This design comes from an exercise in tuning for small area and a short achievable clock period on the open sky130 flow, not from production work.
Where RTL was checked, it was by simulation tests only, not by an equivalence proof against the original.
Some runs may be left out. An edit can pass the tests and still lose a function that they never use.
Only the layout flow was run in runs 2 to 5; the RTL was not checked for function there.

$ cat flow/run.sh
#!/bin/bash
# synth_recipe.tcl (not shown) runs the flow's synth.tcl, then flattens the netlist and writes it again
# the make line also repeats each setting of config.mk as NAME=value (left out here)
make -C /OpenROAD-flow-scripts/flow DESIGN_CONFIG=/design/flow/config.mk WORK_HOME=/design/flow/orfs CLKGATE_MAP_FILE= SYNTH_SCRIPT=/design/flow/synth_recipe.tcl finish
$ cat flow/config.mk
export PLATFORM = sky130hd
export DESIGN_NAME = fp16_alu
export DESIGN_NICKNAME = fp16_alu
export VERILOG_FILES = /design/flow/design.v
export SDC_FILE = /design/flow/constraint.sdc
export NUM_CORES = 4
export LEC_CHECK = 0
export CAP_MARGIN = 20
export CORE_MARGIN = 2
export CORE_UTILIZATION = 40
export PLACE_DENSITY = 0.6
export SLEW_MARGIN = 20
$ cat flow/constraint.sdc
create_clock -name core_clock -period 23.0 [get_ports {clk}]
set_input_delay 4.6000 -clock core_clock [delete_from_list [all_inputs] [get_ports {clk}]]
set_output_delay 4.6000 -clock core_clock [all_outputs]
set_load 0.01 [all_outputs]
$ cat flow/design.v
`timescale 1ns/1ps
module fp_add#(parameter BITS = 16)			 
(
input wire [BITS-1:0] iA,
input wire [BITS-1:0] iB,
output wire [BITS-1:0] oZ
);
localparam M_BITS = 11;
localparam E_BITS = 5;
logic sign_A;
logic sign_B;
logic [E_BITS-1:0] exp_A;
logic [E_BITS-1:0] exp_B;
logic [M_BITS-1:0] man_A;
logic [M_BITS-1:0] man_B;
assign sign_A = iA[BITS-1];
assign sign_B = iB[BITS-1];
assign exp_A = iA[BITS-2:M_BITS-1];
assign exp_B = iB[BITS-2:M_BITS-1];
assign man_A = {|exp_A,iA[M_BITS-2:0]};
assign man_B = {|exp_B,iB[M_BITS-2:0]};
logic res_nan;
logic pos_inf;
logic neg_inf;
assign res_nan = ((&exp_A && &exp_B) && (sign_A ^ sign_B)) || ((&exp_A && |man_A[M_BITS-2:0])||(&exp_B && |man_B[M_BITS-2:0]));
assign pos_inf = ((&exp_A && ~sign_A)||(&exp_B && ~sign_B)) && ~res_nan;
assign neg_inf = ((&exp_A && sign_A)||(&exp_B && sign_B)) && ~res_nan;
logic exp_equals;
logic expA_higher;
logic expB_higher;
logic [E_BITS-1:0] higher_exp;
assign exp_equals = exp_A == exp_B;
assign expA_higher = exp_A > exp_B;
assign expB_higher = !expA_higher && !exp_equals;
assign higher_exp = expA_higher ? (exp_A) : (exp_B);
logic [E_BITS-1:0] exp_diff;
assign exp_diff = expA_higher ? (exp_A - exp_B) : (expB_higher ? (exp_B - exp_A) : 5'd0);
logic [M_BITS-1:0] man_to_shift;
logic [M_BITS-1:0] man_higher;
logic [2*M_BITS-1:0] double_man;
logic [2*M_BITS-1:0] shifted_man;
logic G1;
logic R1;
logic S1;
logic subnormal_to_shift;
logic [E_BITS-1:0] right_shift_val;
assign man_to_shift =  (expA_higher && !exp_equals) ? (man_B) : (man_A);  
assign man_higher = (expA_higher && !exp_equals) ? (man_A) : (man_B);  
assign double_man = {man_to_shift, 11'b0};
assign subnormal_to_shift = (~|exp_A || ~(|exp_B)) && (exp_diff!=0) ? ~man_to_shift [M_BITS-1] : 1'b0;  
assign right_shift_val = (exp_diff - subnormal_to_shift);
always_comb begin
    shifted_man = double_man >> right_shift_val;
    G1 = shifted_man [M_BITS-1];
    R1 = shifted_man [M_BITS-2];
	S1 = |shifted_man [M_BITS-3:0];
end
logic [M_BITS+2:0] X1;  
logic [M_BITS+2:0] X2;
logic X1s;
logic X2s;
logic [M_BITS+4:0] SUM1;
logic [M_BITS+4:0] SUM2;
logic carry;
logic [M_BITS+3:0] SUM;
logic sb;
logic sb1;
assign X1s = (shifted_man[2*M_BITS-1:M_BITS-3] == 0) ? (1'b0):((expA_higher && !exp_equals) ?  sign_B : sign_A);
assign X2s = (man_higher == 0) ? (1'b0):((expA_higher && !exp_equals) ? sign_A : sign_B);
assign X1 = (X1s ? (({~shifted_man[2*M_BITS-1:M_BITS],~G1,~R1,~S1}) + 14'd1) : {shifted_man[2*M_BITS-1:M_BITS],G1,R1,S1});
assign X2 = (X2s ? ((~{man_higher,3'd0}) + 14'd1) : {man_higher,3'd0}); 
assign SUM1 = {X1s,X1} + {X2s,X2};
assign sb1 = (X1s || X2s) ? ((X1s && X2s) ? (1'b1) : (SUM1[M_BITS+3])):(1'b0);
assign SUM2 = (sb1)?((~SUM1) + 16'd1):(SUM1);
assign carry = ((X1s||X2s)?(SUM2[M_BITS+3]):(SUM1[M_BITS+3]));
assign SUM =  (right_shift_val > 12) ? {1'b0,man_higher,3'b0} : {carry,SUM2[M_BITS+2:0]};
logic [E_BITS-1:0] LZ;
logic [E_BITS-1:0] left_shift_val;
always_comb begin
	casex(SUM[M_BITS+3:3])
		12'b1xxx_xxxx_xxxx: begin
            LZ = 0;
		end
		12'b01xx_xxxx_xxxx: begin
			LZ = 1;
		end
		12'b001x_xxxx_xxxx: begin
			LZ = 2;
		end
		12'b0001_xxxx_xxxx: begin
			LZ = 3;
		end
		12'b0000_1xxx_xxxx: begin
			LZ = 4;
		end
		12'b0000_01xx_xxxx: begin
			LZ = 5;
		end
		12'b0000_001x_xxxx: begin
			LZ = 6;
		end
		12'b0000_0001_xxxx: begin
			LZ = 7;
		end
		12'b0000_0000_1xxx: begin
			LZ = 8;
		end
		12'b0000_0000_01xx: begin
			LZ = 9;
		end
		12'b0000_0000_001x: begin
			LZ = 10;
		end
		12'b0000_0000_0001: begin
			LZ = 11;
		end
		default: begin
			LZ = 12;
		end
	endcase
end
logic infinite;
assign infinite = (&exp_A || &exp_B);
logic [E_BITS-1:0] exp1;
logic [E_BITS-1:0] exp;
always_comb begin
	if (higher_exp==0) begin  
		exp1 = 5'd0;
		left_shift_val = 5'd1;
	end else if (LZ > higher_exp)begin  
		exp1 = 5'd0;
		left_shift_val = higher_exp;
	end else begin  
		exp1 = higher_exp - LZ + 5'd1;
		left_shift_val = LZ;
	end
end
logic [M_BITS+3:0] norm_man;
logic G;
logic R;
logic S;
always_comb begin
	norm_man = SUM << left_shift_val;
	G = norm_man[4];
	R = norm_man[3];
	S = |norm_man[2:0];
end
assign round = R && (G||S);
logic [M_BITS-1:0]mantissa;
logic [M_BITS-1:0]mantissa1;
assign mantissa1 = (norm_man[M_BITS+3:4] + round); 
always_comb begin
	if (infinite || res_nan) begin
		exp = 5'h1f;
	end else if ((!mantissa1[M_BITS-1] && norm_man[M_BITS+3]) || (mantissa1[M_BITS-1] && (exp1==0))) begin 
		exp = exp1 + 5'd1;
	end else if(!(|mantissa1)) begin  
		exp = 5'd0;
	end else begin
		exp = exp1;
	end
end
assign mantissa = res_nan ? 11'h600 :(&exp ? 11'd0 : mantissa1);
assign sb = pos_inf ? 1'b0 : (neg_inf || res_nan ? 1'b1 : sb1);
assign oZ = {sb, exp, mantissa[M_BITS-2:0]};
endmodule
`timescale 1ns/1ps
module fp_mult#(parameter BITS = 16)			 
(
input wire [BITS-1:0] iA,
input wire [BITS-1:0] iB,
output wire [BITS-1:0] oZ
);
localparam M_BITS = 11;
localparam E_BITS = 5;
logic [E_BITS-1:0] exp;
logic [M_BITS-1:0] man;
logic sign;
logic sign_A;
logic sign_B;
logic signed [E_BITS:0] exp_A;
logic signed [E_BITS:0] exp_B;
logic signed [E_BITS+1:0] sum1;
logic signed [E_BITS+1:0] sum2;
logic signed [E_BITS+1:0] exp1;
logic signed [E_BITS+1:0] exp2;
logic signed [E_BITS+1:0] exp3;
logic infinite;
logic normal_num;
logic subnormal_num;
logic signed [E_BITS+1:0] right_shift;
logic [M_BITS-1:0] man_A;
logic [M_BITS-1:0] man_B;
logic [M_BITS-1:0] man1;
logic [2*M_BITS-1:0] mult;
logic signed [E_BITS+1:0] left_shift;
logic [2*M_BITS-1:0] mult1;
logic [4*M_BITS-1:0] shifted_mult;
logic zero;
logic G;
logic R;
logic S;
logic round;
logic res_nan;
assign sign_A = iA[BITS-1];
assign sign_B = iB[BITS-1];
assign exp_A = {1'b0,iA[BITS-2:M_BITS-1]};  
assign exp_B = {1'b0,iB[BITS-2:M_BITS-1]};  
assign man_A = {|exp_A,iA[M_BITS-2:0]};
assign man_B = {|exp_B,iB[M_BITS-2:0]};
assign zero = ~(|iA[BITS-2:0]) || ~(|iB[BITS-2:0]);
assign res_nan =((~(|iA[BITS-2:0]) && &exp_B[E_BITS-1:0]) || (~(|iB[BITS-2:0]) && &exp_A[E_BITS-1:0])) || ((&exp_A[E_BITS-1:0] && |man_A[M_BITS-2:0])||(&exp_B[E_BITS-1:0] && |man_B[M_BITS-2:0]));
assign sign = res_nan ? 1'b1 : sign_A^sign_B;
logic [1:0] extra_add;
logic exp_A_zero;
logic exp_B_zero;
logic mult_MSB;
assign exp_A_zero = ~(|exp_A);
assign exp_B_zero = ~(|exp_B);
assign mult_MSB = mult[2*M_BITS-1];
always_comb begin  
	case ({exp_A_zero, exp_B_zero})
		2'b00 : extra_add = 2'b00;
		2'b01 : extra_add = 2'b01;
		2'b10 : extra_add = 2'b01;
		2'b11 : extra_add = 2'b10;
	endcase
end
assign sum1 = {1'b0,exp_A} + {1'b0,exp_B};
assign sum2 = {5'd0,extra_add} - 7'd14;
assign exp1 = sum1 + sum2;
assign exp2 = exp1 - left_shift;
assign infinite = (exp2[E_BITS] || (&(exp2[E_BITS-1:0]))) && ~exp2[E_BITS+1] || (&exp_A[E_BITS-1:0] || &exp_B[E_BITS-1:0]);  
assign normal_num = |exp2[E_BITS:0] && ~exp2[E_BITS+1];
assign subnormal_num = ~(|exp2[E_BITS:0]) || exp2[E_BITS+1];  
assign right_shift = subnormal_num ? ~exp2 + 7'd2 : 7'd0;  
logic man_full;
logic man_semifull;
assign man_full = &man1;
assign man_semifull = &man1[M_BITS-2:0];
assign exp3 = exp2 + (round && man_full);
assign exp = (infinite || res_nan || ((exp3[E_BITS] ^ exp3[E_BITS+1]) && ~(zero || subnormal_num))) ? 5'b1_1111 : (zero || (subnormal_num && ~(round && man_semifull))) ? 5'd0 : (subnormal_num && (round && man_semifull)) ? 5'd1 :exp3[E_BITS-1:0]; 
logic l_shift;
logic [E_BITS+1:0] shift_val;
assign mult = man_A * man_B;
LZ48 LZ_48_i(.bus(mult),.LZ(left_shift));
assign l_shift = left_shift > right_shift;
assign shift_val = l_shift ? (left_shift - right_shift) : (right_shift - left_shift);
assign shifted_mult = l_shift ? {mult,22'd0} << shift_val : {mult,22'd0} >> shift_val;
assign G = shifted_mult [3*M_BITS];
assign R = shifted_mult [3*M_BITS-1];
assign S = |shifted_mult [3*M_BITS-2:0];
assign round = R && (G||S);
assign man1 = shifted_mult[4*M_BITS-1:3*M_BITS];
assign man = res_nan ? 11'h600 :((infinite || zero) ? 11'd0: man1 + round);
assign oZ = {sign,exp,man[M_BITS-2:0]};
endmodule
module LZ48 (input logic[21:0] bus, output logic [6:0] LZ);
always_comb begin
	casex(bus)
		22'b1xxx_xxxx_xxxx_xxxx_xxxx_xx: begin
            LZ = 0;
		end
		22'b01xx_xxxx_xxxx_xxxx_xxxx_xx: begin
            LZ = 1;
		end
		22'b001x_xxxx_xxxx_xxxx_xxxx_xx: begin
            LZ = 2;
		end
		22'b0001_xxxx_xxxx_xxxx_xxxx_xx: begin
            LZ = 3;
		end
		22'b0000_1xxx_xxxx_xxxx_xxxx_xx: begin
            LZ = 4;
		end
		22'b0000_01xx_xxxx_xxxx_xxxx_xx: begin
            LZ = 5;
		end
		22'b0000_001x_xxxx_xxxx_xxxx_xx: begin
            LZ = 6;
		end
		22'b0000_0001_xxxx_xxxx_xxxx_xx: begin
            LZ = 7;
		end
		22'b0000_0000_1xxx_xxxx_xxxx_xx: begin
            LZ = 8;
		end
		22'b0000_0000_01xx_xxxx_xxxx_xx: begin
            LZ = 9;
		end
		22'b0000_0000_001x_xxxx_xxxx_xx: begin
            LZ = 10;
		end
		22'b0000_0000_0001_xxxx_xxxx_xx: begin
            LZ = 11;
		end
		22'b0000_0000_0000_1xxx_xxxx_xx: begin
            LZ = 12;
		end
		22'b0000_0000_0000_01xx_xxxx_xx: begin
            LZ = 13;
		end
		22'b0000_0000_0000_001x_xxxx_xx: begin
            LZ = 14;
		end
		22'b0000_0000_0000_0001_xxxx_xx: begin
            LZ = 15;
		end
		22'b0000_0000_0000_0000_1xxx_xx: begin
            LZ = 16;
		end
		22'b0000_0000_0000_0000_01xx_xx: begin
            LZ = 17;
		end
		22'b0000_0000_0000_0000_001x_xx: begin
            LZ = 18;
		end
		22'b0000_0000_0000_0000_0001_xx: begin
            LZ = 19;
		end
		22'b0000_0000_0000_0000_0000_1x: begin
            LZ = 20;
		end
		22'b0000_0000_0000_0000_0000_01: begin
            LZ = 21;
		end
		default: begin
			LZ = 22;
		end
	endcase
end
endmodule
`timescale 1ns/1ps
module flpcomp#(parameter Bits = 16)(
	input logic [Bits-1:0] iA,
	input logic [Bits-1:0] iB,
	output logic [Bits-1:0] oZ
);
	logic a_mag_higher;
	logic b_mag_higher;
	logic dif_sign;
	always_comb begin
		if(iA[Bits-2:0] < iB[Bits-2:0]) begin
			a_mag_higher = 0;
			b_mag_higher = 1;
		end else begin
			a_mag_higher = 1;
			b_mag_higher = 0;
		end
	end
	always_comb begin
		case({iA[Bits-1],iB[Bits-1],a_mag_higher,b_mag_higher})
			4'b0001: oZ = iB;
			4'b0010: oZ = iA;
			4'b0101: oZ = iA;
			4'b0110: oZ = iA;
			4'b1001: oZ = iB;
			4'b1010: oZ = iB;
			4'b1101: oZ = iA;
			4'b1110: oZ = iB;
			default: oZ = iA;
		endcase
	end
endmodule
`timescale 1ns/1ps
module fp16_alu (
  input  wire        clk,
  input  wire [1:0]  op,
  input  wire [15:0] a,
  input  wire [15:0] b,
  output wire [15:0] z
);
  reg [1:0]  op_q;
  reg [15:0] a_q, b_q, z_q;
  wire [15:0] add_b = (op_q == 2'd3) ? {~b_q[15], b_q[14:0]} : b_q;
  wire [15:0] add_z, mul_z, max_z;
  fp_add  #(.BITS(16)) u_add (.iA(a_q), .iB(add_b), .oZ(add_z));
  fp_mult #(.BITS(16)) u_mul (.iA(a_q), .iB(b_q), .oZ(mul_z));
  flpcomp #(.Bits(16)) u_max (.iA(a_q), .iB(b_q), .oZ(max_z));
  always @(posedge clk) begin
    op_q <= op;
    a_q  <= a;
    b_q  <= b;
    case (op_q)
      2'd1:    z_q <= mul_z;
      2'd2:    z_q <= max_z;
      default: z_q <= add_z;
    endcase
  end
  assign z = z_q;
endmodule
### Supply network, run 1

Scale: 2 px per um. Pins as bars on the die edge.
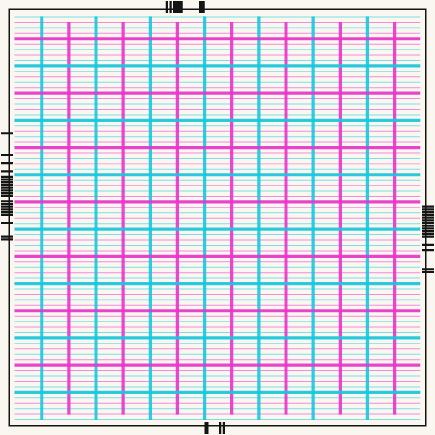
colour	net
cyan	VSS
magenta	VDD
met4 straps	14
met1 rails	75
met5 straps	14
rows	74
CORE AREA: 40800 um^2

### Placed cells, one colour a class, run 1

Scale: 2 px per um. Fill, decap, tap and diode cells in grey.
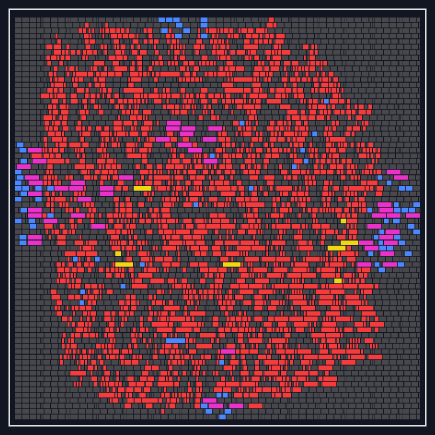
colour	class	cells	share of their area
yellow	clock drivers and dummy loads	8	0.91%
blue	remaining buffers and delay cells	79	4.4%
magenta	sequential cells	50	5.9%
red	remaining logic cells	2061	89%

### Routed clock nets over the placement, run 1

Scale: 2 px per um.
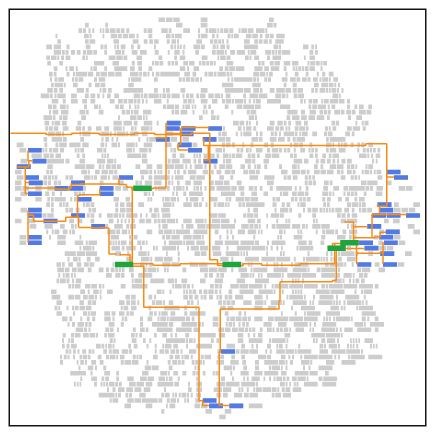
[orange] clock wires | length: 1180 um
[green] clock-net drivers | count: 5
[blue] flip-flops | count: 50
routed clock nets	6
clock latency on the worst-skew pair: 0.32 ns

## run 1: cell usage after synthesis (16+ instances only)
master,instances
ha_1,154
a21oi_1,148
o211ai_1,28
a22oi_1,16
nand2b_1,23
nand2_1,219
mux2_2,16
nor2b_1,16
nor4_1,17
fa_1,91
xnor2_1,79
xor2_1,29
and2_1,61
inv_1,204
nor2_1,173
nand3_1,68
mux2i_1,70
a211oi_1,27
or3_1,16
nand4_1,19
a31oi_1,47
o21bai_1,19
and3_1,28
o22ai_1,20
dfxtp_1,50
clkbuf_1,85
a21o_1,24
nor3_1,72
o21ai_0,89
## run 1: kinds of logic after synthesis
family                   after synthesis
buffers and inverters                333
multiplexers                         105
adder cells (fa/ha/maj)              245
AND/OR/NAND/NOR                      778
AO/OA/AOI/OAI                        615
XOR/XNOR                             109
flip-flops                            50
## run 1: per-stage QoR
step / area, um^2 / std cells
finish: 17600 / 2730
global route: 17600 / 2730
CTS: 17500 / 2729
detailed placement: 17400 / 2721
global placement: 17400 / 2721
floorplan: 16600 / 2235
## run 1: flip-flops by register name (all words and copies together) (netlist names)
register and count:
op_q 2, b_q 16, z_q 16, a_q 16
==> summary.md, run 1 <==
| Metric | Value |
|---|---|
| Mapped Area | 16600 um^2 |
| CTS H-tree lvls | 2 |
| Root buf cell | clkbuf_16 |
| Area leader, netlist | ha_1 |
| Via Count | 17.0k |
| IO Pins | 51 |
| Final hold violation count | 0 |
| Critical Path RT | 23.16 ns |
| Syn nets | 2515 |
| Most frequent cells in the layout | nand2_1, inv_1, nor2_1 |
| Die H | 207 um |
| Final worst-path cycle share | 0.743 |
| Metal-1 WL | 25.8 mm |
| Minimum clock period | 17.09 ns |
| Cell count after synthesis | 2235 |
| Post-Synth XOR/XNOR Area | 0.0581 |
| GRT Total Usage | 0.256 |
| Layout clock buffers | 5 |
| Synth top area cells | ha_1, fa_1, dfxtp_1 |
| Worst Setup Start Kind | flop |
| Max transition margin | 0.273 |
| Top class by area | multi-input gates |
| Post CTS Setup Buffer Count | 0 |
| Synthesis-to-layout area growth | 6.11% |
| Layout cells sized above 1 | 0.0696 |
| Post-CTS sizing | 0 |
| Gr ovfl total | 0 |
| Synthesis Warnings | 6 |
| Status | finished clean |
| Non-Clock Buffer Area Fraction | 0.0420 |
| Yosys top cell area share | 0.116 |
| Syn_area_per_cell | 7.41 um^2 |
| CP delay by family, top | compound AO/OA/AOI/OAI gates |
| Routed WL | 56.4 mm |
| Post-DP HPWL | 42.8 mm |
| Setup WS pre-CTS | 5.98 ns |
| Largest net degree at the start of global routing | 46 |
| WL met3 | 4.62 mm |
| Skew final | 0.00962 ns |
| CP Capture Point | z_q[12]$_DFF_P_ |
## Run 2: files that changed since run 1, shown whole
==> flow/design.v <==
`timescale 1ns/1ps
module fp_add (
  input  logic [15:0] iA,
  input  logic [15:0] iB,
  input  logic        lt,      
  input  logic        eq,      
  output logic        oS,
  output logic [4:0]  oE,
  output logic [9:0]  oM,
  output logic        oR
);
  logic [4:0] eA, eB, eL, eS;
  logic [10:0] mL, mS;
  logic sL, sS;
  assign eA = iA[14:10];
  assign eB = iB[14:10];
  logic res_nan, pos_inf, infinite;
  logic infA, infB;
  assign infA = &eA;
  assign infB = &eB;
  assign res_nan = (infA & infB & (iA[15] ^ iB[15])) | (infA & |iA[9:0]) | (infB & |iB[9:0]);
  assign pos_inf = (infA & ~iA[15]) | (infB & ~iB[15]);
  assign infinite = infA | infB;
  assign eL = lt ? eB : eA;
  assign eS = lt ? eA : eB;
  assign sL = lt ? iB[15] : iA[15];
  assign sS = lt ? iA[15] : iB[15];
  assign mL = lt ? {|eB, iB[9:0]} : {|eA, iA[9:0]};
  assign mS = lt ? {|eA, iA[9:0]} : {|eB, iB[9:0]};
  logic [4:0] rsv;
  assign rsv = {eL[4:1], eL[0] | ~|eL} - {eS[4:1], eS[0] | ~|eS};
  logic far;
  assign far = rsv > 5'd12;
  logic [21:0] sh;
  assign sh = {mS, 11'b0} >> rsv[3:0];
  logic [13:0] x1;
  assign x1 = {sh[21:9], |sh[8:0]};
  logic X1s, X2s, eff_sub;
  assign X1s = sS & |sh[21:8];
  assign X2s = sL & |mL;
  assign eff_sub = X1s ^ X2s;
  logic [14:0] mag;
  assign mag = {1'b0, mL, 3'b0} + ({1'b0, x1} ^ {15{eff_sub}}) + {14'd0, eff_sub};
  logic sb1;
  assign sb1 = far ? sL : (X2s & ~(eff_sub & eq));
  logic [14:0] SUM;
  assign SUM = far ? {1'b0, mL, 3'b0} : mag;
  logic [3:0] LZ;
  always_comb begin
    LZ = 4'd12;
    for (int i = 3; i < 15; i++)
      if (SUM[i]) LZ = 4'(14 - i);
  end
  logic [4:0] exp1;
  logic [3:0] lsv;
  always_comb begin
    if (eL == 5'd0) begin
      exp1 = 5'd0;
      lsv = 4'd1;
    end else if ({1'b0, LZ} > eL) begin
      exp1 = 5'd0;
      lsv = eL[3:0];
    end else begin
      exp1 = eL - {1'b0, LZ} + 5'd1;
      lsv = LZ;
    end
  end
  logic [14:0] norm_man;
  assign norm_man = SUM << lsv;
  logic round;
  assign round = norm_man[3] & (norm_man[4] | |norm_man[2:0]);
  logic [4:0] E;
  assign E = norm_man[14] ? (exp1 | {4'd0, exp1 == 5'd0}) : 5'd0;
  always_comb begin
    if (res_nan) begin
      oS = 1'b1; oE = 5'h1f; oM = 10'h200; oR = 1'b0;
    end else if (infinite) begin
      oS = ~pos_inf; oE = 5'h1f; oM = 10'd0; oR = 1'b0;
    end else if (E == 5'h1f) begin
      oS = sb1; oE = (round & &norm_man[13:4]) ? 5'd0 : 5'h1f; oM = 10'd0; oR = 1'b0;
    end else begin
      oS = sb1; oE = E; oM = norm_man[13:4]; oR = round;
    end
  end
endmodule
`timescale 1ns/1ps
module fp_mult (
  input  logic [15:0] iA,
  input  logic [15:0] iB,
  output logic        oS,
  output logic [4:0]  oE,
  output logic [9:0]  oM,
  output logic        oR
);
  logic [4:0] eA, eB;
  assign eA = iA[14:10];
  assign eB = iB[14:10];
  logic [10:0] mA, mB;
  assign mA = {|eA, iA[9:0]};
  assign mB = {|eB, iB[9:0]};
  logic zero, res_nan, infA, infB;
  assign infA = &eA;
  assign infB = &eB;
  assign zero = ~|iA[14:0] | ~|iB[14:0];
  assign res_nan = (~|iA[14:0] & infB) | (~|iB[14:0] & infA) | (infA & |iA[9:0]) | (infB & |iB[9:0]);
  logic [21:0] P;
  mul11 u_m (.a(mA), .b(mB), .p(P));
  logic [9:0] fs;
  assign fs = (eA == 5'd0) ? iA[9:0] : ((eB == 5'd0) ? iB[9:0] : 10'h3ff);
  logic [3:0] lzs;
  always_comb begin
    lzs = 4'd11;
    for (int i = 0; i < 10; i++)
      if (fs[i]) lzs = 4'(10 - i);
    if (eA != 5'd0 && eB != 5'd0) lzs = 4'd0;
  end
  logic [3:0] tzA, tzB;
  always_comb begin
    tzA = 4'd11;
    for (int i = 10; i >= 0; i--)
      if (mA[i]) tzA = 4'(i);
    tzB = 4'd11;
    for (int i = 10; i >= 0; i--)
      if (mB[i]) tzB = 4'(i);
  end
  logic signed [7:0] exp1, ea, u;
  assign exp1 = $signed({3'b0, eA[4:1], eA[0] | ~|eA}) + $signed({3'b0, eB[4:1], eB[0] | ~|eB}) - 8'sd14;
  assign ea = exp1 - $signed({4'b0, lzs});
  logic lim;      
  assign lim = ea < 8'sd1;
  assign u = lim ? 8'sd11 - exp1 : 8'sd10 - $signed({4'b0, lzs});
  logic [31:0] pext, q;
  assign pext = {P, 10'd0};
  assign q = (u > 8'sd23) ? 32'd0 : (pext >> u[4:0]);
  logic n;
  assign n = ~q[21] & (ea > 8'sd1);
  logic [11:0] w;
  assign w = n ? q[20:9] : q[21:10];
  logic signed [7:0] t;
  assign t = $signed({4'b0, tzA}) + $signed({4'b0, tzB}) + 8'sd10 - u;
  logic S;
  assign S = n ? (t < 8'sd9) : (t < 8'sd10);
  logic rnd;
  assign rnd = w[0] & (w[1] | S);
  logic subn, infinite;
  logic signed [7:0] ea1;
  assign ea1 = ea - 8'sd1;
  assign subn = lim | (~q[21] & (ea == 8'sd1));
  assign infinite = (q[21] ? (ea > 8'sd30) : (ea > 8'sd31)) | infA | infB;
  logic [4:0] E;
  assign E = subn ? 5'd0 : (q[21] ? ea[4:0] : ea1[4:0]);
  always_comb begin
    if (res_nan) begin
      oS = 1'b1; oE = 5'h1f; oM = 10'h200; oR = 1'b0;
    end else if (infinite) begin
      oS = iA[15] ^ iB[15]; oE = 5'h1f; oM = 10'd0; oR = 1'b0;
    end else if (zero) begin
      oS = iA[15] ^ iB[15]; oE = 5'd0; oM = 10'd0; oR = 1'b0;
    end else begin
      oS = iA[15] ^ iB[15]; oE = E; oM = w[10:1]; oR = rnd;
    end
  end
endmodule
module mul11 (input [10:0] a, input [10:0] b, output [21:0] p);
  localparam W=22;
  wire pp0_0 = a[0] & b[0];
  wire pp0_1 = a[0] & b[1];
  wire pp0_2 = a[0] & b[2];
  wire pp0_3 = a[0] & b[3];
  wire pp0_4 = a[0] & b[4];
  wire pp0_5 = a[0] & b[5];
  wire pp0_6 = a[0] & b[6];
  wire pp0_7 = a[0] & b[7];
  wire pp0_8 = a[0] & b[8];
  wire pp0_9 = a[0] & b[9];
  wire pp0_10 = a[0] & b[10];
  wire pp1_0 = a[1] & b[0];
  wire pp1_1 = a[1] & b[1];
  wire pp1_2 = a[1] & b[2];
  wire pp1_3 = a[1] & b[3];
  wire pp1_4 = a[1] & b[4];
  wire pp1_5 = a[1] & b[5];
  wire pp1_6 = a[1] & b[6];
  wire pp1_7 = a[1] & b[7];
  wire pp1_8 = a[1] & b[8];
  wire pp1_9 = a[1] & b[9];
  wire pp1_10 = a[1] & b[10];
  wire pp2_0 = a[2] & b[0];
  wire pp2_1 = a[2] & b[1];
  wire pp2_2 = a[2] & b[2];
  wire pp2_3 = a[2] & b[3];
  wire pp2_4 = a[2] & b[4];
  wire pp2_5 = a[2] & b[5];
  wire pp2_6 = a[2] & b[6];
  wire pp2_7 = a[2] & b[7];
  wire pp2_8 = a[2] & b[8];
  wire pp2_9 = a[2] & b[9];
  wire pp2_10 = a[2] & b[10];
  wire pp3_0 = a[3] & b[0];
  wire pp3_1 = a[3] & b[1];
  wire pp3_2 = a[3] & b[2];
  wire pp3_3 = a[3] & b[3];
  wire pp3_4 = a[3] & b[4];
  wire pp3_5 = a[3] & b[5];
  wire pp3_6 = a[3] & b[6];
  wire pp3_7 = a[3] & b[7];
  wire pp3_8 = a[3] & b[8];
  wire pp3_9 = a[3] & b[9];
  wire pp3_10 = a[3] & b[10];
  wire pp4_0 = a[4] & b[0];
  wire pp4_1 = a[4] & b[1];
  wire pp4_2 = a[4] & b[2];
  wire pp4_3 = a[4] & b[3];
  wire pp4_4 = a[4] & b[4];
  wire pp4_5 = a[4] & b[5];
  wire pp4_6 = a[4] & b[6];
  wire pp4_7 = a[4] & b[7];
  wire pp4_8 = a[4] & b[8];
  wire pp4_9 = a[4] & b[9];
  wire pp4_10 = a[4] & b[10];
  wire pp5_0 = a[5] & b[0];
  wire pp5_1 = a[5] & b[1];
  wire pp5_2 = a[5] & b[2];
  wire pp5_3 = a[5] & b[3];
  wire pp5_4 = a[5] & b[4];
  wire pp5_5 = a[5] & b[5];
  wire pp5_6 = a[5] & b[6];
  wire pp5_7 = a[5] & b[7];
  wire pp5_8 = a[5] & b[8];
  wire pp5_9 = a[5] & b[9];
  wire pp5_10 = a[5] & b[10];
  wire pp6_0 = a[6] & b[0];
  wire pp6_1 = a[6] & b[1];
  wire pp6_2 = a[6] & b[2];
  wire pp6_3 = a[6] & b[3];
  wire pp6_4 = a[6] & b[4];
  wire pp6_5 = a[6] & b[5];
  wire pp6_6 = a[6] & b[6];
  wire pp6_7 = a[6] & b[7];
  wire pp6_8 = a[6] & b[8];
  wire pp6_9 = a[6] & b[9];
  wire pp6_10 = a[6] & b[10];
  wire pp7_0 = a[7] & b[0];
  wire pp7_1 = a[7] & b[1];
  wire pp7_2 = a[7] & b[2];
  wire pp7_3 = a[7] & b[3];
  wire pp7_4 = a[7] & b[4];
  wire pp7_5 = a[7] & b[5];
  wire pp7_6 = a[7] & b[6];
  wire pp7_7 = a[7] & b[7];
  wire pp7_8 = a[7] & b[8];
  wire pp7_9 = a[7] & b[9];
  wire pp7_10 = a[7] & b[10];
  wire pp8_0 = a[8] & b[0];
  wire pp8_1 = a[8] & b[1];
  wire pp8_2 = a[8] & b[2];
  wire pp8_3 = a[8] & b[3];
  wire pp8_4 = a[8] & b[4];
  wire pp8_5 = a[8] & b[5];
  wire pp8_6 = a[8] & b[6];
  wire pp8_7 = a[8] & b[7];
  wire pp8_8 = a[8] & b[8];
  wire pp8_9 = a[8] & b[9];
  wire pp8_10 = a[8] & b[10];
  wire pp9_0 = a[9] & b[0];
  wire pp9_1 = a[9] & b[1];
  wire pp9_2 = a[9] & b[2];
  wire pp9_3 = a[9] & b[3];
  wire pp9_4 = a[9] & b[4];
  wire pp9_5 = a[9] & b[5];
  wire pp9_6 = a[9] & b[6];
  wire pp9_7 = a[9] & b[7];
  wire pp9_8 = a[9] & b[8];
  wire pp9_9 = a[9] & b[9];
  wire pp9_10 = a[9] & b[10];
  wire pp10_0 = a[10] & b[0];
  wire pp10_1 = a[10] & b[1];
  wire pp10_2 = a[10] & b[2];
  wire pp10_3 = a[10] & b[3];
  wire pp10_4 = a[10] & b[4];
  wire pp10_5 = a[10] & b[5];
  wire pp10_6 = a[10] & b[6];
  wire pp10_7 = a[10] & b[7];
  wire pp10_8 = a[10] & b[8];
  wire pp10_9 = a[10] & b[9];
  wire pp10_10 = a[10] & b[10];
  wire t1 = pp0_9 ^ pp1_8;
  wire t2 = pp0_9 & pp1_8;
  wire t3 = pp0_10 ^ pp1_9 ^ pp2_8;
  wire t4 = (pp0_10 & pp1_9) | (pp0_10 & pp2_8) | (pp1_9 & pp2_8);
  wire t5 = pp3_7 ^ pp4_6;
  wire t6 = pp3_7 & pp4_6;
  wire t7 = pp1_10 ^ pp2_9 ^ pp3_8;
  wire t8 = (pp1_10 & pp2_9) | (pp1_10 & pp3_8) | (pp2_9 & pp3_8);
  wire t9 = pp4_7 ^ pp5_6;
  wire t10 = pp4_7 & pp5_6;
  wire t11 = pp2_10 ^ pp3_9 ^ pp4_8;
  wire t12 = (pp2_10 & pp3_9) | (pp2_10 & pp4_8) | (pp3_9 & pp4_8);
  wire t13 = pp0_6 ^ pp1_5;
  wire t14 = pp0_6 & pp1_5;
  wire t15 = pp0_7 ^ pp1_6 ^ pp2_5;
  wire t16 = (pp0_7 & pp1_6) | (pp0_7 & pp2_5) | (pp1_6 & pp2_5);
  wire t17 = pp3_4 ^ pp4_3;
  wire t18 = pp3_4 & pp4_3;
  wire t19 = pp0_8 ^ pp1_7 ^ pp2_6;
  wire t20 = (pp0_8 & pp1_7) | (pp0_8 & pp2_6) | (pp1_7 & pp2_6);
  wire t21 = pp3_5 ^ pp4_4 ^ pp5_3;
  wire t22 = (pp3_5 & pp4_4) | (pp3_5 & pp5_3) | (pp4_4 & pp5_3);
  wire t23 = pp6_2 ^ pp7_1;
  wire t24 = pp6_2 & pp7_1;
  wire t25 = t1 ^ pp2_7 ^ pp3_6;
  wire t26 = (t1 & pp2_7) | (t1 & pp3_6) | (pp2_7 & pp3_6);
  wire t27 = pp4_5 ^ pp5_4 ^ pp6_3;
  wire t28 = (pp4_5 & pp5_4) | (pp4_5 & pp6_3) | (pp5_4 & pp6_3);
  wire t29 = pp7_2 ^ pp8_1 ^ pp9_0;
  wire t30 = (pp7_2 & pp8_1) | (pp7_2 & pp9_0) | (pp8_1 & pp9_0);
  wire t31 = t3 ^ t5 ^ pp5_5;
  wire t32 = (t3 & t5) | (t3 & pp5_5) | (t5 & pp5_5);
  wire t33 = pp6_4 ^ pp7_3 ^ pp8_2;
  wire t34 = (pp6_4 & pp7_3) | (pp6_4 & pp8_2) | (pp7_3 & pp8_2);
  wire t35 = pp9_1 ^ pp10_0 ^ t2;
  wire t36 = (pp9_1 & pp10_0) | (pp9_1 & t2) | (pp10_0 & t2);
  wire t37 = t7 ^ t9 ^ pp6_5;
  wire t38 = (t7 & t9) | (t7 & pp6_5) | (t9 & pp6_5);
  wire t39 = pp7_4 ^ pp8_3 ^ pp9_2;
  wire t40 = (pp7_4 & pp8_3) | (pp7_4 & pp9_2) | (pp8_3 & pp9_2);
  wire t41 = pp10_1 ^ t4 ^ t6;
  wire t42 = (pp10_1 & t4) | (pp10_1 & t6) | (t4 & t6);
  wire t43 = t11 ^ pp5_7 ^ pp6_6;
  wire t44 = (t11 & pp5_7) | (t11 & pp6_6) | (pp5_7 & pp6_6);
  wire t45 = pp7_5 ^ pp8_4 ^ pp9_3;
  wire t46 = (pp7_5 & pp8_4) | (pp7_5 & pp9_3) | (pp8_4 & pp9_3);
  wire t47 = pp10_2 ^ t8 ^ t10;
  wire t48 = (pp10_2 & t8) | (pp10_2 & t10) | (t8 & t10);
  wire t49 = pp3_10 ^ pp4_9 ^ pp5_8;
  wire t50 = (pp3_10 & pp4_9) | (pp3_10 & pp5_8) | (pp4_9 & pp5_8);
  wire t51 = pp6_7 ^ pp7_6 ^ pp8_5;
  wire t52 = (pp6_7 & pp7_6) | (pp6_7 & pp8_5) | (pp7_6 & pp8_5);
  wire t53 = pp9_4 ^ pp10_3 ^ t12;
  wire t54 = (pp9_4 & pp10_3) | (pp9_4 & t12) | (pp10_3 & t12);
  wire t55 = pp4_10 ^ pp5_9 ^ pp6_8;
  wire t56 = (pp4_10 & pp5_9) | (pp4_10 & pp6_8) | (pp5_9 & pp6_8);
  wire t57 = pp7_7 ^ pp8_6 ^ pp9_5;
  wire t58 = (pp7_7 & pp8_6) | (pp7_7 & pp9_5) | (pp8_6 & pp9_5);
  wire t59 = pp5_10 ^ pp6_9 ^ pp7_8;
  wire t60 = (pp5_10 & pp6_9) | (pp5_10 & pp7_8) | (pp6_9 & pp7_8);
  wire t61 = pp0_4 ^ pp1_3;
  wire t62 = pp0_4 & pp1_3;
  wire t63 = pp0_5 ^ pp1_4 ^ pp2_3;
  wire t64 = (pp0_5 & pp1_4) | (pp0_5 & pp2_3) | (pp1_4 & pp2_3);
  wire t65 = pp3_2 ^ pp4_1;
  wire t66 = pp3_2 & pp4_1;
  wire t67 = t13 ^ pp2_4 ^ pp3_3;
  wire t68 = (t13 & pp2_4) | (t13 & pp3_3) | (pp2_4 & pp3_3);
  wire t69 = pp4_2 ^ pp5_1 ^ pp6_0;
  wire t70 = (pp4_2 & pp5_1) | (pp4_2 & pp6_0) | (pp5_1 & pp6_0);
  wire t71 = t15 ^ t17 ^ pp5_2;
  wire t72 = (t15 & t17) | (t15 & pp5_2) | (t17 & pp5_2);
  wire t73 = pp6_1 ^ pp7_0 ^ t14;
  wire t74 = (pp6_1 & pp7_0) | (pp6_1 & t14) | (pp7_0 & t14);
  wire t75 = t19 ^ t21 ^ t23;
  wire t76 = (t19 & t21) | (t19 & t23) | (t21 & t23);
  wire t77 = pp8_0 ^ t16 ^ t18;
  wire t78 = (pp8_0 & t16) | (pp8_0 & t18) | (t16 & t18);
  wire t79 = t25 ^ t27 ^ t29;
  wire t80 = (t25 & t27) | (t25 & t29) | (t27 & t29);
  wire t81 = t20 ^ t22 ^ t24;
  wire t82 = (t20 & t22) | (t20 & t24) | (t22 & t24);
  wire t83 = t31 ^ t33 ^ t35;
  wire t84 = (t31 & t33) | (t31 & t35) | (t33 & t35);
  wire t85 = t26 ^ t28 ^ t30;
  wire t86 = (t26 & t28) | (t26 & t30) | (t28 & t30);
  wire t87 = t37 ^ t39 ^ t41;
  wire t88 = (t37 & t39) | (t37 & t41) | (t39 & t41);
  wire t89 = t32 ^ t34 ^ t36;
  wire t90 = (t32 & t34) | (t32 & t36) | (t34 & t36);
  wire t91 = t43 ^ t45 ^ t47;
  wire t92 = (t43 & t45) | (t43 & t47) | (t45 & t47);
  wire t93 = t38 ^ t40 ^ t42;
  wire t94 = (t38 & t40) | (t38 & t42) | (t40 & t42);
  wire t95 = t49 ^ t51 ^ t53;
  wire t96 = (t49 & t51) | (t49 & t53) | (t51 & t53);
  wire t97 = t44 ^ t46 ^ t48;
  wire t98 = (t44 & t46) | (t44 & t48) | (t46 & t48);
  wire t99 = t55 ^ t57 ^ pp10_4;
  wire t100 = (t55 & t57) | (t55 & pp10_4) | (t57 & pp10_4);
  wire t101 = t50 ^ t52 ^ t54;
  wire t102 = (t50 & t52) | (t50 & t54) | (t52 & t54);
  wire t103 = t59 ^ pp8_7 ^ pp9_6;
  wire t104 = (t59 & pp8_7) | (t59 & pp9_6) | (pp8_7 & pp9_6);
  wire t105 = pp10_5 ^ t56 ^ t58;
  wire t106 = (pp10_5 & t56) | (pp10_5 & t58) | (t56 & t58);
  wire t107 = pp6_10 ^ pp7_9 ^ pp8_8;
  wire t108 = (pp6_10 & pp7_9) | (pp6_10 & pp8_8) | (pp7_9 & pp8_8);
  wire t109 = pp9_7 ^ pp10_6 ^ t60;
  wire t110 = (pp9_7 & pp10_6) | (pp9_7 & t60) | (pp10_6 & t60);
  wire t111 = pp7_10 ^ pp8_9 ^ pp9_8;
  wire t112 = (pp7_10 & pp8_9) | (pp7_10 & pp9_8) | (pp8_9 & pp9_8);
  wire t113 = pp0_3 ^ pp1_2;
  wire t114 = pp0_3 & pp1_2;
  wire t115 = t61 ^ pp2_2 ^ pp3_1;
  wire t116 = (t61 & pp2_2) | (t61 & pp3_1) | (pp2_2 & pp3_1);
  wire t117 = t63 ^ t65 ^ pp5_0;
  wire t118 = (t63 & t65) | (t63 & pp5_0) | (t65 & pp5_0);
  wire t119 = t67 ^ t69 ^ t64;
  wire t120 = (t67 & t69) | (t67 & t64) | (t69 & t64);
  wire t121 = t71 ^ t73 ^ t68;
  wire t122 = (t71 & t73) | (t71 & t68) | (t73 & t68);
  wire t123 = t75 ^ t77 ^ t72;
  wire t124 = (t75 & t77) | (t75 & t72) | (t77 & t72);
  wire t125 = t79 ^ t81 ^ t76;
  wire t126 = (t79 & t81) | (t79 & t76) | (t81 & t76);
  wire t127 = t83 ^ t85 ^ t80;
  wire t128 = (t83 & t85) | (t83 & t80) | (t85 & t80);
  wire t129 = t87 ^ t89 ^ t84;
  wire t130 = (t87 & t89) | (t87 & t84) | (t89 & t84);
  wire t131 = t91 ^ t93 ^ t88;
  wire t132 = (t91 & t93) | (t91 & t88) | (t93 & t88);
  wire t133 = t95 ^ t97 ^ t92;
  wire t134 = (t95 & t97) | (t95 & t92) | (t97 & t92);
  wire t135 = t99 ^ t101 ^ t96;
  wire t136 = (t99 & t101) | (t99 & t96) | (t101 & t96);
  wire t137 = t103 ^ t105 ^ t100;
  wire t138 = (t103 & t105) | (t103 & t100) | (t105 & t100);
  wire t139 = t107 ^ t109 ^ t104;
  wire t140 = (t107 & t109) | (t107 & t104) | (t109 & t104);
  wire t141 = t111 ^ pp10_7 ^ t108;
  wire t142 = (t111 & pp10_7) | (t111 & t108) | (pp10_7 & t108);
  wire t143 = pp8_10 ^ pp9_9 ^ pp10_8;
  wire t144 = (pp8_10 & pp9_9) | (pp8_10 & pp10_8) | (pp9_9 & pp10_8);
  wire t145 = pp0_2 ^ pp1_1;
  wire t146 = pp0_2 & pp1_1;
  wire t147 = t113 ^ pp2_1 ^ pp3_0;
  wire t148 = (t113 & pp2_1) | (t113 & pp3_0) | (pp2_1 & pp3_0);
  wire t149 = t115 ^ pp4_0 ^ t114;
  wire t150 = (t115 & pp4_0) | (t115 & t114) | (pp4_0 & t114);
  wire t151 = t117 ^ t62 ^ t116;
  wire t152 = (t117 & t62) | (t117 & t116) | (t62 & t116);
  wire t153 = t119 ^ t66 ^ t118;
  wire t154 = (t119 & t66) | (t119 & t118) | (t66 & t118);
  wire t155 = t121 ^ t70 ^ t120;
  wire t156 = (t121 & t70) | (t121 & t120) | (t70 & t120);
  wire t157 = t123 ^ t74 ^ t122;
  wire t158 = (t123 & t74) | (t123 & t122) | (t74 & t122);
  wire t159 = t125 ^ t78 ^ t124;
  wire t160 = (t125 & t78) | (t125 & t124) | (t78 & t124);
  wire t161 = t127 ^ t82 ^ t126;
  wire t162 = (t127 & t82) | (t127 & t126) | (t82 & t126);
  wire t163 = t129 ^ t86 ^ t128;
  wire t164 = (t129 & t86) | (t129 & t128) | (t86 & t128);
  wire t165 = t131 ^ t90 ^ t130;
  wire t166 = (t131 & t90) | (t131 & t130) | (t90 & t130);
  wire t167 = t133 ^ t94 ^ t132;
  wire t168 = (t133 & t94) | (t133 & t132) | (t94 & t132);
  wire t169 = t135 ^ t98 ^ t134;
  wire t170 = (t135 & t98) | (t135 & t134) | (t98 & t134);
  wire t171 = t137 ^ t102 ^ t136;
  wire t172 = (t137 & t102) | (t137 & t136) | (t102 & t136);
  wire t173 = t139 ^ t106 ^ t138;
  wire t174 = (t139 & t106) | (t139 & t138) | (t106 & t138);
  wire t175 = t141 ^ t110 ^ t140;
  wire t176 = (t141 & t110) | (t141 & t140) | (t110 & t140);
  wire t177 = t143 ^ t112 ^ t142;
  wire t178 = (t143 & t112) | (t143 & t142) | (t112 & t142);
  wire t179 = pp9_10 ^ pp10_9 ^ t144;
  wire t180 = (pp9_10 & pp10_9) | (pp9_10 & t144) | (pp10_9 & t144);
  wire [21:0] ra = {1'b0, pp10_10, t179, t177, t175, t173, t171, t169, t167, t165, t163, t161, t159, t157, t155, t153, t151, t149, t147, t145, pp0_1, pp0_0};
  wire [21:0] rb = {1'b0, t180, t178, t176, t174, t172, t170, t168, t166, t164, t162, t160, t158, t156, t154, t152, t150, t148, t146, pp2_0, pp1_0, 1'b0};
  assign p = ra + rb;
endmodule
`timescale 1ns/1ps
module flpcomp (
  input  logic [15:0] iA,
  input  logic [15:0] iB,
  input  logic        lt,      
  output logic [15:0] oZ
);
  logic pick_b;
  always_comb begin
    case ({iA[15], iB[15]})
      2'b00:   pick_b = lt;
      2'b01:   pick_b = 1'b0;
      2'b10:   pick_b = 1'b1;
      default: pick_b = ~lt;
    endcase
  end
  assign oZ = pick_b ? iB : iA;
endmodule
`timescale 1ns/1ps
module fp16_alu (
  input  wire        clk,
  input  wire [1:0]  op,
  input  wire [15:0] a,
  input  wire [15:0] b,
  output wire [15:0] z
);
  reg [1:0]  op_q;
  reg [15:0] a_q, b_q;
  reg        s_q, r_q;
  reg [14:0] em_q;
  wire [15:0] add_b = (op_q == 2'd3) ? {~b_q[15], b_q[14:0]} : b_q;
  wire lt = a_q[14:0] < b_q[14:0];
  wire eq = a_q[14:0] == b_q[14:0];
  wire [15:0] max_z;
  wire as, ar, ms, mr;
  wire [4:0] ae, me;
  wire [9:0] am, mm;
  fp_add  u_add (.iA(a_q), .iB(add_b), .lt(lt), .eq(eq), .oS(as), .oE(ae), .oM(am), .oR(ar));
  fp_mult u_mul (.iA(a_q), .iB(b_q), .oS(ms), .oE(me), .oM(mm), .oR(mr));
  flpcomp u_max (.iA(a_q), .iB(b_q), .lt(lt), .oZ(max_z));
  always @(posedge clk) begin
    op_q <= op;
    a_q  <= a;
    b_q  <= b;
    case (op_q)
      2'd1: begin
        s_q <= ms; em_q <= {me, mm}; r_q <= mr;
      end
      2'd2: begin
        s_q <= max_z[15]; em_q <= max_z[14:0]; r_q <= 1'b0;
      end
      default: begin
        s_q <= as; em_q <= {ae, am}; r_q <= ar;
      end
    endcase
  end
  assign z = {s_q, em_q + {14'd0, r_q}};
endmodule
==> run 2 against run 1 <==
Effect of this change: still clean; die area is 17% lower; sequential cell count up 1; critical path type unchanged; synthesized cell count down 20%; critical path depth down 11.
==> summary.md, run 2 <==
| Metric | Value |
|---|---|
| Via Count | 13.3k (-22%) |
| Non-Clock Buffer Area Fraction | 0.0435 (+0.00151) |
| Synthesis-to-layout area growth | 7.17% |
| Minimum clock period | 15.00 ns (-2.09 ns) |
| Synth top area cells | fa_1, ha_1, dfxtp_1 |
| Root buf cell | clkbuf_16 |
| Final hold violation count | 0 (unchanged) |
| Post CTS Setup Buffer Count | 0 (unchanged) |
| Fin cells | 2228 (-18%) |
| Status | finished clean |
| Routed WL | 44.3 mm (-21%) |
| Mapped Area | 13600 um^2 (-18%) |
| Max transition margin | 0.268 (-0.00480) |
| Cell count after synthesis | 1791 (-20%) |
| Setup WS pre-CTS | 8.36 ns (+2.38 ns) |
| Gr ovfl total | 0 (unchanged) |
| Layout clock buffers | 5 (unchanged) |
| Top-count cell post-synth | nor2_1 |
| Post-CTS sizing | 0 (unchanged) |
| Inst Count DP | 2221 (-18%) |
| Largest regs | a_q: 16 flops, b_q: 16 flops, em_q: 15 flops |
| Layout cells sized above 1 | 0.0708 (+0.00118) |
| Placed cell areas | 14400 um^2 (-17%) |
| IO Pins | 51 (unchanged) |
| Top class by area | multi-input gates |
| Clock latency on the worst-skew pair | 0.32 ns (about the same) |
| Largest net degree at the start of global routing | 33 (-28%) |
| Post-DP HPWL | 34.9 mm (-18%) |
| Syn_area_per_cell | 7.61 um^2 (+2.7%) |
run 2: critical path: cells and delay by family (launching register included):
family / cells / cell delay (ns)
simple gates: 16 / 3.75
compound gates: 20 / 5.27
flops: 1 / 0.81
fa+ha+maj: 5 / 1.87
mux: 3 / 0.84
xor+xnor: 2 / 0.78
buf+inv: 7 / 1.49
run 2: how the worst max path moves through the flow:
stage	start	endpoint	slack (ns)	cells past startpoint
after global routing	b_q[4]$_DFF_P_	em_q[12]$_DFF_P_	6.81	51
after CTS	b_q[7]$_DFF_P_	em_q[13]$_DFF_P_	8.27	53
after global placement	b_q[7]$_DFF_P_	em_q[14]$_DFF_P_	8.67	53
after floorplan	b_q[11]$_DFF_P_	em_q[12]$_DFF_P_	10.86	55
after detailed placement	b_q[7]$_DFF_P_	em_q[13]$_DFF_P_	8.36	53
final	b_q[7]$_DFF_P_	em_q[13]$_DFF_P_	8.00	53
run 2: cell families (layout without fill, tap and decap cells):
kind of cell,after synthesis,in the layout,synth area share
and+or+nand+nor,609,609,0.221
AOI/OAI and AO/OA,475,475,0.252
buffers and inverters,265,254,0.0781
adders and majority gates,204,204,0.235
muxes,114,114,0.0911
xor gates and xnor gates,73,73,0.0483
DFF,51,51,0.0749
### Routed clock nets over the placement, run 2

Scale: 2 px per um.
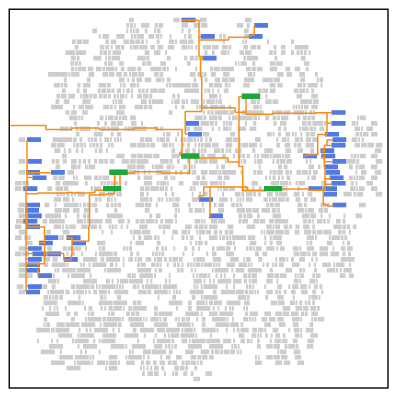
[orange] clock wires | length: 935 um
[green] clock-net drivers | count: 5
[blue] flip-flops | count: 51
routed clock nets	6

### Routing view, run 2

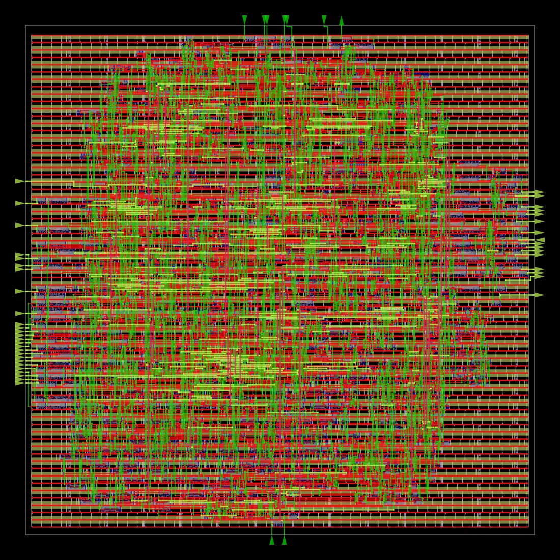
Max Used Layer: met4
routed len/inst: 19.9 um
Metal-1 WL: 20.8 mm
WL met3: 3.34 mm

### Supply network, run 2

Scale: 2 px per um. Pins as bars on the die edge.
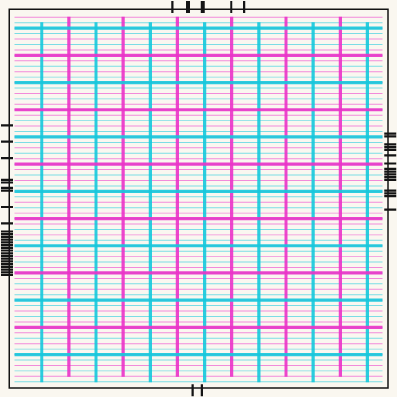
colour	net
magenta	VDD
cyan	VSS
rows	67
met1 rails	68
met5 straps	13
signal pins	51
met4 straps	13
Die X: 189 um
CORE AREA: 33500 um^2

### Placed cells, one colour a class, run 2

Scale: 2 px per um. Fill, decap, tap and diode cells in grey.
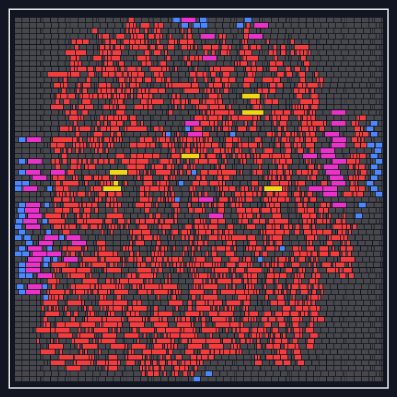
colour	class	cells	share of their area
blue	remaining buffers and delay cells	68	4.5%
magenta	sequential cells	51	7.3%
yellow	clock drivers and dummy loads	7	1.2%
red	remaining logic cells	1654	87%
sequential portion of the cell area: 0.0699
Core Util, Final: 0.436
design area: 14600 um^2

--- run 3 (diff from run 2) ---
--- a/flow/config.mk
+++ b/flow/config.mk
@@ -6,4 +6,5 @@
 export NUM_CORES = 4
 export LEC_CHECK = 0
+export ABC_AREA = 1
 export CAP_MARGIN = 20
 export CORE_MARGIN = 2
==> run 3 against run 2 <==
Effect of this change: maximum frequency rose by 30%; hold slack got worse by 0.10 ns; die area fell by 8.5%; utilization rose by 0.40 points; cell area fell by 7.9%; clock skew fell by 0.0080 ns; routed wire length fell by 12%; largest cell class unchanged; highest routed layer unchanged.
==> summary.md, run 3 <==
| Metric | Value |
|---|---|
| Top-count cell post-synth | nand2_1 |
| Post-CTS sizing | 0 (unchanged) |
| Largest net degree at the start of global routing | 51 (+55%) |
| Largest regs | a_q: 16 flops, b_q: 16 flops, em_q: 15 flops |
| Max Used Layer | met4 |
| Inverters | 392 |
| Die X | 180 um (-4.3%) |
| Non-Clock Buffer Area Fraction | 0.0506 (+0.00710) |
| Status | finished clean |
| Placed cell areas | 13300 um^2 (-8.0%) |
| Sequential portion of the cell area | 0.0759 (+0.00602) |
| Fin cells | 2441 (+9.6%) |
| Final worst-path cycle share | 0.500 |
| Layout clock buffers | 5 (unchanged) |
| Max Freq | 0.0869 GHz |
| Post-DP HPWL | 30.6 mm (-12%) |
| Design area | 13400 um^2 (-7.9%) |
| Max transition margin | 0.367 (+0.0986) |
| Root buf cell | clkbuf_16 |
| Tap cells | 396 |
| CORE AREA | 30600 um^2 (-8.8%) |
| Clock latency on the worst-skew pair | 0.32 ns (about the same) |
| Gr ovfl total | 0 (unchanged) |
| Critical Path Most Common Cell | nand2_1 |
| IO Pins | 51 (unchanged) |
| Top class by area | multi-input gates |
| FFs & Latches | 51 |
| Inst Count DP | 2433 (+9.5%) |
| Cell count after synthesis | 2028 (+13%) |
| GRT busiest layer | met2 |
| CP arrival | 11.72 ns |
| Minimum clock period | 11.51 ns (-3.49 ns) |
| Synthesis-to-layout area growth | 8.04% |
| Multi-input gate share of total cell area | 0.716 |
| Syn_area_per_cell | 6.14 um^2 (-19%) |
| Post CTS Setup Buffer Count | 0 (unchanged) |
| Area leader, netlist | nand2_1 |
| Filler cells | 3273 |
| Synth top area cells | nand2_1, fa_1, ha_1 |
| Mapped Area | 12400 um^2 (-8.7%) |
| Final WS setup | 11.49 ns |
| Initial core utilization | 0.407 |
-- run 3: critical path, delay by kind of cell, from the launching register on --
family	cells	cell delay (ns)
simple gates	37	4.57
compound gates	9	2.62
fa+ha+maj	5	1.73
buf+inv	8	1.26
flops	1	0.81
xor+xnor	2	0.38
-- run 3: final timing paths --
path / startpoint / to / depth (start not counted)
min reg2reg: b_q[15]$_DFF_P_ / s_q$_DFF_P_ / 3
max reg2reg: b_q[8]$_DFF_P_ / em_q[14]$_DFF_P_ / 61
min: b_q[15]$_DFF_P_ / s_q$_DFF_P_ / 3
max: b_q[8]$_DFF_P_ / em_q[14]$_DFF_P_ / 61
-- run 3: logic make-up (layout without fill, tap and decap cells) --
logic type | count (synthesis) | in the layout | synth area share
AOI/OAI and AO/OA | 256 | 256 | 0.118
xor gates and xnor gates | 69 | 69 | 0.0485
adders and majority gates | 202 | 202 | 0.256
buffers and inverters | 457 | 474 | 0.145
DFF | 51 | 51 | 0.0820
muxes | 4 | 4 | 0.00322
and+or+nand+nor | 989 | 989 | 0.348
### Metal layers overlaid, run 3

Scale: 2 px per um.
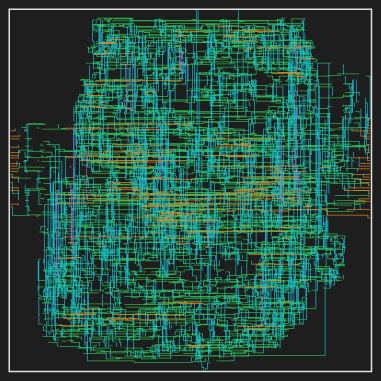
colour	layer	wire length
purple	M4	446 um
green	M1	19100 um
orange	M3	2460 um
cyan	M2	16800 um
GRT Total Usage: 0.235
routed len/inst: 15.9 um
Via Count: 12.7k
Routed WL: 38.8 mm

### Routed clock nets over the placement, run 3

Scale: 2 px per um.
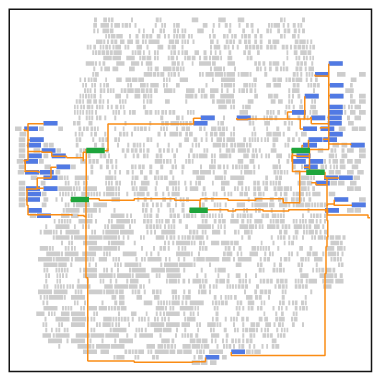
[blue] flip-flops | count: 51
[orange] clock wires | length: 1030 um
[green] clock-net drivers | count: 5
routed clock nets	6
skew final: 0.00554 ns

### Routing view, run 3

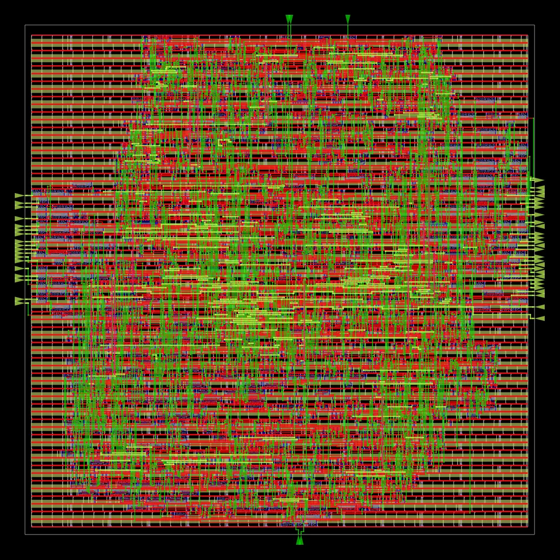
Metal-1 WL: 19.1 mm
WL met3: 2.46 mm
wire length on met2: 16.8 mm

### Supply network, run 3

Scale: 2 px per um. Pins as bars on the die edge.
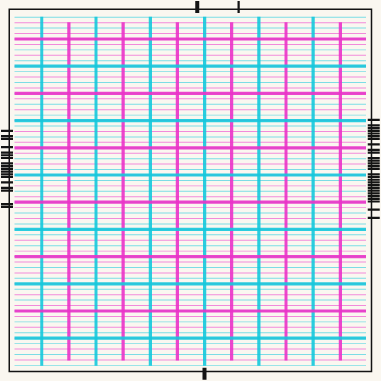
colour	net
magenta	VDD
cyan	VSS
met1 rails	65
signal pins	51
rows	64
met5 straps	12

--- run 4 (diff from run 3) ---
==> flow/flow/run.sh (new file) <==
#!/bin/bash
# Standard layout, with timing repair aiming for setup slack 13 ns
# so that the achieved clock period is short.
set -euo pipefail
export SETUP_SLACK_MARGIN=13
bash standard.sh > standard_flow.log 2>&1
==> flow/standard.sh (new file) <==
#!/bin/bash
# synth_recipe.tcl (not shown) runs the flow's synth.tcl, then flattens the netlist and writes it again
# the make line also repeats each setting of config.mk as NAME=value (left out here)
make -C /OpenROAD-flow-scripts/flow DESIGN_CONFIG=/design/flow/config.mk WORK_HOME=/design/flow/orfs CLKGATE_MAP_FILE= SYNTH_SCRIPT=/design/flow/synth_recipe.tcl "${@:-finish}"
removed: flow/run.sh
==> run 4 against run 3 <==
Effect of this change: still clean; worst setup slack better by 2.3 ns; area after synthesis stayed put; non-clock buffer count is 12 higher; first-iteration DRC count is 11% higher; hold slack better by 0.0084 ns; via count is 0.78% higher; utilization is 1.0 points higher; maximum frequency is 25% higher; count of clock-buffer cells in the layout stayed put; register-to-register slack better by 2.3 ns; largest cell class unchanged.
==> summary.md, run 4 <==
| Metric | Value |
|---|---|
| Gr ovfl total | 0 (unchanged) |
| Design area | 13800 um^2 (+2.3%) |
| R2R cell count | 60 (-1.6%) |
| Hold path start | a_q[15]$_DFF_P_ |
| Max Used Layer | met4 |
| Root buf cell | clkbuf_16 |
| Placed cell areas | 13300 um^2 (unchanged) |
| # diodes | 0 |
| Area leader, netlist | nand2_1 |
| Initial antenna violation count | 0 |
| IO Pins | 51 (unchanged) |
| Final setup violation count | 0 |
| Filler cells | 3253 (-0.61%) |
| Skew final | 0.00667 ns (+0.00113 ns) |
| Hold EP | s_q$_DFF_P_ |
| CP Capture Point | em_q[13]$_DFF_P_ |
| Cell count after synthesis | 2028 (unchanged) |
| Largest regs | a_q: 16 flops, b_q: 16 flops, em_q: 15 flops |
| Synth Area in Adders | 0.256 (unchanged) |
| Post-synthesis mux area share | 0.00322 (unchanged) |
| Top-count cell post-synth | nand2_1 |
| Synthesis Warnings | 4 |
| Levels on crit path | 60 (-1.6%) |
| Max transition margin | 0.368 (+0.00129) |
| Hold path cells | 3 (unchanged) |
| Initial core utilization | 0.407 (unchanged) |
| CP arrival | 9.43 ns (-2.29 ns) |
| Slowest cell on crit path | ha_2 |
| Max Freq | 0.109 GHz (+25%) |
| Worst reg2reg path startpoint | b_q[12]$_DFF_P_ |
| WP buf/inv | 8 (unchanged) |
| Status | finished clean |
| Largest family of logic cells by synthesized area | simple AND/OR/NAND/NOR gates |
| Largest net degree at the start of global routing | 51 (unchanged) |
| Critical Path Source | b_q[12]$_DFF_P_ |
| Post-Synth Simple-Gate Area | 0.348 (unchanged) |
| Final worst-path cycle share | 0.401 (-0.0997) |
| Synth cell count leaders | nand2_1, inv_1, nand3_1, ha_1, o21ai_0 |
| Die X | 180 um (unchanged) |
| Post-DP HPWL | 30.6 mm (unchanged) |
| Synthesis-to-layout area growth | 10.5% |
| Slew Viols, Final | 0 |
| Post CTS Setup Buffer Count | 3 (+3) |
| Mapped Area | 12400 um^2 (unchanged) |
| Post-Synth XOR/XNOR Area | 0.0485 (unchanged) |
| Critical Path Most Common Cell | nand2_1 |
| CP delay by family, top | simple AND/OR/NAND/NOR gates |
| Synth top area cells | nand2_1, fa_1, ha_1 |
| Clock latency on the worst-skew pair | 0.32 ns (about the same) |
| Worst R2R End | em_q[13]$_DFF_P_ |
| Post-CTS sizing | 13 (+13) |
[run 4: cell counts after synthesis]
No cell type changed its count.
[run 4: per-stage QoR]
step	hold WS [ns]	cells	utilization	setup slack (ns)
floorplan	0.614	2028	-	13.79
global placement	0.736	2433	0.435	11.95
detailed placement	0.732	2433	0.435	11.66
CTS	0.762	2444	0.442	13.07
global route	0.803	2456	0.450	13.00
finish	0.768	2456	0.450	13.78
[run 4: layout make-up]
cell class | count | area share
clock buffer | 5 | 0.00910
timing repair inverter | 1 | 0.000546
clock inverter | 3 | 0.00209
sequential | 51 | 0.0752
inverter | 392 | 0.108
timing repair buffer | 86 | 0.0580
tap | 396 | 0.0360
multi-input combinational | 1522 | 0.711
[run 4: layer usage]
metal | vias up | track usage
met1 | 5876 | 0.351
met5 | - | 0
met4 | 0 | 0.0297
met2 | 453 | 0.370
li1 | 6453 | -
met3 | 46 | 0.0287
### Routed clock nets over the placement, run 4

Scale: 2 px per um.
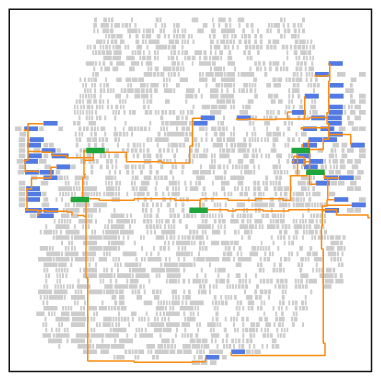
[blue] flip-flops | count: 51
[green] clock-net drivers | count: 5
[orange] clock wires | length: 1060 um
routed clock nets	6

### Placed cells, one colour a class, run 4

Scale: 2 px per um. Fill, decap, tap and diode cells in grey.
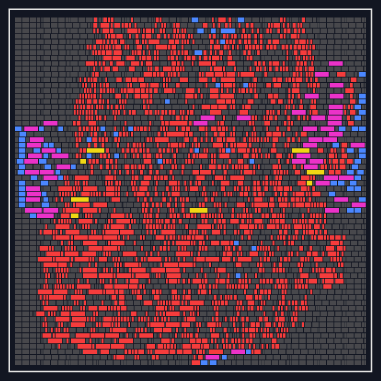
colour	class	cells	share of their area
blue	remaining buffers and delay cells	86	6.0%
magenta	sequential cells	51	7.8%
red	remaining logic cells	1915	85%
yellow	clock drivers and dummy loads	8	1.2%
FP Rows: 64
CORE AREA: 30600 um^2
Core Util, Final: 0.450

### Routing view, run 4

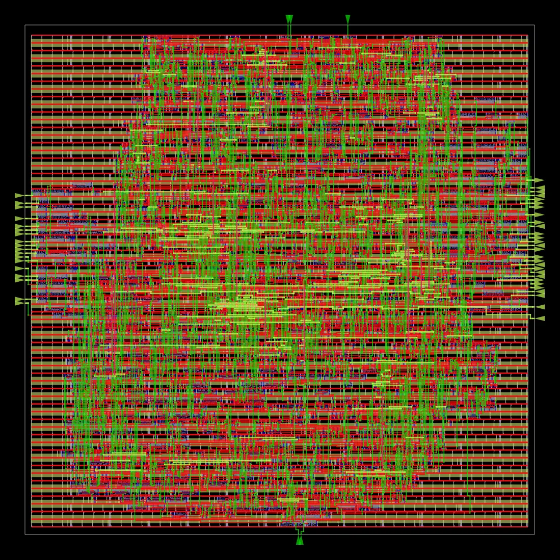
GRT Total Usage: 0.235
WL met3: 2.32 mm
Metal-1 WL: 19.5 mm
wire length on met2: 17.1 mm
routed len/inst: 16.0 um

### Metal layers overlaid, run 4

Scale: 2 px per um.
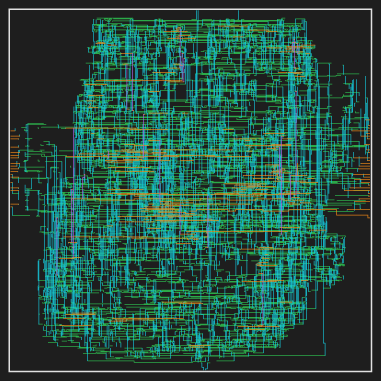
colour	layer	wire length
cyan	M2	17100 um
orange	M3	2320 um
purple	M4	503 um
green	M1	19500 um
Routed WL: 39.4 mm
Via Count: 12.8k

--- run 5 (diff from run 4) ---
==> flow/flow/run.sh (replaced) <==
#!/bin/bash
# Standard layout, with timing repair aiming for setup slack 16 ns
# so that the achieved clock period is short.
set -euo pipefail
export SETUP_SLACK_MARGIN=16
bash standard.sh > standard_flow.log 2>&1
==> run 5 against run 4 <==
Effect of this change: non-clock buffer count rose by 119; maximum frequency increased by 9.8%; highest routed layer is now met5; critical path type unchanged; still clean on timing, DRC and antenna; critical path depth grew 3; critical endpoint is now em_q[6]$_DFF_P_; clock skew is 0.0085 ns higher; routed wire length rose by 13%; first-iteration DRC count decreased by 8.0%.
==> summary.md, run 5 <==
| Metric | Value |
|---|---|
| Largest net degree at the start of global routing | 29 (-43%) |
| FP Rows | 64 (unchanged) |
| Initial antenna violation count | 1 (+1) |
| Final worst-path cycle share | 0.365 (-0.0356) |
| Inst Count DP | 2423 (-0.41%) |
| Largest family of logic cells by synthesized area | simple AND/OR/NAND/NOR gates |
| Met1 Use GR | 0.369 (+0.0177) |
| FFs & Latches | 51 (unchanged) |
| CORE AREA | 30600 um^2 (unchanged) |
| IO Pins | 51 (unchanged) |
| # diodes | 0 (unchanged) |
| Critical Path Most Common Cell | nand2_2 |
| Skew final | 0.0152 ns (+0.00849 ns) |
| Clock-cell share | 0.00952 (-0.00167) |
| Synth cell count leaders | nand2_1, inv_1, nand3_1, ha_1, o21ai_0 |
| Comb_multi_in | 1526 (+0.26%) |
| Final setup violation count | 0 (unchanged) |
| Met3 Resource Use GR | 0.0641 (+0.0354) |
| Inverters | 394 (+0.25%) |
| Mapped Area | 12400 um^2 (unchanged) |
| Largest regs | a_q: 16 flops, b_q: 16 flops, em_q: 15 flops |
| Status | finished clean |
| Synthesis-to-layout area growth | 28.8% |
| Max Freq | 0.119 GHz (+9.8%) |
| WL met3 | 3.95 mm (+71%) |
| Filler cells | 3026 (-7.0%) |
| Area leader, netlist | nand2_1 |
| Plain + repair buffers | 205 (+140%) |
| Synthesis Warnings | 4 (unchanged) |
| Max transition margin | 0.211 (-0.158) |
| Initial core utilization | 0.407 (unchanged) |
| Placed cell areas | 13500 um^2 (+1.8%) |
| Slew Viols, Final | 0 (unchanged) |
| CP arrival | 8.60 ns (-0.83 ns) |
| Final WS setup | 14.60 ns (+0.820 ns) |
| Post-DP HPWL | 31.3 mm (+2.2%) |
| Fin cells | 2580 (+5.0%) |
| Synth top area cells | nand2_1, fa_1, ha_1 |
| Clock latency on the worst-skew pair | 0.32 ns (about the same) |
| CP delay by family, top | simple AND/OR/NAND/NOR gates |
| Tap cells | 396 (unchanged) |
| Multi-input gate share of total cell area | 0.677 (-0.0340) |
| Layout clock buffers | 5 (unchanged) |
| Post-Synth Simple-Gate Area | 0.348 (unchanged) |
run 5: cell families (layout without fill, tap and decap cells):
logic type	count (synthesis)	in the layout
AOI/OAI and AO/OA	256	256
buffers and inverters	457	607
and+or+nand+nor	989	995
muxes	4	4
adders and majority gates	202	202
DFF	51	51
xor gates and xnor gates	69	69
run 5: path summary, 6_finish.rpt:
| kind | cells past startpoint | end | start | slack [ns] |
|---|---|---|---|---|
| worst min-delay path | 4 | em_q[13]$_DFF_P_ | b_q[13]$_DFF_P_ | 0.69 |
| worst max-delay path | 63 | em_q[6]$_DFF_P_ | b_q[8]$_DFF_P_ | 14.60 |
| worst min register to register | 4 | em_q[13]$_DFF_P_ | b_q[13]$_DFF_P_ | 0.69 |
| worst max register to register | 63 | em_q[6]$_DFF_P_ | b_q[8]$_DFF_P_ | 14.60 |
run 5: what timing repair did:
item                                    CTS  global route
setup buffers                           109            32
endpoints found under the setup margin   20            19
hold endpoints to repair                  0             0
cloned                                    7             1
pin swaps                                99           102
resized for setup                       219            87
### Routing view, run 5

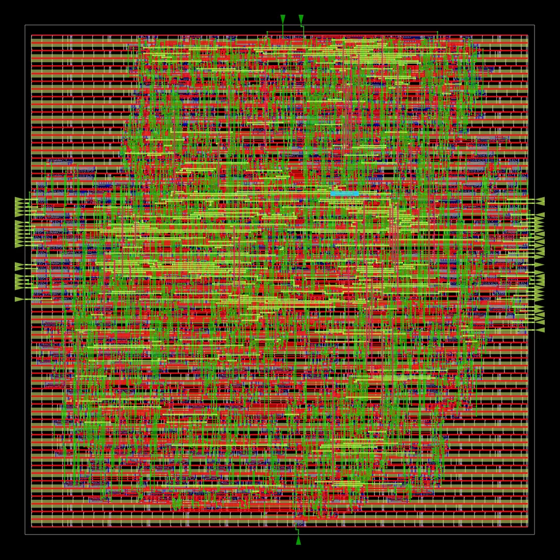
Max Used Layer: met5
routed len/inst: 17.2 um
Metal-1 WL: 19.7 mm

### Placed cells, one colour a class, run 5

Scale: 2 px per um. Fill, decap, tap and diode cells in grey.
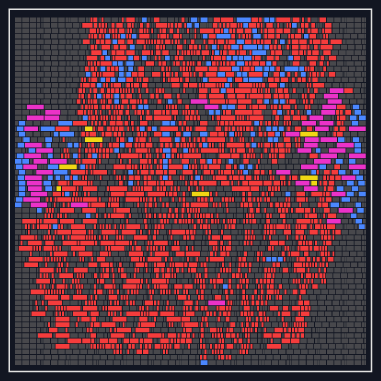
colour	class	cells	share of their area
blue	remaining buffers and delay cells	205	12%
red	remaining logic cells	1920	80%
magenta	sequential cells	51	7.2%
yellow	clock drivers and dummy loads	8	0.98%
Core Util, Final: 0.524
sequential portion of the cell area: 0.0693
design area: 16000 um^2

### Supply network, run 5

Scale: 2 px per um. Pins as bars on the die edge.
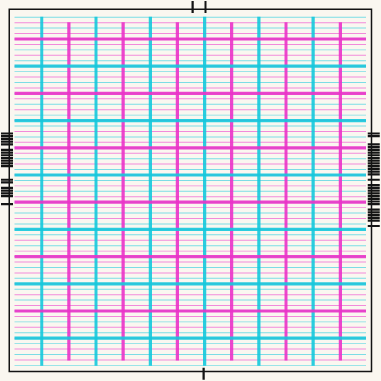
colour	net
cyan	VSS
magenta	VDD
met5 straps	12
signal pins	51
Die X: 180 um
Die H: 180 um

### Metal layers overlaid, run 5

Scale: 2 px per um.
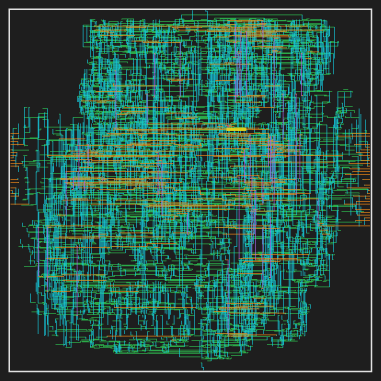
colour	layer	wire length
yellow	M5	8.30 um
cyan	M2	19700 um
green	M1	19700 um
orange	M3	3950 um
purple	M4	1000 um
Routed WL: 44.4 mm
GRT Total Usage: 0.264
Via Count: 13.7k

--- run 6 (diff from run 5) ---
--- a/flow/design.v
+++ b/flow/design.v
@@ -124,30 +124,30 @@
       if (mB[i]) tzB = 4'(i);
   end
-  logic signed [7:0] exp1, ea, u;
-  assign exp1 = $signed({3'b0, eA[4:1], eA[0] | ~|eA}) + $signed({3'b0, eB[4:1], eB[0] | ~|eB}) - 8'sd14;
-  assign ea = exp1 - $signed({4'b0, lzs});
+  logic [5:0] X;
+  assign X = {1'b0, eA[4:1], eA[0] | ~|eA} + {1'b0, eB[4:1], eB[0] | ~|eB};
+  logic [6:0] D;
+  assign D = {1'b0, X} - {3'b0, lzs};
   logic lim;      
-  assign lim = ea < 8'sd1;
-  assign u = lim ? 8'sd11 - exp1 : 8'sd10 - $signed({4'b0, lzs});
+  assign lim = D[6] | (D < 7'd15);
+  logic [4:0] u;
+  assign u = lim ? 5'(6'd25 - X) : 5'(4'd10 - lzs);
   logic [31:0] pext, q;
   assign pext = {P, 10'd0};
-  assign q = (u > 8'sd23) ? 32'd0 : (pext >> u[4:0]);
+  assign q = pext >> u;
   logic n;
-  assign n = ~q[21] & (ea > 8'sd1);
+  assign n = ~q[21] & ~D[6] & (D > 7'd15);
   logic [11:0] w;
   assign w = n ? q[20:9] : q[21:10];
-  logic signed [7:0] t;
-  assign t = $signed({4'b0, tzA}) + $signed({4'b0, tzB}) + 8'sd10 - u;
+  logic [4:0] tz;
+  assign tz = tzA + tzB;
   logic S;
-  assign S = n ? (t < 8'sd9) : (t < 8'sd10);
+  assign S = n ? (tz + 5'd1 < u) : (tz < u);
   logic rnd;
   assign rnd = w[0] & (w[1] | S);
   logic subn, infinite;
-  logic signed [7:0] ea1;
-  assign ea1 = ea - 8'sd1;
-  assign subn = lim | (~q[21] & (ea == 8'sd1));
-  assign infinite = (q[21] ? (ea > 8'sd30) : (ea > 8'sd31)) | infA | infB;
+  assign subn = lim | (~q[21] & (D == 7'd15));
+  assign infinite = (~D[6] & (q[21] ? (D > 7'd44) : (D > 7'd45))) | infA | infB;
   logic [4:0] E;
-  assign E = subn ? 5'd0 : (q[21] ? ea[4:0] : ea1[4:0]);
+  assign E = subn ? 5'd0 : (q[21] ? 5'(D - 7'd14) : 5'(D - 7'd15));
   always_comb begin
     if (res_nan) begin
@@ -467,5 +467,99 @@
   wire [21:0] ra = {1'b0, pp10_10, t179, t177, t175, t173, t171, t169, t167, t165, t163, t161, t159, t157, t155, t153, t151, t149, t147, t145, pp0_1, pp0_0};
   wire [21:0] rb = {1'b0, t180, t178, t176, t174, t172, t170, t168, t166, t164, t162, t160, t158, t156, t154, t152, t150, t148, t146, pp2_0, pp1_0, 1'b0};
-  assign p = ra + rb;
+  wire [21:0] g0 = ra & rb, p0 = ra ^ rb;
+  wire bg1 = g0[1] | (p0[1] & g0[0]);
+  wire bp1 = p0[1] & p0[0];
+  wire bg2 = g0[3] | (p0[3] & g0[2]);
+  wire bp2 = p0[3] & p0[2];
+  wire bg3 = g0[5] | (p0[5] & g0[4]);
+  wire bp3 = p0[5] & p0[4];
+  wire bg4 = g0[7] | (p0[7] & g0[6]);
+  wire bp4 = p0[7] & p0[6];
+  wire bg5 = g0[9] | (p0[9] & g0[8]);
+  wire bp5 = p0[9] & p0[8];
+  wire bg6 = g0[11] | (p0[11] & g0[10]);
+  wire bp6 = p0[11] & p0[10];
+  wire bg7 = g0[13] | (p0[13] & g0[12]);
+  wire bp7 = p0[13] & p0[12];
+  wire bg8 = g0[15] | (p0[15] & g0[14]);
+  wire bp8 = p0[15] & p0[14];
+  wire bg9 = g0[17] | (p0[17] & g0[16]);
+  wire bp9 = p0[17] & p0[16];
+  wire bg10 = g0[19] | (p0[19] & g0[18]);
+  wire bp10 = p0[19] & p0[18];
+  wire bg11 = g0[21] | (p0[21] & g0[20]);
+  wire bp11 = p0[21] & p0[20];
+  wire bg12 = bg2 | (bp2 & bg1);
+  wire bp12 = bp2 & bp1;
+  wire bg13 = bg4 | (bp4 & bg3);
+  wire bp13 = bp4 & bp3;
+  wire bg14 = bg6 | (bp6 & bg5);
+  wire bp14 = bp6 & bp5;
+  wire bg15 = bg8 | (bp8 & bg7);
+  wire bp15 = bp8 & bp7;
+  wire bg16 = bg10 | (bp10 & bg9);
+  wire bp16 = bp10 & bp9;
+  wire bg17 = bg13 | (bp13 & bg12);
+  wire bp17 = bp13 & bp12;
+  wire bg18 = bg15 | (bp15 & bg14);
+  wire bp18 = bp15 & bp14;
+  wire bg19 = bg18 | (bp18 & bg17);
+  wire bp19 = bp18 & bp17;
+  wire bg20 = bg14 | (bp14 & bg17);
+  wire bp20 = bp14 & bp17;
+  wire bg21 = bg16 | (bp16 & bg19);
+  wire bp21 = bp16 & bp19;
+  wire bg22 = bg3 | (bp3 & bg12);
+  wire bp22 = bp3 & bp12;
+  wire bg23 = bg5 | (bp5 & bg17);
+  wire bp23 = bp5 & bp17;
+  wire bg24 = bg7 | (bp7 & bg20);
+  wire bp24 = bp7 & bp20;
+  wire bg25 = bg9 | (bp9 & bg19);
+  wire bp25 = bp9 & bp19;
+  wire bg26 = bg11 | (bp11 & bg21);
+  wire bp26 = bp11 & bp21;
+  wire bg27 = g0[2] | (p0[2] & bg1);
+  wire bp27 = p0[2] & bp1;
+  wire bg28 = g0[4] | (p0[4] & bg12);
+  wire bp28 = p0[4] & bp12;
+  wire bg29 = g0[6] | (p0[6] & bg22);
+  wire bp29 = p0[6] & bp22;
+  wire bg30 = g0[8] | (p0[8] & bg17);
+  wire bp30 = p0[8] & bp17;
+  wire bg31 = g0[10] | (p0[10] & bg23);
+  wire bp31 = p0[10] & bp23;
+  wire bg32 = g0[12] | (p0[12] & bg20);
+  wire bp32 = p0[12] & bp20;
+  wire bg33 = g0[14] | (p0[14] & bg24);
+  wire bp33 = p0[14] & bp24;
+  wire bg34 = g0[16] | (p0[16] & bg19);
+  wire bp34 = p0[16] & bp19;
+  wire bg35 = g0[18] | (p0[18] & bg25);
+  wire bp35 = p0[18] & bp25;
+  wire bg36 = g0[20] | (p0[20] & bg21);
+  wire bp36 = p0[20] & bp21;
+  assign p[0] = p0[0];
+  assign p[1] = p0[1] ^ g0[0];
+  assign p[2] = p0[2] ^ bg1;
+  assign p[3] = p0[3] ^ bg27;
+  assign p[4] = p0[4] ^ bg12;
+  assign p[5] = p0[5] ^ bg28;
+  assign p[6] = p0[6] ^ bg22;
+  assign p[7] = p0[7] ^ bg29;
+  assign p[8] = p0[8] ^ bg17;
+  assign p[9] = p0[9] ^ bg30;
+  assign p[10] = p0[10] ^ bg23;
+  assign p[11] = p0[11] ^ bg31;
+  assign p[12] = p0[12] ^ bg20;
+  assign p[13] = p0[13] ^ bg32;
+  assign p[14] = p0[14] ^ bg24;
+  assign p[15] = p0[15] ^ bg33;
+  assign p[16] = p0[16] ^ bg19;
+  assign p[17] = p0[17] ^ bg34;
+  assign p[18] = p0[18] ^ bg25;
+  assign p[19] = p0[19] ^ bg35;
+  assign p[20] = p0[20] ^ bg21;
+  assign p[21] = p0[21] ^ bg36;
 endmodule
 `timescale 1ns/1ps
==> flow/flow/run.sh (replaced) <==
#!/bin/bash
# Standard layout, with timing repair aiming for setup slack 13 ns
# so that the achieved clock period is short.
set -euo pipefail
export SETUP_SLACK_MARGIN=13
bash standard.sh > standard_flow.log 2>&1
==> run 6 against run 5 <==
Effect of this change: global-route usage is 2.8 points lower; highest routed layer is now met4; still clean; routed wire length down 15%; worst setup slack worse by 0.84 ns; maximum frequency down 9.1%.
==> summary.md, run 6 <==
| Metric | Value |
|---|---|
| Mapped Area | 12200 um^2 (-1.7%) |
| Critical Path Most Common Cell | nand2_1 |
| Inst Count DP | 2362 (-2.5%) |
| Core Util, Final | 0.449 (-0.0754) |
| Synthesis Warnings | 4 (unchanged) |
| CP delay by family, top | adder cells |
| Synth top area cells | nand2_1, fa_1, ha_1 |
| Max Freq | 0.108 GHz (-9.1%) |
| Placed cell areas | 13100 um^2 (-3.4%) |
| Final WS setup | 13.76 ns (-0.843 ns) |
| Post CTS Setup Buffer Count | 5 (-95%) |
| Hold path cells | 3 (-1) |
| Area leader, netlist | nand2_1 |
| Slew Viols, Final | 0 (unchanged) |
| Status | finished clean |
| Worst reg2reg path startpoint | b_q[12]$_DFF_P_ |
| Fin cells | 2395 (-7.2%) |
| Metal-1 WL | 17.9 mm (-9.5%) |
| Synthesis-to-layout area growth | 11.3% |
| Hold path start | b_q[14]$_DFF_P_ |
| Post-Synth Simple-Gate Area | 0.324 (-0.0237) |
| CP arrival | 9.49 ns (+0.89 ns) |
| # diodes | 0 (unchanged) |
| CORE AREA | 30300 um^2 (-0.79%) |
| Via Count | 12.5k (-9.1%) |
| Hold EP | em_q[14]$_DFF_P_ |
## run 6: worst max-delay path by stage
stage | startpoint | endpoint | slack (ns) | cells after the start
after floorplan | b_q[12]$_DFF_P_ | em_q[10]$_DFF_P_ | 13.67 | 72
after global placement | b_q[9]$_DFF_P_ | em_q[10]$_DFF_P_ | 11.75 | 59
after detailed placement | b_q[9]$_DFF_P_ | em_q[12]$_DFF_P_ | 11.54 | 63
after global routing | b_q[13]$_DFF_P_ | em_q[12]$_DFF_P_ | 12.95 | 67
after CTS | b_q[5]$_DFF_P_ | em_q[13]$_DFF_P_ | 13.03 | 65
final | b_q[12]$_DFF_P_ | r_q$_DFF_P_ | 13.76 | 39
## run 6: area by class of cell
class / count / area [um^2]
Multi-Input combinational cell: 1464 / 9620
Inverter: 382 / 1450
Clock inverter: 3 / 27.5
Sequential cell: 51 / 1030
Clock buffer: 5 / 125
Timing Repair Buffer: 93 / 858
Timing Repair inverter: 1 / 7.51
Tap cell: 396 / 495
Fill cell: 3202 / 16700
## run 6: worst reg2reg max path: cells and delay by family (launching register included)
family	cells	cell delay [ns]
and+or+nand+nor	15	2.25
DFF	1	0.35
AOI/OAI and AO/OA	11	2.34
buffers and inverters	6	0.86
adders and majority gates	7	3.38
### Supply network, run 6

Scale: 3 px per um. Pins as bars on the die edge.
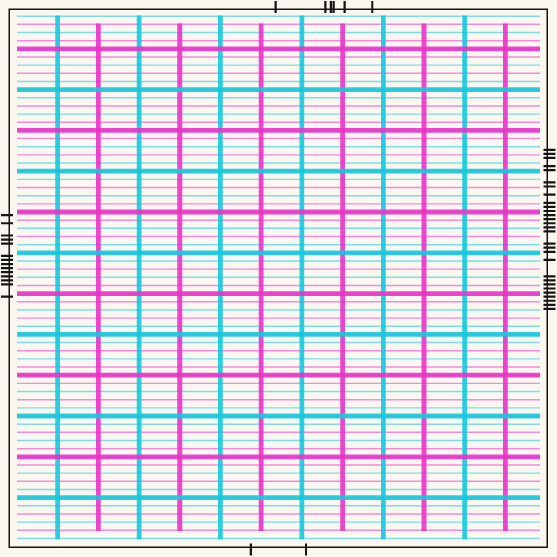
colour	net
magenta	VDD
cyan	VSS
met4 straps	12
rows	64
met5 straps	12
signal pins	51
Die X: 179 um

### Placed cells, one colour a class, run 6

Scale: 3 px per um. Fill, decap, tap and diode cells in grey.
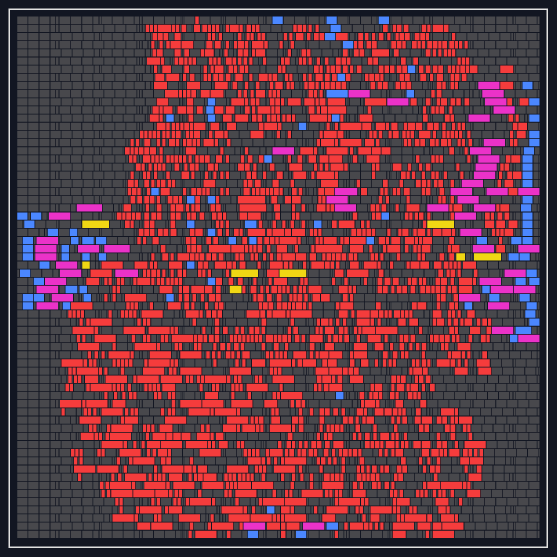
colour	class	cells	share of their area
blue	remaining buffers and delay cells	93	6.5%
magenta	sequential cells	51	7.9%
yellow	clock drivers and dummy loads	8	1.2%
red	remaining logic cells	1847	84%

### Metal layers overlaid, run 6

Scale: 2 px per um.
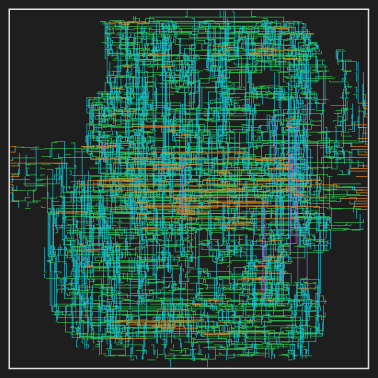
colour	layer	wire length
green	M1	17900 um
cyan	M2	16300 um
orange	M3	2820 um
purple	M4	580 um

### Routed clock nets over the placement, run 6

Scale: 3 px per um.
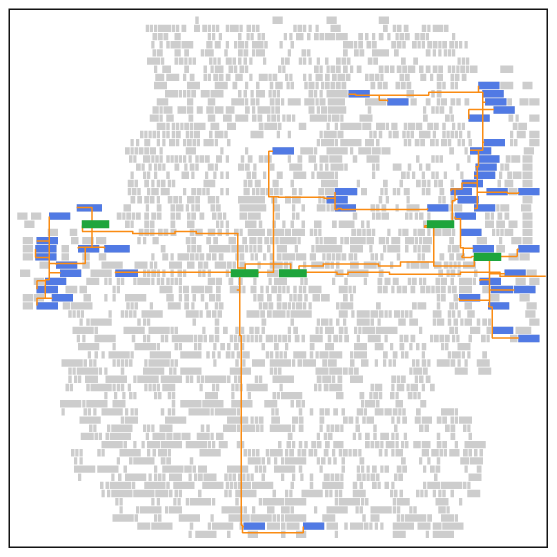
[orange] clock wires | length: 901 um
[green] clock-net drivers | count: 5
[blue] flip-flops | count: 51
routed clock nets	6
skew final: 0.0245 ns
clock latency on the worst-skew pair: 0.33 ns

--- run 7 (diff from run 6) ---
--- a/flow/design.v
+++ b/flow/design.v
@@ -1,8 +1,8 @@
 `timescale 1ns/1ps
 module fp_add (
-  input  logic [15:0] iA,
-  input  logic [15:0] iB,
-  input  logic        lt,      
+  input  logic [15:0] iL,
+  input  logic [15:0] iS,
   input  logic        eq,      
+  input  logic [4:0]  rsv,     
   output logic        oS,
   output logic [4:0]  oE,
@@ -10,24 +10,20 @@
   output logic        oR
 );
-  logic [4:0] eA, eB, eL, eS;
+  logic [4:0] eL, eS;
   logic [10:0] mL, mS;
   logic sL, sS;
-  assign eA = iA[14:10];
-  assign eB = iB[14:10];
+  assign eL = iL[14:10];
+  assign eS = iS[14:10];
+  assign sL = iL[15];
+  assign sS = iS[15];
+  assign mL = {|eL, iL[9:0]};
+  assign mS = {|eS, iS[9:0]};
   logic res_nan, pos_inf, infinite;
-  logic infA, infB;
-  assign infA = &eA;
-  assign infB = &eB;
-  assign res_nan = (infA & infB & (iA[15] ^ iB[15])) | (infA & |iA[9:0]) | (infB & |iB[9:0]);
-  assign pos_inf = (infA & ~iA[15]) | (infB & ~iB[15]);
-  assign infinite = infA | infB;
-  assign eL = lt ? eB : eA;
-  assign eS = lt ? eA : eB;
-  assign sL = lt ? iB[15] : iA[15];
-  assign sS = lt ? iA[15] : iB[15];
-  assign mL = lt ? {|eB, iB[9:0]} : {|eA, iA[9:0]};
-  assign mS = lt ? {|eA, iA[9:0]} : {|eB, iB[9:0]};
-  logic [4:0] rsv;
-  assign rsv = {eL[4:1], eL[0] | ~|eL} - {eS[4:1], eS[0] | ~|eS};
+  logic infL, infS;
+  assign infL = &eL;
+  assign infS = &eS;
+  assign res_nan = (infL & infS & (sL ^ sS)) | (infL & |iL[9:0]) | (infS & |iS[9:0]);
+  assign pos_inf = (infL & ~sL) | (infS & ~sS);
+  assign infinite = infL | infS;
   logic far;
   assign far = rsv > 5'd12;
@@ -106,12 +102,10 @@
   logic [21:0] P;
   mul11 u_m (.a(mA), .b(mB), .p(P));
-  logic [9:0] fs;
-  assign fs = (eA == 5'd0) ? iA[9:0] : ((eB == 5'd0) ? iB[9:0] : 10'h3ff);
   logic [3:0] lzs;
   always_comb begin
     lzs = 4'd11;
     for (int i = 0; i < 10; i++)
-      if (fs[i]) lzs = 4'(10 - i);
-    if (eA != 5'd0 && eB != 5'd0) lzs = 4'd0;
+      if (iB[i]) lzs = 4'(10 - i);
+    if (eB != 5'd0) lzs = 4'd0;
   end
   logic [3:0] tzA, tzB;
@@ -567,7 +561,21 @@
   input  logic [15:0] iA,
   input  logic [15:0] iB,
-  input  logic        lt,      
-  output logic [15:0] oZ
+  output logic [15:0] oL,      
+  output logic [15:0] oS,      
+  output logic        oEq,     
+  output logic [4:0]  oRsv,    
+  output logic        oMaxL    
 );
+  logic lt;
+  assign lt = iA[14:0] < iB[14:0];
+  assign oEq = iA[14:0] == iB[14:0];
+  assign oL = lt ? iB : iA;
+  assign oS = lt ? iA : iB;
+  logic [4:0] ea, eb, dab, dba;
+  assign ea = {iA[14:11], iA[10] | ~|iA[14:10]};
+  assign eb = {iB[14:11], iB[10] | ~|iB[14:10]};
+  assign dab = ea - eb;
+  assign dba = eb - ea;
+  assign oRsv = lt ? dba : dab;
   logic pick_b;
   always_comb begin
@@ -579,5 +587,5 @@
     endcase
   end
-  assign oZ = pick_b ? iB : iA;
+  assign oMaxL = pick_b == lt;
 endmodule
 `timescale 1ns/1ps
@@ -589,34 +597,40 @@
   output wire [15:0] z
 );
+  wire [15:0] b_in = (op == 2'd3) ? {~b[15], b[14:0]} : b;
+  wire [15:0] l_in, s_in;
+  wire eq_in, maxl_in;
+  wire [4:0] rsv_in;
+  flpcomp u_ord (.iA(a), .iB(b_in), .oL(l_in), .oS(s_in), .oEq(eq_in), .oRsv(rsv_in), .oMaxL(maxl_in));
   reg [1:0]  op_q;
-  reg [15:0] a_q, b_q;
-  reg        s_q, r_q;
+  reg [15:0] l_q, s_q;
+  reg        eq_q, maxl_q;
+  reg [4:0]  rsv_q;
+  reg        zs_q, r_q;
   reg [14:0] em_q;
-  wire [15:0] add_b = (op_q == 2'd3) ? {~b_q[15], b_q[14:0]} : b_q;
-  wire lt = a_q[14:0] < b_q[14:0];
-  wire eq = a_q[14:0] == b_q[14:0];
-  wire [15:0] max_z;
   wire as, ar, ms, mr;
   wire [4:0] ae, me;
   wire [9:0] am, mm;
-  fp_add  u_add (.iA(a_q), .iB(add_b), .lt(lt), .eq(eq), .oS(as), .oE(ae), .oM(am), .oR(ar));
-  fp_mult u_mul (.iA(a_q), .iB(b_q), .oS(ms), .oE(me), .oM(mm), .oR(mr));
-  flpcomp u_max (.iA(a_q), .iB(b_q), .lt(lt), .oZ(max_z));
+  wire [15:0] max_z = maxl_q ? l_q : s_q;
+  fp_add  u_add (.iL(l_q), .iS(s_q), .eq(eq_q), .rsv(rsv_q), .oS(as), .oE(ae), .oM(am), .oR(ar));
+  fp_mult u_mul (.iA(l_q), .iB(s_q), .oS(ms), .oE(me), .oM(mm), .oR(mr));
   always @(posedge clk) begin
-    op_q <= op;
-    a_q  <= a;
-    b_q  <= b;
+    op_q   <= op;
+    l_q    <= l_in;
+    s_q    <= s_in;
+    eq_q   <= eq_in;
+    maxl_q <= maxl_in;
+    rsv_q  <= rsv_in;
     case (op_q)
       2'd1: begin
-        s_q <= ms; em_q <= {me, mm}; r_q <= mr;
+        zs_q <= ms; em_q <= {me, mm}; r_q <= mr;
       end
       2'd2: begin
-        s_q <= max_z[15]; em_q <= max_z[14:0]; r_q <= 1'b0;
+        zs_q <= max_z[15]; em_q <= max_z[14:0]; r_q <= 1'b0;
       end
       default: begin
-        s_q <= as; em_q <= {ae, am}; r_q <= ar;
+        zs_q <= as; em_q <= {ae, am}; r_q <= ar;
       end
     endcase
   end
-  assign z = {s_q, em_q + {14'd0, r_q}};
+  assign z = {zs_q, em_q + {14'd0, r_q}};
 endmodule
==> flow/flow/run.sh (replaced) <==
#!/bin/bash
# Standard layout, with timing repair aiming for setup slack 16.5 ns
# so that the achieved clock period is short.
set -euo pipefail
export SETUP_SLACK_MARGIN=16.5
bash standard.sh > standard_flow.log 2>&1
==> run 7 against run 6 <==
Effect of this change: routed wire length rose by 9.8%; critical path depth is the same; sequential share of layout area rose by 0.37 points; largest cell class unchanged; highest routed layer unchanged.
==> summary.md, run 7 <==
| Metric | Value |
|---|---|
| Status | finished clean |
| Fin cells | 2492 (+4.1%) |
| Clock-cell share | 0.0227 (+0.0115) |
| Multi-input logic area | 10200 um^2 (+6.4%) |
| Plain + repair buffers | 173 (+86%) |
| Reg area | 1230 um^2 (+19%) |
| CTS Hold Bufs | 0 |
| Inverters | 397 (+3.7%) |
| Synthesis Warnings | 4 (unchanged) |
| Filler cells | 3045 (-4.9%) |
| Multi-input gate share of total cell area | 0.663 (-0.0430) |
| Final WS setup | 15.93 ns (+2.17 ns) |
| Non-Clock Buffer Area Fraction | 0.103 (+0.0402) |
| Post CTS Setup Buffer Count | 57 (+52) |
| Hold EP | em_q[14]$_DFF_P_ |
| Max Freq | 0.141 GHz (+31%) |
| Tap cells | 396 (unchanged) |
| Worst hold path class | reg2reg |
| # diodes | 0 (unchanged) |
| Hold path start | op_q[1]$_DFF_P_ |
| Drt pass-1 iters | 5 |
| Hold path cells | 3 (unchanged) |
| Synthesis-to-layout area growth | 25.1% |
| CP arrival | 7.29 ns (-2.20 ns) |
| Comb_multi_in | 1452 (-0.82%) |
| Clock latency on the worst-skew pair | 0.34 ns (about the same) |
| Synth cell count leaders | nand2_1, inv_1, nand3_1, o21ai_0, nor2_1 |
| First-pass GRT wire length | 65.3 mm |
| Inst Count DP | 2362 (unchanged) |
| Critical Path Most Common Cell | buf_4 |
| Slew Viols, Final | 0 (unchanged) |
| Layout clock buffers | 9 (+4) |
| Placed cell areas | 13200 um^2 (+0.83%) |
| Top class by area | multi-input gates |
| Skew final | 0.00980 ns (-0.0147 ns) |
| FFs & Latches | 58 (+14%) |
| WS Path Type | reg2reg |
| Worst reg2reg path startpoint | s_q[11]$_DFF_P_ |
| Sequential portion of the cell area | 0.0795 (+0.00367) |
| Synth top area cells | nand2_1, fa_1, inv_1 |
-- run 7: how the worst max path moves through the flow --
stage / from / end / cells after the start
floorplan: s_q[11]$_DFF_P_ / em_q[6]$_DFF_P_ / 39
global placement: l_q[3]$_DFF_P_ / em_q[3]$_DFF_P_ / 34
detailed placement: l_q[3]$_DFF_P_ / r_q$_DFF_P_ / 35
CTS: s_q[14]$_DFF_P_ / em_q[5]$_DFF_P_ / 43
global route: l_q[0]$_DFF_P_ / em_q[9]$_DFF_P_ / 42
finish: s_q[11]$_DFF_P_ / em_q[2]$_DFF_P_ / 39
-- run 7: worst max-delay path: cells and delay by family, from the launching register on --
kind	cells	cell delay, ns
DFF	1	0.37
muxes	1	0.16
buffers and inverters	11	1.09
AOI/OAI and AO/OA	9	1.00
and+or+nand+nor	11	0.98
adders and majority gates	7	3.37
-- run 7: kinds of logic after synthesis --
family / share of synthesized area
muxes: 0.00568
xor gates and xnor gates: 0.0412
DFF: 0.0942
buffers and inverters: 0.149
and+or+nand+nor: 0.314
AOI/OAI and AO/OA: 0.132
adders and majority gates: 0.263
### Supply network, run 7

Scale: 3 px per um. Pins as bars on the die edge.
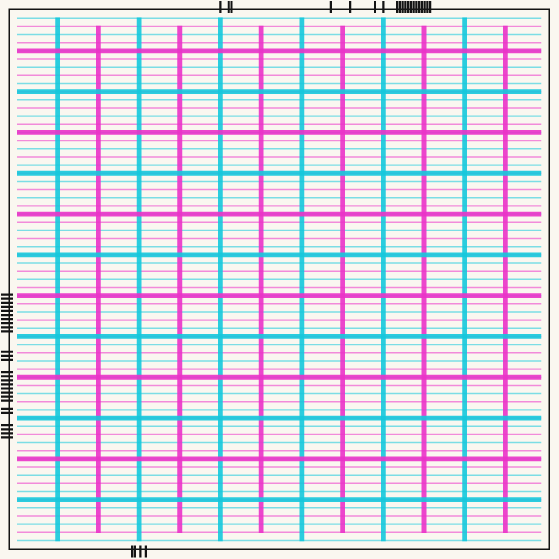
colour	net
magenta	VDD
cyan	VSS
met1 rails	65
met4 straps	12
rows	64
CORE AREA: 30400 um^2
Die H: 180 um
Die X: 180 um

### Placed cells, one colour a class, run 7

Scale: 3 px per um. Fill, decap, tap and diode cells in grey.
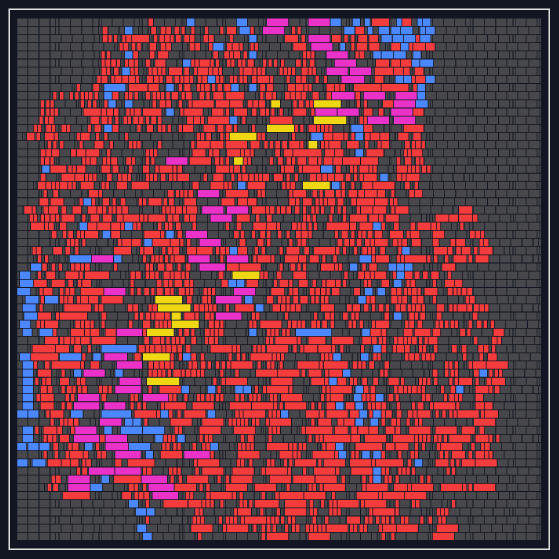
colour	class	cells	share of their area
blue	remaining buffers and delay cells	173	11%
yellow	clock drivers and dummy loads	16	2.3%
magenta	sequential cells	58	8.2%
red	remaining logic cells	1849	79%

### Metal layers overlaid, run 7

Scale: 2 px per um.
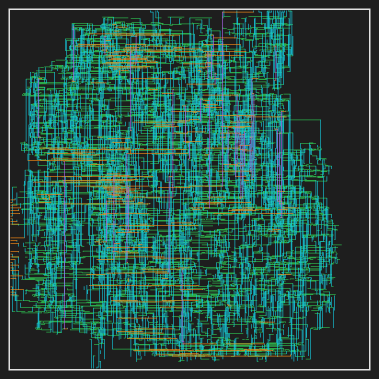
colour	layer	wire length
orange	M3	2580 um
green	M1	18000 um
purple	M4	1120 um
cyan	M2	19500 um
GRT Total Usage: 0.246
Via Count: 13.2k
routed len/inst: 16.5 um
Routed WL: 41.2 mm

### Routing view, run 7

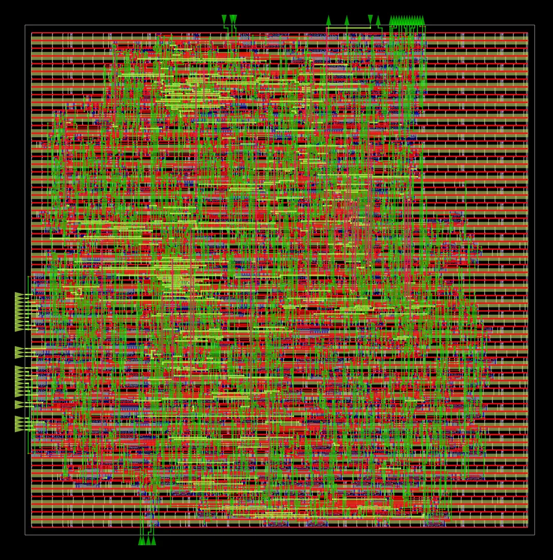
wire length on met2: 19.5 mm
Metal-1 WL: 18.0 mm
WL met3: 2.58 mm
Max Used Layer: met4

--- run 8 (diff from run 7) ---
==> flow/flow/run.sh (replaced) <==
#!/bin/bash
# Standard layout, with timing repair aiming for setup slack 14 ns
# so that the achieved clock period is short.
set -euo pipefail
export SETUP_SLACK_MARGIN=14
bash standard.sh > standard_flow.log 2>&1
==> run 8 against run 7 <==
Effect of this change: first-iteration DRC count shrank 4.9%; global-route usage down 1.2 points; count of clock-buffer cells in the layout rose by 1; hold slack worse by 0.066 ns; clock skew decreased by 0.0012 ns; critical path type unchanged; critical path depth rose by 1; sequential share of layout area is 0.69 points higher; routed wire length fell by 8.6%; sequential cell count unchanged; register-to-register slack lost 1.1 ns.
==> summary.md, run 8 <==
| Metric | Value |
|---|---|
| CP delay by family, top | simple AND/OR/NAND/NOR gates |
| Die H | 180 um (unchanged) |
| # diodes | 0 (unchanged) |
| Fin cells | 2384 (-4.3%) |
| Synth Area in Adders | 0.263 (unchanged) |
| Post-Synth Simple-Gate Area | 0.314 (unchanged) |
| CORE AREA | 30400 um^2 (unchanged) |
| Placed cell areas | 13200 um^2 (-0.14%) |
| Compound-cell area share of the yosys netlist | 0.132 (unchanged) |
| First-pass GRT wire length | 61.9 mm (-5.2%) |
| Vias in the first global route | 12.3k |
| Post-Synth XOR/XNOR Area | 0.0412 (unchanged) |
| Worst R2R End | em_q[6]$_DFF_P_ |
| Synthesis Warnings | 4 (unchanged) |
| Critical Path Source | l_q[2]$_DFF_P_ |
| Worst reg2reg path startpoint | l_q[2]$_DFF_P_ |
| Synthesis-to-layout area growth | 8.98% |
| CP arrival | 8.33 ns (+1.04 ns) |
| Final WS setup | 14.87 ns (-1.06 ns) |
| Hold EP | em_q[14]$_DFF_P_ |
| Slew Viols, Final | 0 (unchanged) |
| Post-synthesis mux area share | 0.00568 (unchanged) |
| Routed WL | 37.7 mm (-8.6%) |
| WS Path Type | reg2reg |
| Filler cells | 3251 (+6.8%) |
| Inst Count DP | 2368 (+0.25%) |
| Synth top area cells | nand2_1, fa_1, inv_1 |
| Layout cells sized above 1 | 0.0402 |
| Largest family of logic cells by synthesized area | simple AND/OR/NAND/NOR gates |
| GRT Total Usage | 0.235 (-0.0118) |
| WP buf/inv | 9 (-2) |
| Die X | 180 um (unchanged) |
| Drt pass-1 iters | 6 (+1) |
| Status | finished clean |
| Hold path cells | 3 (unchanged) |
| Max Freq | 0.123 GHz (-13%) |
[run 8: cell counts after synthesis]
No cell type changed its count.
[run 8: cell type report]
cell class / count / area [um^2] / area share
repair buffers: 72 / 666 / 0.0496
inverters: 396 / 1490 / 0.111
well taps: 396 / 495 / 0.0369
clock buffers: 10 / 239 / 0.0178
multi-input cells: 1446 / 9340 / 0.695
clock inverters: 6 / 41.3 / 0.00307
flip-flops and latches: 58 / 1160 / 0.0864
[run 8: how the worst max path moves through the flow]
stage,end,slack [ns],cells past startpoint
6_report,em_q[6]$_DFF_P_,14.87,40
5_1_grt,em_q[10]$_DFF_P_,14.04,46
4_1_cts,em_q[6]$_DFF_P_,14.89,37
3_5_place_dp,em_q[6]$_DFF_P_,14.91,37
3_3_place_gp,em_q[6]$_DFF_P_,15.13,38
2_1_floorplan,em_q[6]$_DFF_P_,15.55,39
[run 8: routing by layer]
metal	wire length, um	vias to the layer above	track usage
li1	-	6263	-
met1	17000	5772	0.310
met2	17200	451	0.390
met3	2500	61	0.0401
met4	967	0	0.0758
met5	0	-	0
[run 8: worst min-delay path, stage by stage, from the launching register on]
cell and delay, ns:
dfxtp_1 0.34, ha_1 0.18, a31oi_1 0.08, nand2_1 0.05
### Metal layers overlaid, run 8

Scale: 2 px per um.
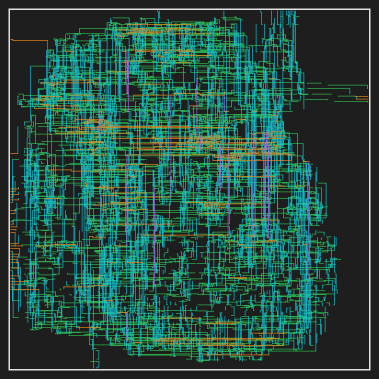
colour	layer	wire length
orange	M3	2500 um
green	M1	17000 um
purple	M4	968 um
cyan	M2	17200 um

### Placed cells, one colour a class, run 8

Scale: 3 px per um. Fill, decap, tap and diode cells in grey.
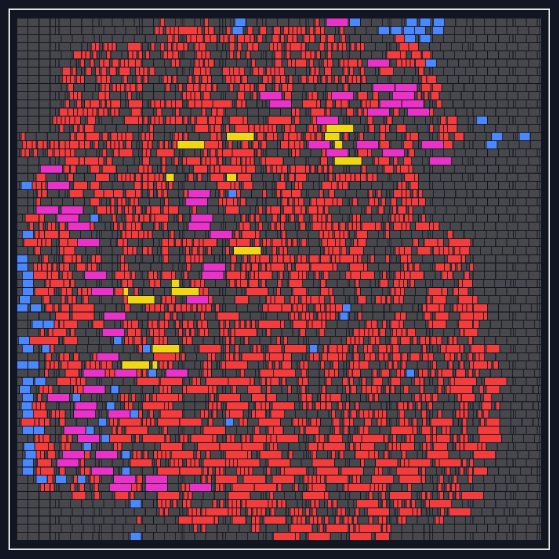
colour	class	cells	share of their area
magenta	sequential cells	58	9.0%
blue	remaining buffers and delay cells	72	5.1%
yellow	clock drivers and dummy loads	16	2.2%
red	remaining logic cells	1842	84%
design area: 13400 um^2
sequential portion of the cell area: 0.0864

### Routed clock nets over the placement, run 8

Scale: 3 px per um.
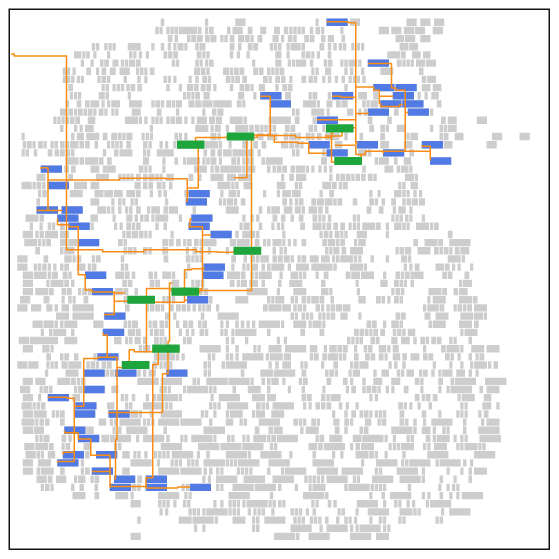
[green] clock-net drivers | count: 9
[orange] clock wires | length: 1180 um
[blue] flip-flops | count: 58
routed clock nets	10
flops lie	widely spread
skew final: 0.00864 ns
clock latency on the worst-skew pair: 0.34 ns

### Routing view, run 8

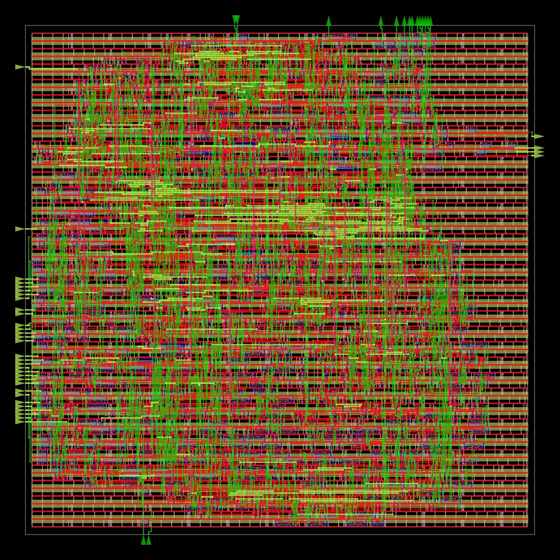
routed len/inst: 15.8 um
Via Count: 12.5k
Metal-1 WL: 17.0 mm
WL met3: 2.50 mm

--- run 9 (diff from run 8) ---
==> flow/flow/run.sh (replaced) <==
#!/bin/bash
# Standard layout, with timing repair aiming for setup slack 15 ns
# so that the achieved clock period is short.
set -euo pipefail
export SETUP_SLACK_MARGIN=15
bash standard.sh > standard_flow.log 2>&1
==> run 9 against run 8 <==
Effect of this change: maximum frequency increased by 7.6%; count of clock-buffer cells in the layout stayed put; via count grew 0.61%; area after synthesis stayed put; highest routed layer unchanged.
==> summary.md, run 9 <==
| Metric | Value |
|---|---|
| Synthesis-to-layout area growth | 10.8% |
| Levels on crit path | 11 (-73%) |
| Met3 Resource Use GR | 0.0401 (unchanged) |
| Layout cells sized above 1 | 0.0620 (+0.0218) |
| Routed len/inst | 15.8 um (about the same) |
| Max Freq | 0.132 GHz (+7.6%) |
| Vias in the first global route | 12.3k (unchanged) |
| Post-Synth XOR/XNOR Area | 0.0412 (unchanged) |
| Post-Synth Simple-Gate Area | 0.314 (unchanged) |
| Max Used Layer | met4 |
| CORE AREA | 30400 um^2 (unchanged) |
| Status | finished clean |
| CP Capture Point | z[14] |
| Clock latency on the worst-skew pair | 0.34 ns (about the same) |
| Synth Area in Adders | 0.263 (unchanged) |
| Hold path cells | 3 (unchanged) |
| Drt pass-1 iters | 6 (unchanged) |
| Synth top area cells | nand2_1, fa_1, inv_1 |
| GR Util met2 | 0.390 (unchanged) |
| WP buf/inv | 1 (-8) |
| Met1 Use GR | 0.310 (unchanged) |
| Die H | 180 um (unchanged) |
==> run 9: cell type report <==
type                    count  area (um^2)
repair buffers             83          753
multi-input cells        1446         9450
clock buffers              10          239
clock inverters             6         41.3
well taps                 396          495
flip-flops and latches     58         1180
inverters                 396         1500
fillers                  3251        16800
==> run 9: stage by stage <==
stage | worst slack (ns) | util | std cells | cell area [um^2]
finish | 15.44 | 0.449 | 2395 | 13700
global route | 14.97 | 0.449 | 2395 | 13700
CTS | 14.99 | 0.442 | 2384 | 13400
detailed placement | 14.91 | 0.432 | 2368 | 13200
global placement | 15.13 | 0.432 | 2368 | 13200
floorplan | 15.55 | - | 1976 | 12300
==> run 9: tightest hold or removal path, cell delays in order (launching register included) <==
cell	delay, ns
dfxtp_1	0.34
ha_1	0.18
a31oi_1	0.08
nand2_1	0.05
==> run 9: what timing repair did <==
item / 4_1_cts / 5_1_grt
gates resized for setup: 2 / 45
pin swaps: 0 / 12
setup buffers: 0 / 11
endpoints found under the hold margin: 0 / 0
gates cloned: 0 / 0
setup endpoints to repair: 9 / 17
### Supply network, run 9

Scale: 3 px per um. Pins as bars on the die edge.
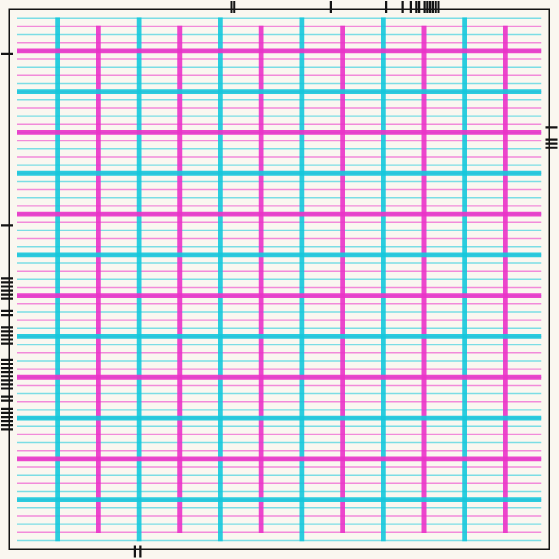
colour	net
magenta	VDD
cyan	VSS
met1 rails	65
met5 straps	12
rows	64
signal pins	51
met4 straps	12

### Routing view, run 9

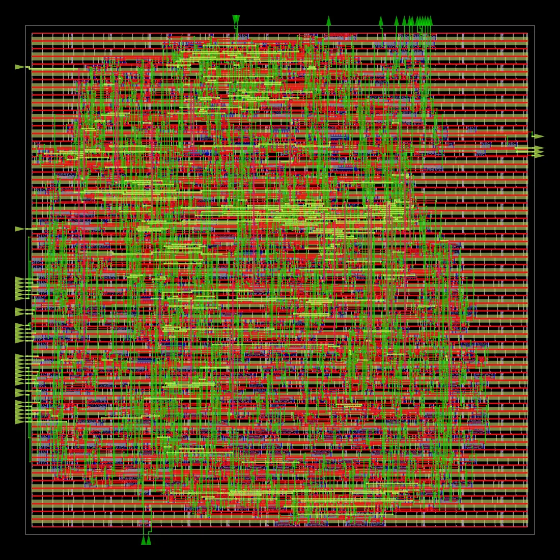
Metal-1 WL: 16.9 mm
GRT Total Usage: 0.235
Via Count: 12.6k
wire length on met2: 17.4 mm
Routed WL: 37.8 mm

### Metal layers overlaid, run 9

Scale: 2 px per um.
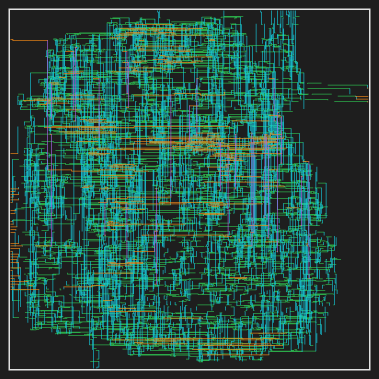
colour	layer	wire length
orange	M3	2660 um
cyan	M2	17400 um
green	M1	16900 um
purple	M4	966 um

### Routed clock nets over the placement, run 9

Scale: 3 px per um.
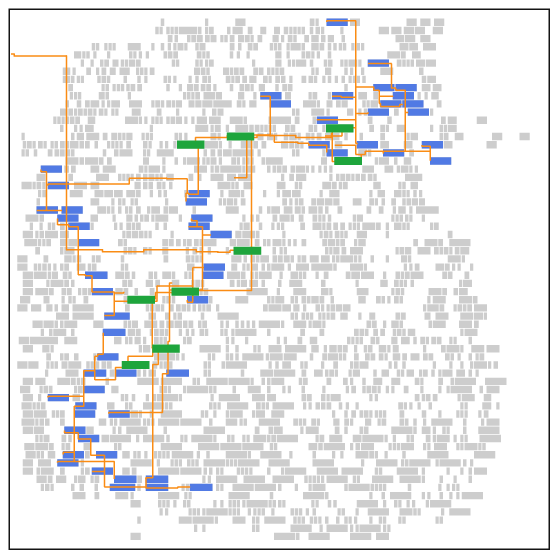
[orange] clock wires | length: 1160 um
[green] clock-net drivers | count: 9
[blue] flip-flops | count: 58
flops lie	widely spread
skew final: 0.00783 ns

--- run 10 (diff from run 9) ---
==> flow/flow/run.sh (replaced) <==
#!/bin/bash
# Standard layout with two changes:
#  - synthesis maps with an area-oriented ABC script (flow/abc_area.script,
#    used through ABC_AREA 1 from a copy of the ORFS scripts folder);
#  - timing repair aims for a setup slack of MARGIN ns, so that the
#    achieved clock period is short.
set -euo pipefail
MARGIN=15
here=$(pwd)
rm -rf "$here/scripts"
cp -r "$FLOW_HOME/scripts" "$here/scripts"
cp "$here/flow/abc_area.script" "$here/scripts/abc_area.script"
export SCRIPTS_DIR="$here/scripts"
export SETUP_SLACK_MARGIN=$MARGIN
bash standard.sh > standard_flow.log 2>&1
==> flow/flow/abc_area.script (new file) <==
strash
&get -n
&fraig -x
&put
scorr
dc2
strash
dch -f
map -a
topo
stime -c
buffer -c
upsize -c
dnsize -c
==> run 10 against run 9 <==
Effect of this change: still clean; first-iteration DRC count decreased by 17%; via count decreased by 7.6%; synthesized cell count down 12%; utilization is 3.9 points higher; routed wire length down 2.7%; sequential share of layout area is 0.27 points higher; count of clock-buffer cells in the layout is 1 lower; maximum frequency is 0.62% lower; critical path type is now reg2reg; critical endpoint is now em_q[5]$_DFF_P_; largest cell class unchanged.
==> summary.md, run 10 <==
| Metric | Value |
|---|---|
| Plain + repair buffers | 130 (+57%) |
| WP buf/inv | 6 (+5) |
| Layout clock buffers | 9 (-1) |
| Routed len/inst | 16.8 um (+6.2%) |
| Synth top area cells | fa_1, ha_1, dfxtp_1 |
| Post-Synth XOR/XNOR Area | 0.0408 (-0.000384) |
| Filler cells | 2835 (-13%) |
| Clock-cell share | 0.0258 (+0.00524) |
| Comb_multi_in | 1302 (-10%) |
| GRT Total Usage | 0.248 (+0.0130) |
| Placed cell areas | 12000 um^2 (-8.4%) |
| Multi-input gate share of total cell area | 0.675 (-0.0169) |
| Top-count cell post-synth | nand2_1 |
| Tap cells | 378 (-4.5%) |
| FFs & Latches | 58 (unchanged) |
| Inst Count DP | 2099 (-11%) |
| Post-CTS sizing | 33 (+31) |
| Layout cells sized above 1 | 0.154 (+0.0922) |
| Vias in the first global route | 11.0k (-10%) |
| Worst hold path class | reg2reg |
| Post CTS Setup Buffer Count | 18 (+18) |
| Clk slew on worst S/H paths | 0.06 ns |
| Skew final | 0.00866 ns (+0.000829 ns) |
| Fin cells | 2193 (-8.4%) |
| Non-Clock Buffer Area Fraction | 0.0837 (+0.0286) |
| Post-Synth Simple-Gate Area | 0.236 (-0.0783) |
| Die H | 172 um (-4.0%) |
| Synthesis-to-layout area growth | 19.9% |
| Final WS setup | 15.40 ns (-0.0469 ns) |
| Cell count after synthesis | 1736 |
| Status | finished clean |
| Setup WS pre-CTS | 13.79 ns (-1.12 ns) |
| Top class by area | multi-input gates |
==> run 10: changes by cell type after synthesis, sizes merged, moves of 14 or more <==
| cell | previous run | this run |
|---|---|---|
| nand4 | 40 | 14 |
| inv | 392 | 304 |
| nor2 | 113 | 247 |
| a31oi | 6 | 20 |
| a21oi | 84 | 125 |
| nand2 | 545 | 297 |
| nand3 | 159 | 36 |
| o21ai | 129 | 185 |
==> run 10: metal layers <==
metal	routed length, um	share of wire	up-vias	global-route usage
li1	-	-	5731	-
met1	16600	0.45	5447	0.328
met2	16900	0.46	406	0.412
met3	2300	0.063	75	0.0412
met4	993	0.027	0	0.0775
met5	0	0	-	0
==> run 10: worst paths after layout <==
check | endpoint | cells past startpoint | start
setup reg to reg | em_q[5]$_DFF_P_ | 36 | s_q[14]$_DFF_P_
hold / removal | em_q[11]$_DFF_P_ | 2 | s_q[11]$_DFF_P_
setup / recovery | em_q[5]$_DFF_P_ | 36 | s_q[14]$_DFF_P_
hold reg to reg | em_q[11]$_DFF_P_ | 2 | s_q[11]$_DFF_P_
==> run 10: through the flow <==
step	hold WS, ns	util
finish	0.683	0.488
global route	0.682	0.488
CTS	0.655	0.454
detailed placement	0.645	0.432
global placement	0.642	0.432
floorplan	0.487	-
### Routing view, run 10

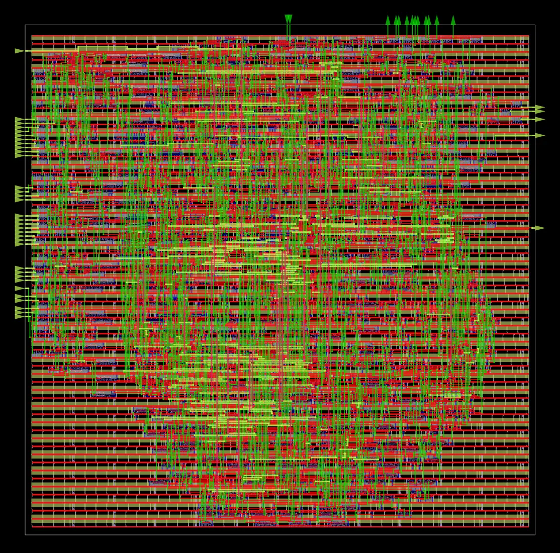
WL met3: 2.30 mm
Metal-1 WL: 16.6 mm
Via Count: 11.7k
Routed WL: 36.8 mm

### Routed clock nets over the placement, run 10

Scale: 3 px per um.
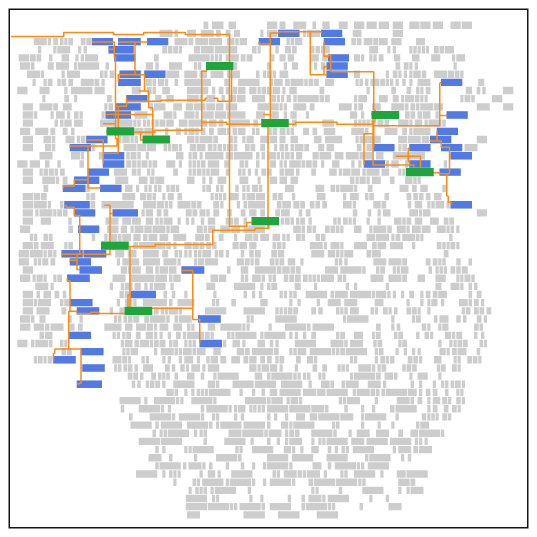
[orange] clock wires | length: 1150 um
[green] clock-net drivers | count: 9
[blue] flip-flops | count: 58
routed clock nets	10

### Placed cells, one colour a class, run 10

Scale: 3 px per um. Fill, decap, tap and diode cells in grey.
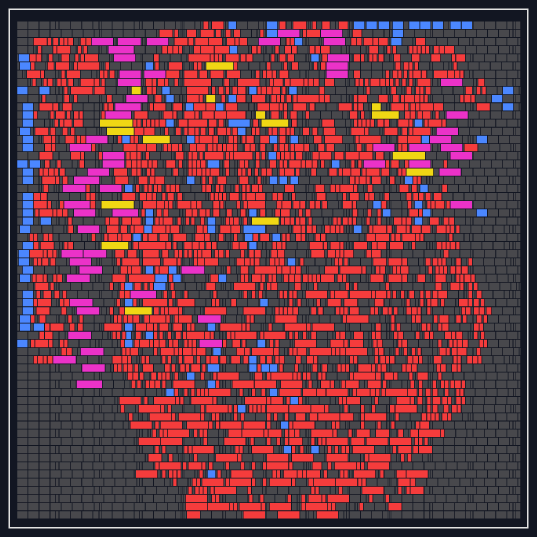
colour	class	cells	share of their area
magenta	sequential cells	58	9.2%
red	remaining logic cells	1611	79%
yellow	clock drivers and dummy loads	16	2.7%
blue	remaining buffers and delay cells	130	8.7%
sequential portion of the cell area: 0.0890
design area: 13600 um^2
CORE AREA: 27900 um^2

### Metal layers overlaid, run 10

Scale: 2 px per um.
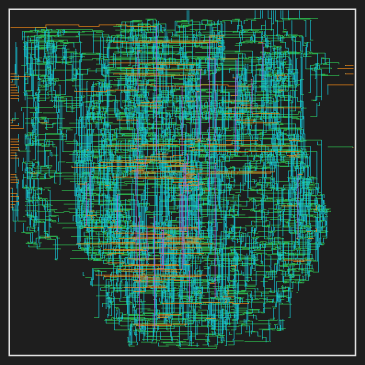
colour	layer	wire length
green	M1	16600 um
purple	M4	993 um
orange	M3	2300 um
cyan	M2	16900 um

## static timing again, ports no longer ideal
No port has a modelled driver above. Below, the same layouts with a new extraction and two added sets of constraints. Step 1: set_driving_cell puts a clkbuf_16 on clk and a buf_2 on each other input, an assumption about the parent block. Step 2 also shifts input and output timing later by t, the mid clock arrival at the registers, as if the neighbouring blocks saw the same clock. a / b / c = no drivers / after step 1 / after step 2; a / b = the first two.
run	t (ns)	slack for setup (ns)	hold WS [ns]	worst setup path at the end	slew at the worst register clock pin (ns)
run 1	0.369	5.909 / 5.909 / 5.909	0.854 / 0.854 / 0.854	register to register	0.09 / 0.09
run 2	0.351	7.998 / 7.998 / 7.998	0.862 / 0.862 / 0.862	register to register	0.09 / 0.09
run 3	0.355	11.492 / 11.492 / 11.492	0.760 / 0.760 / 0.760	register to register	0.08 / 0.08
run 4	0.357	13.785 / 13.785 / 13.785	0.768 / 0.768 / 0.768	register to register	0.08 / 0.08
run 5	0.360	14.604 / 14.604 / 14.604	0.693 / 0.693 / 0.693	register to register	0.09 / 0.09
run 6	0.357	13.761 / 13.761 / 13.761	0.723 / 0.723 / 0.723	register to register	0.10 / 0.10
run 7	0.386	15.930 / 15.930 / 15.930	0.740 / 0.740 / 0.740	register to register	0.07 / 0.07
run 8	0.383	14.873 / 14.873 / 14.873	0.674 / 0.674 / 0.674	register to register	0.06 / 0.06
run 9	0.381	15.443 / 15.396 / 15.512	0.674 / 0.674 / 0.674	register to register	0.06 / 0.06
run 10	0.400	15.397 / 15.397 / 15.222	0.683 / 0.683 / 0.683	input to register	0.06 / 0.06
After both steps every run listed still meets setup and hold. The setup slack of run 10, which loses most, moves by 0.000 ns with the drivers and by -0.175 ns with both steps.
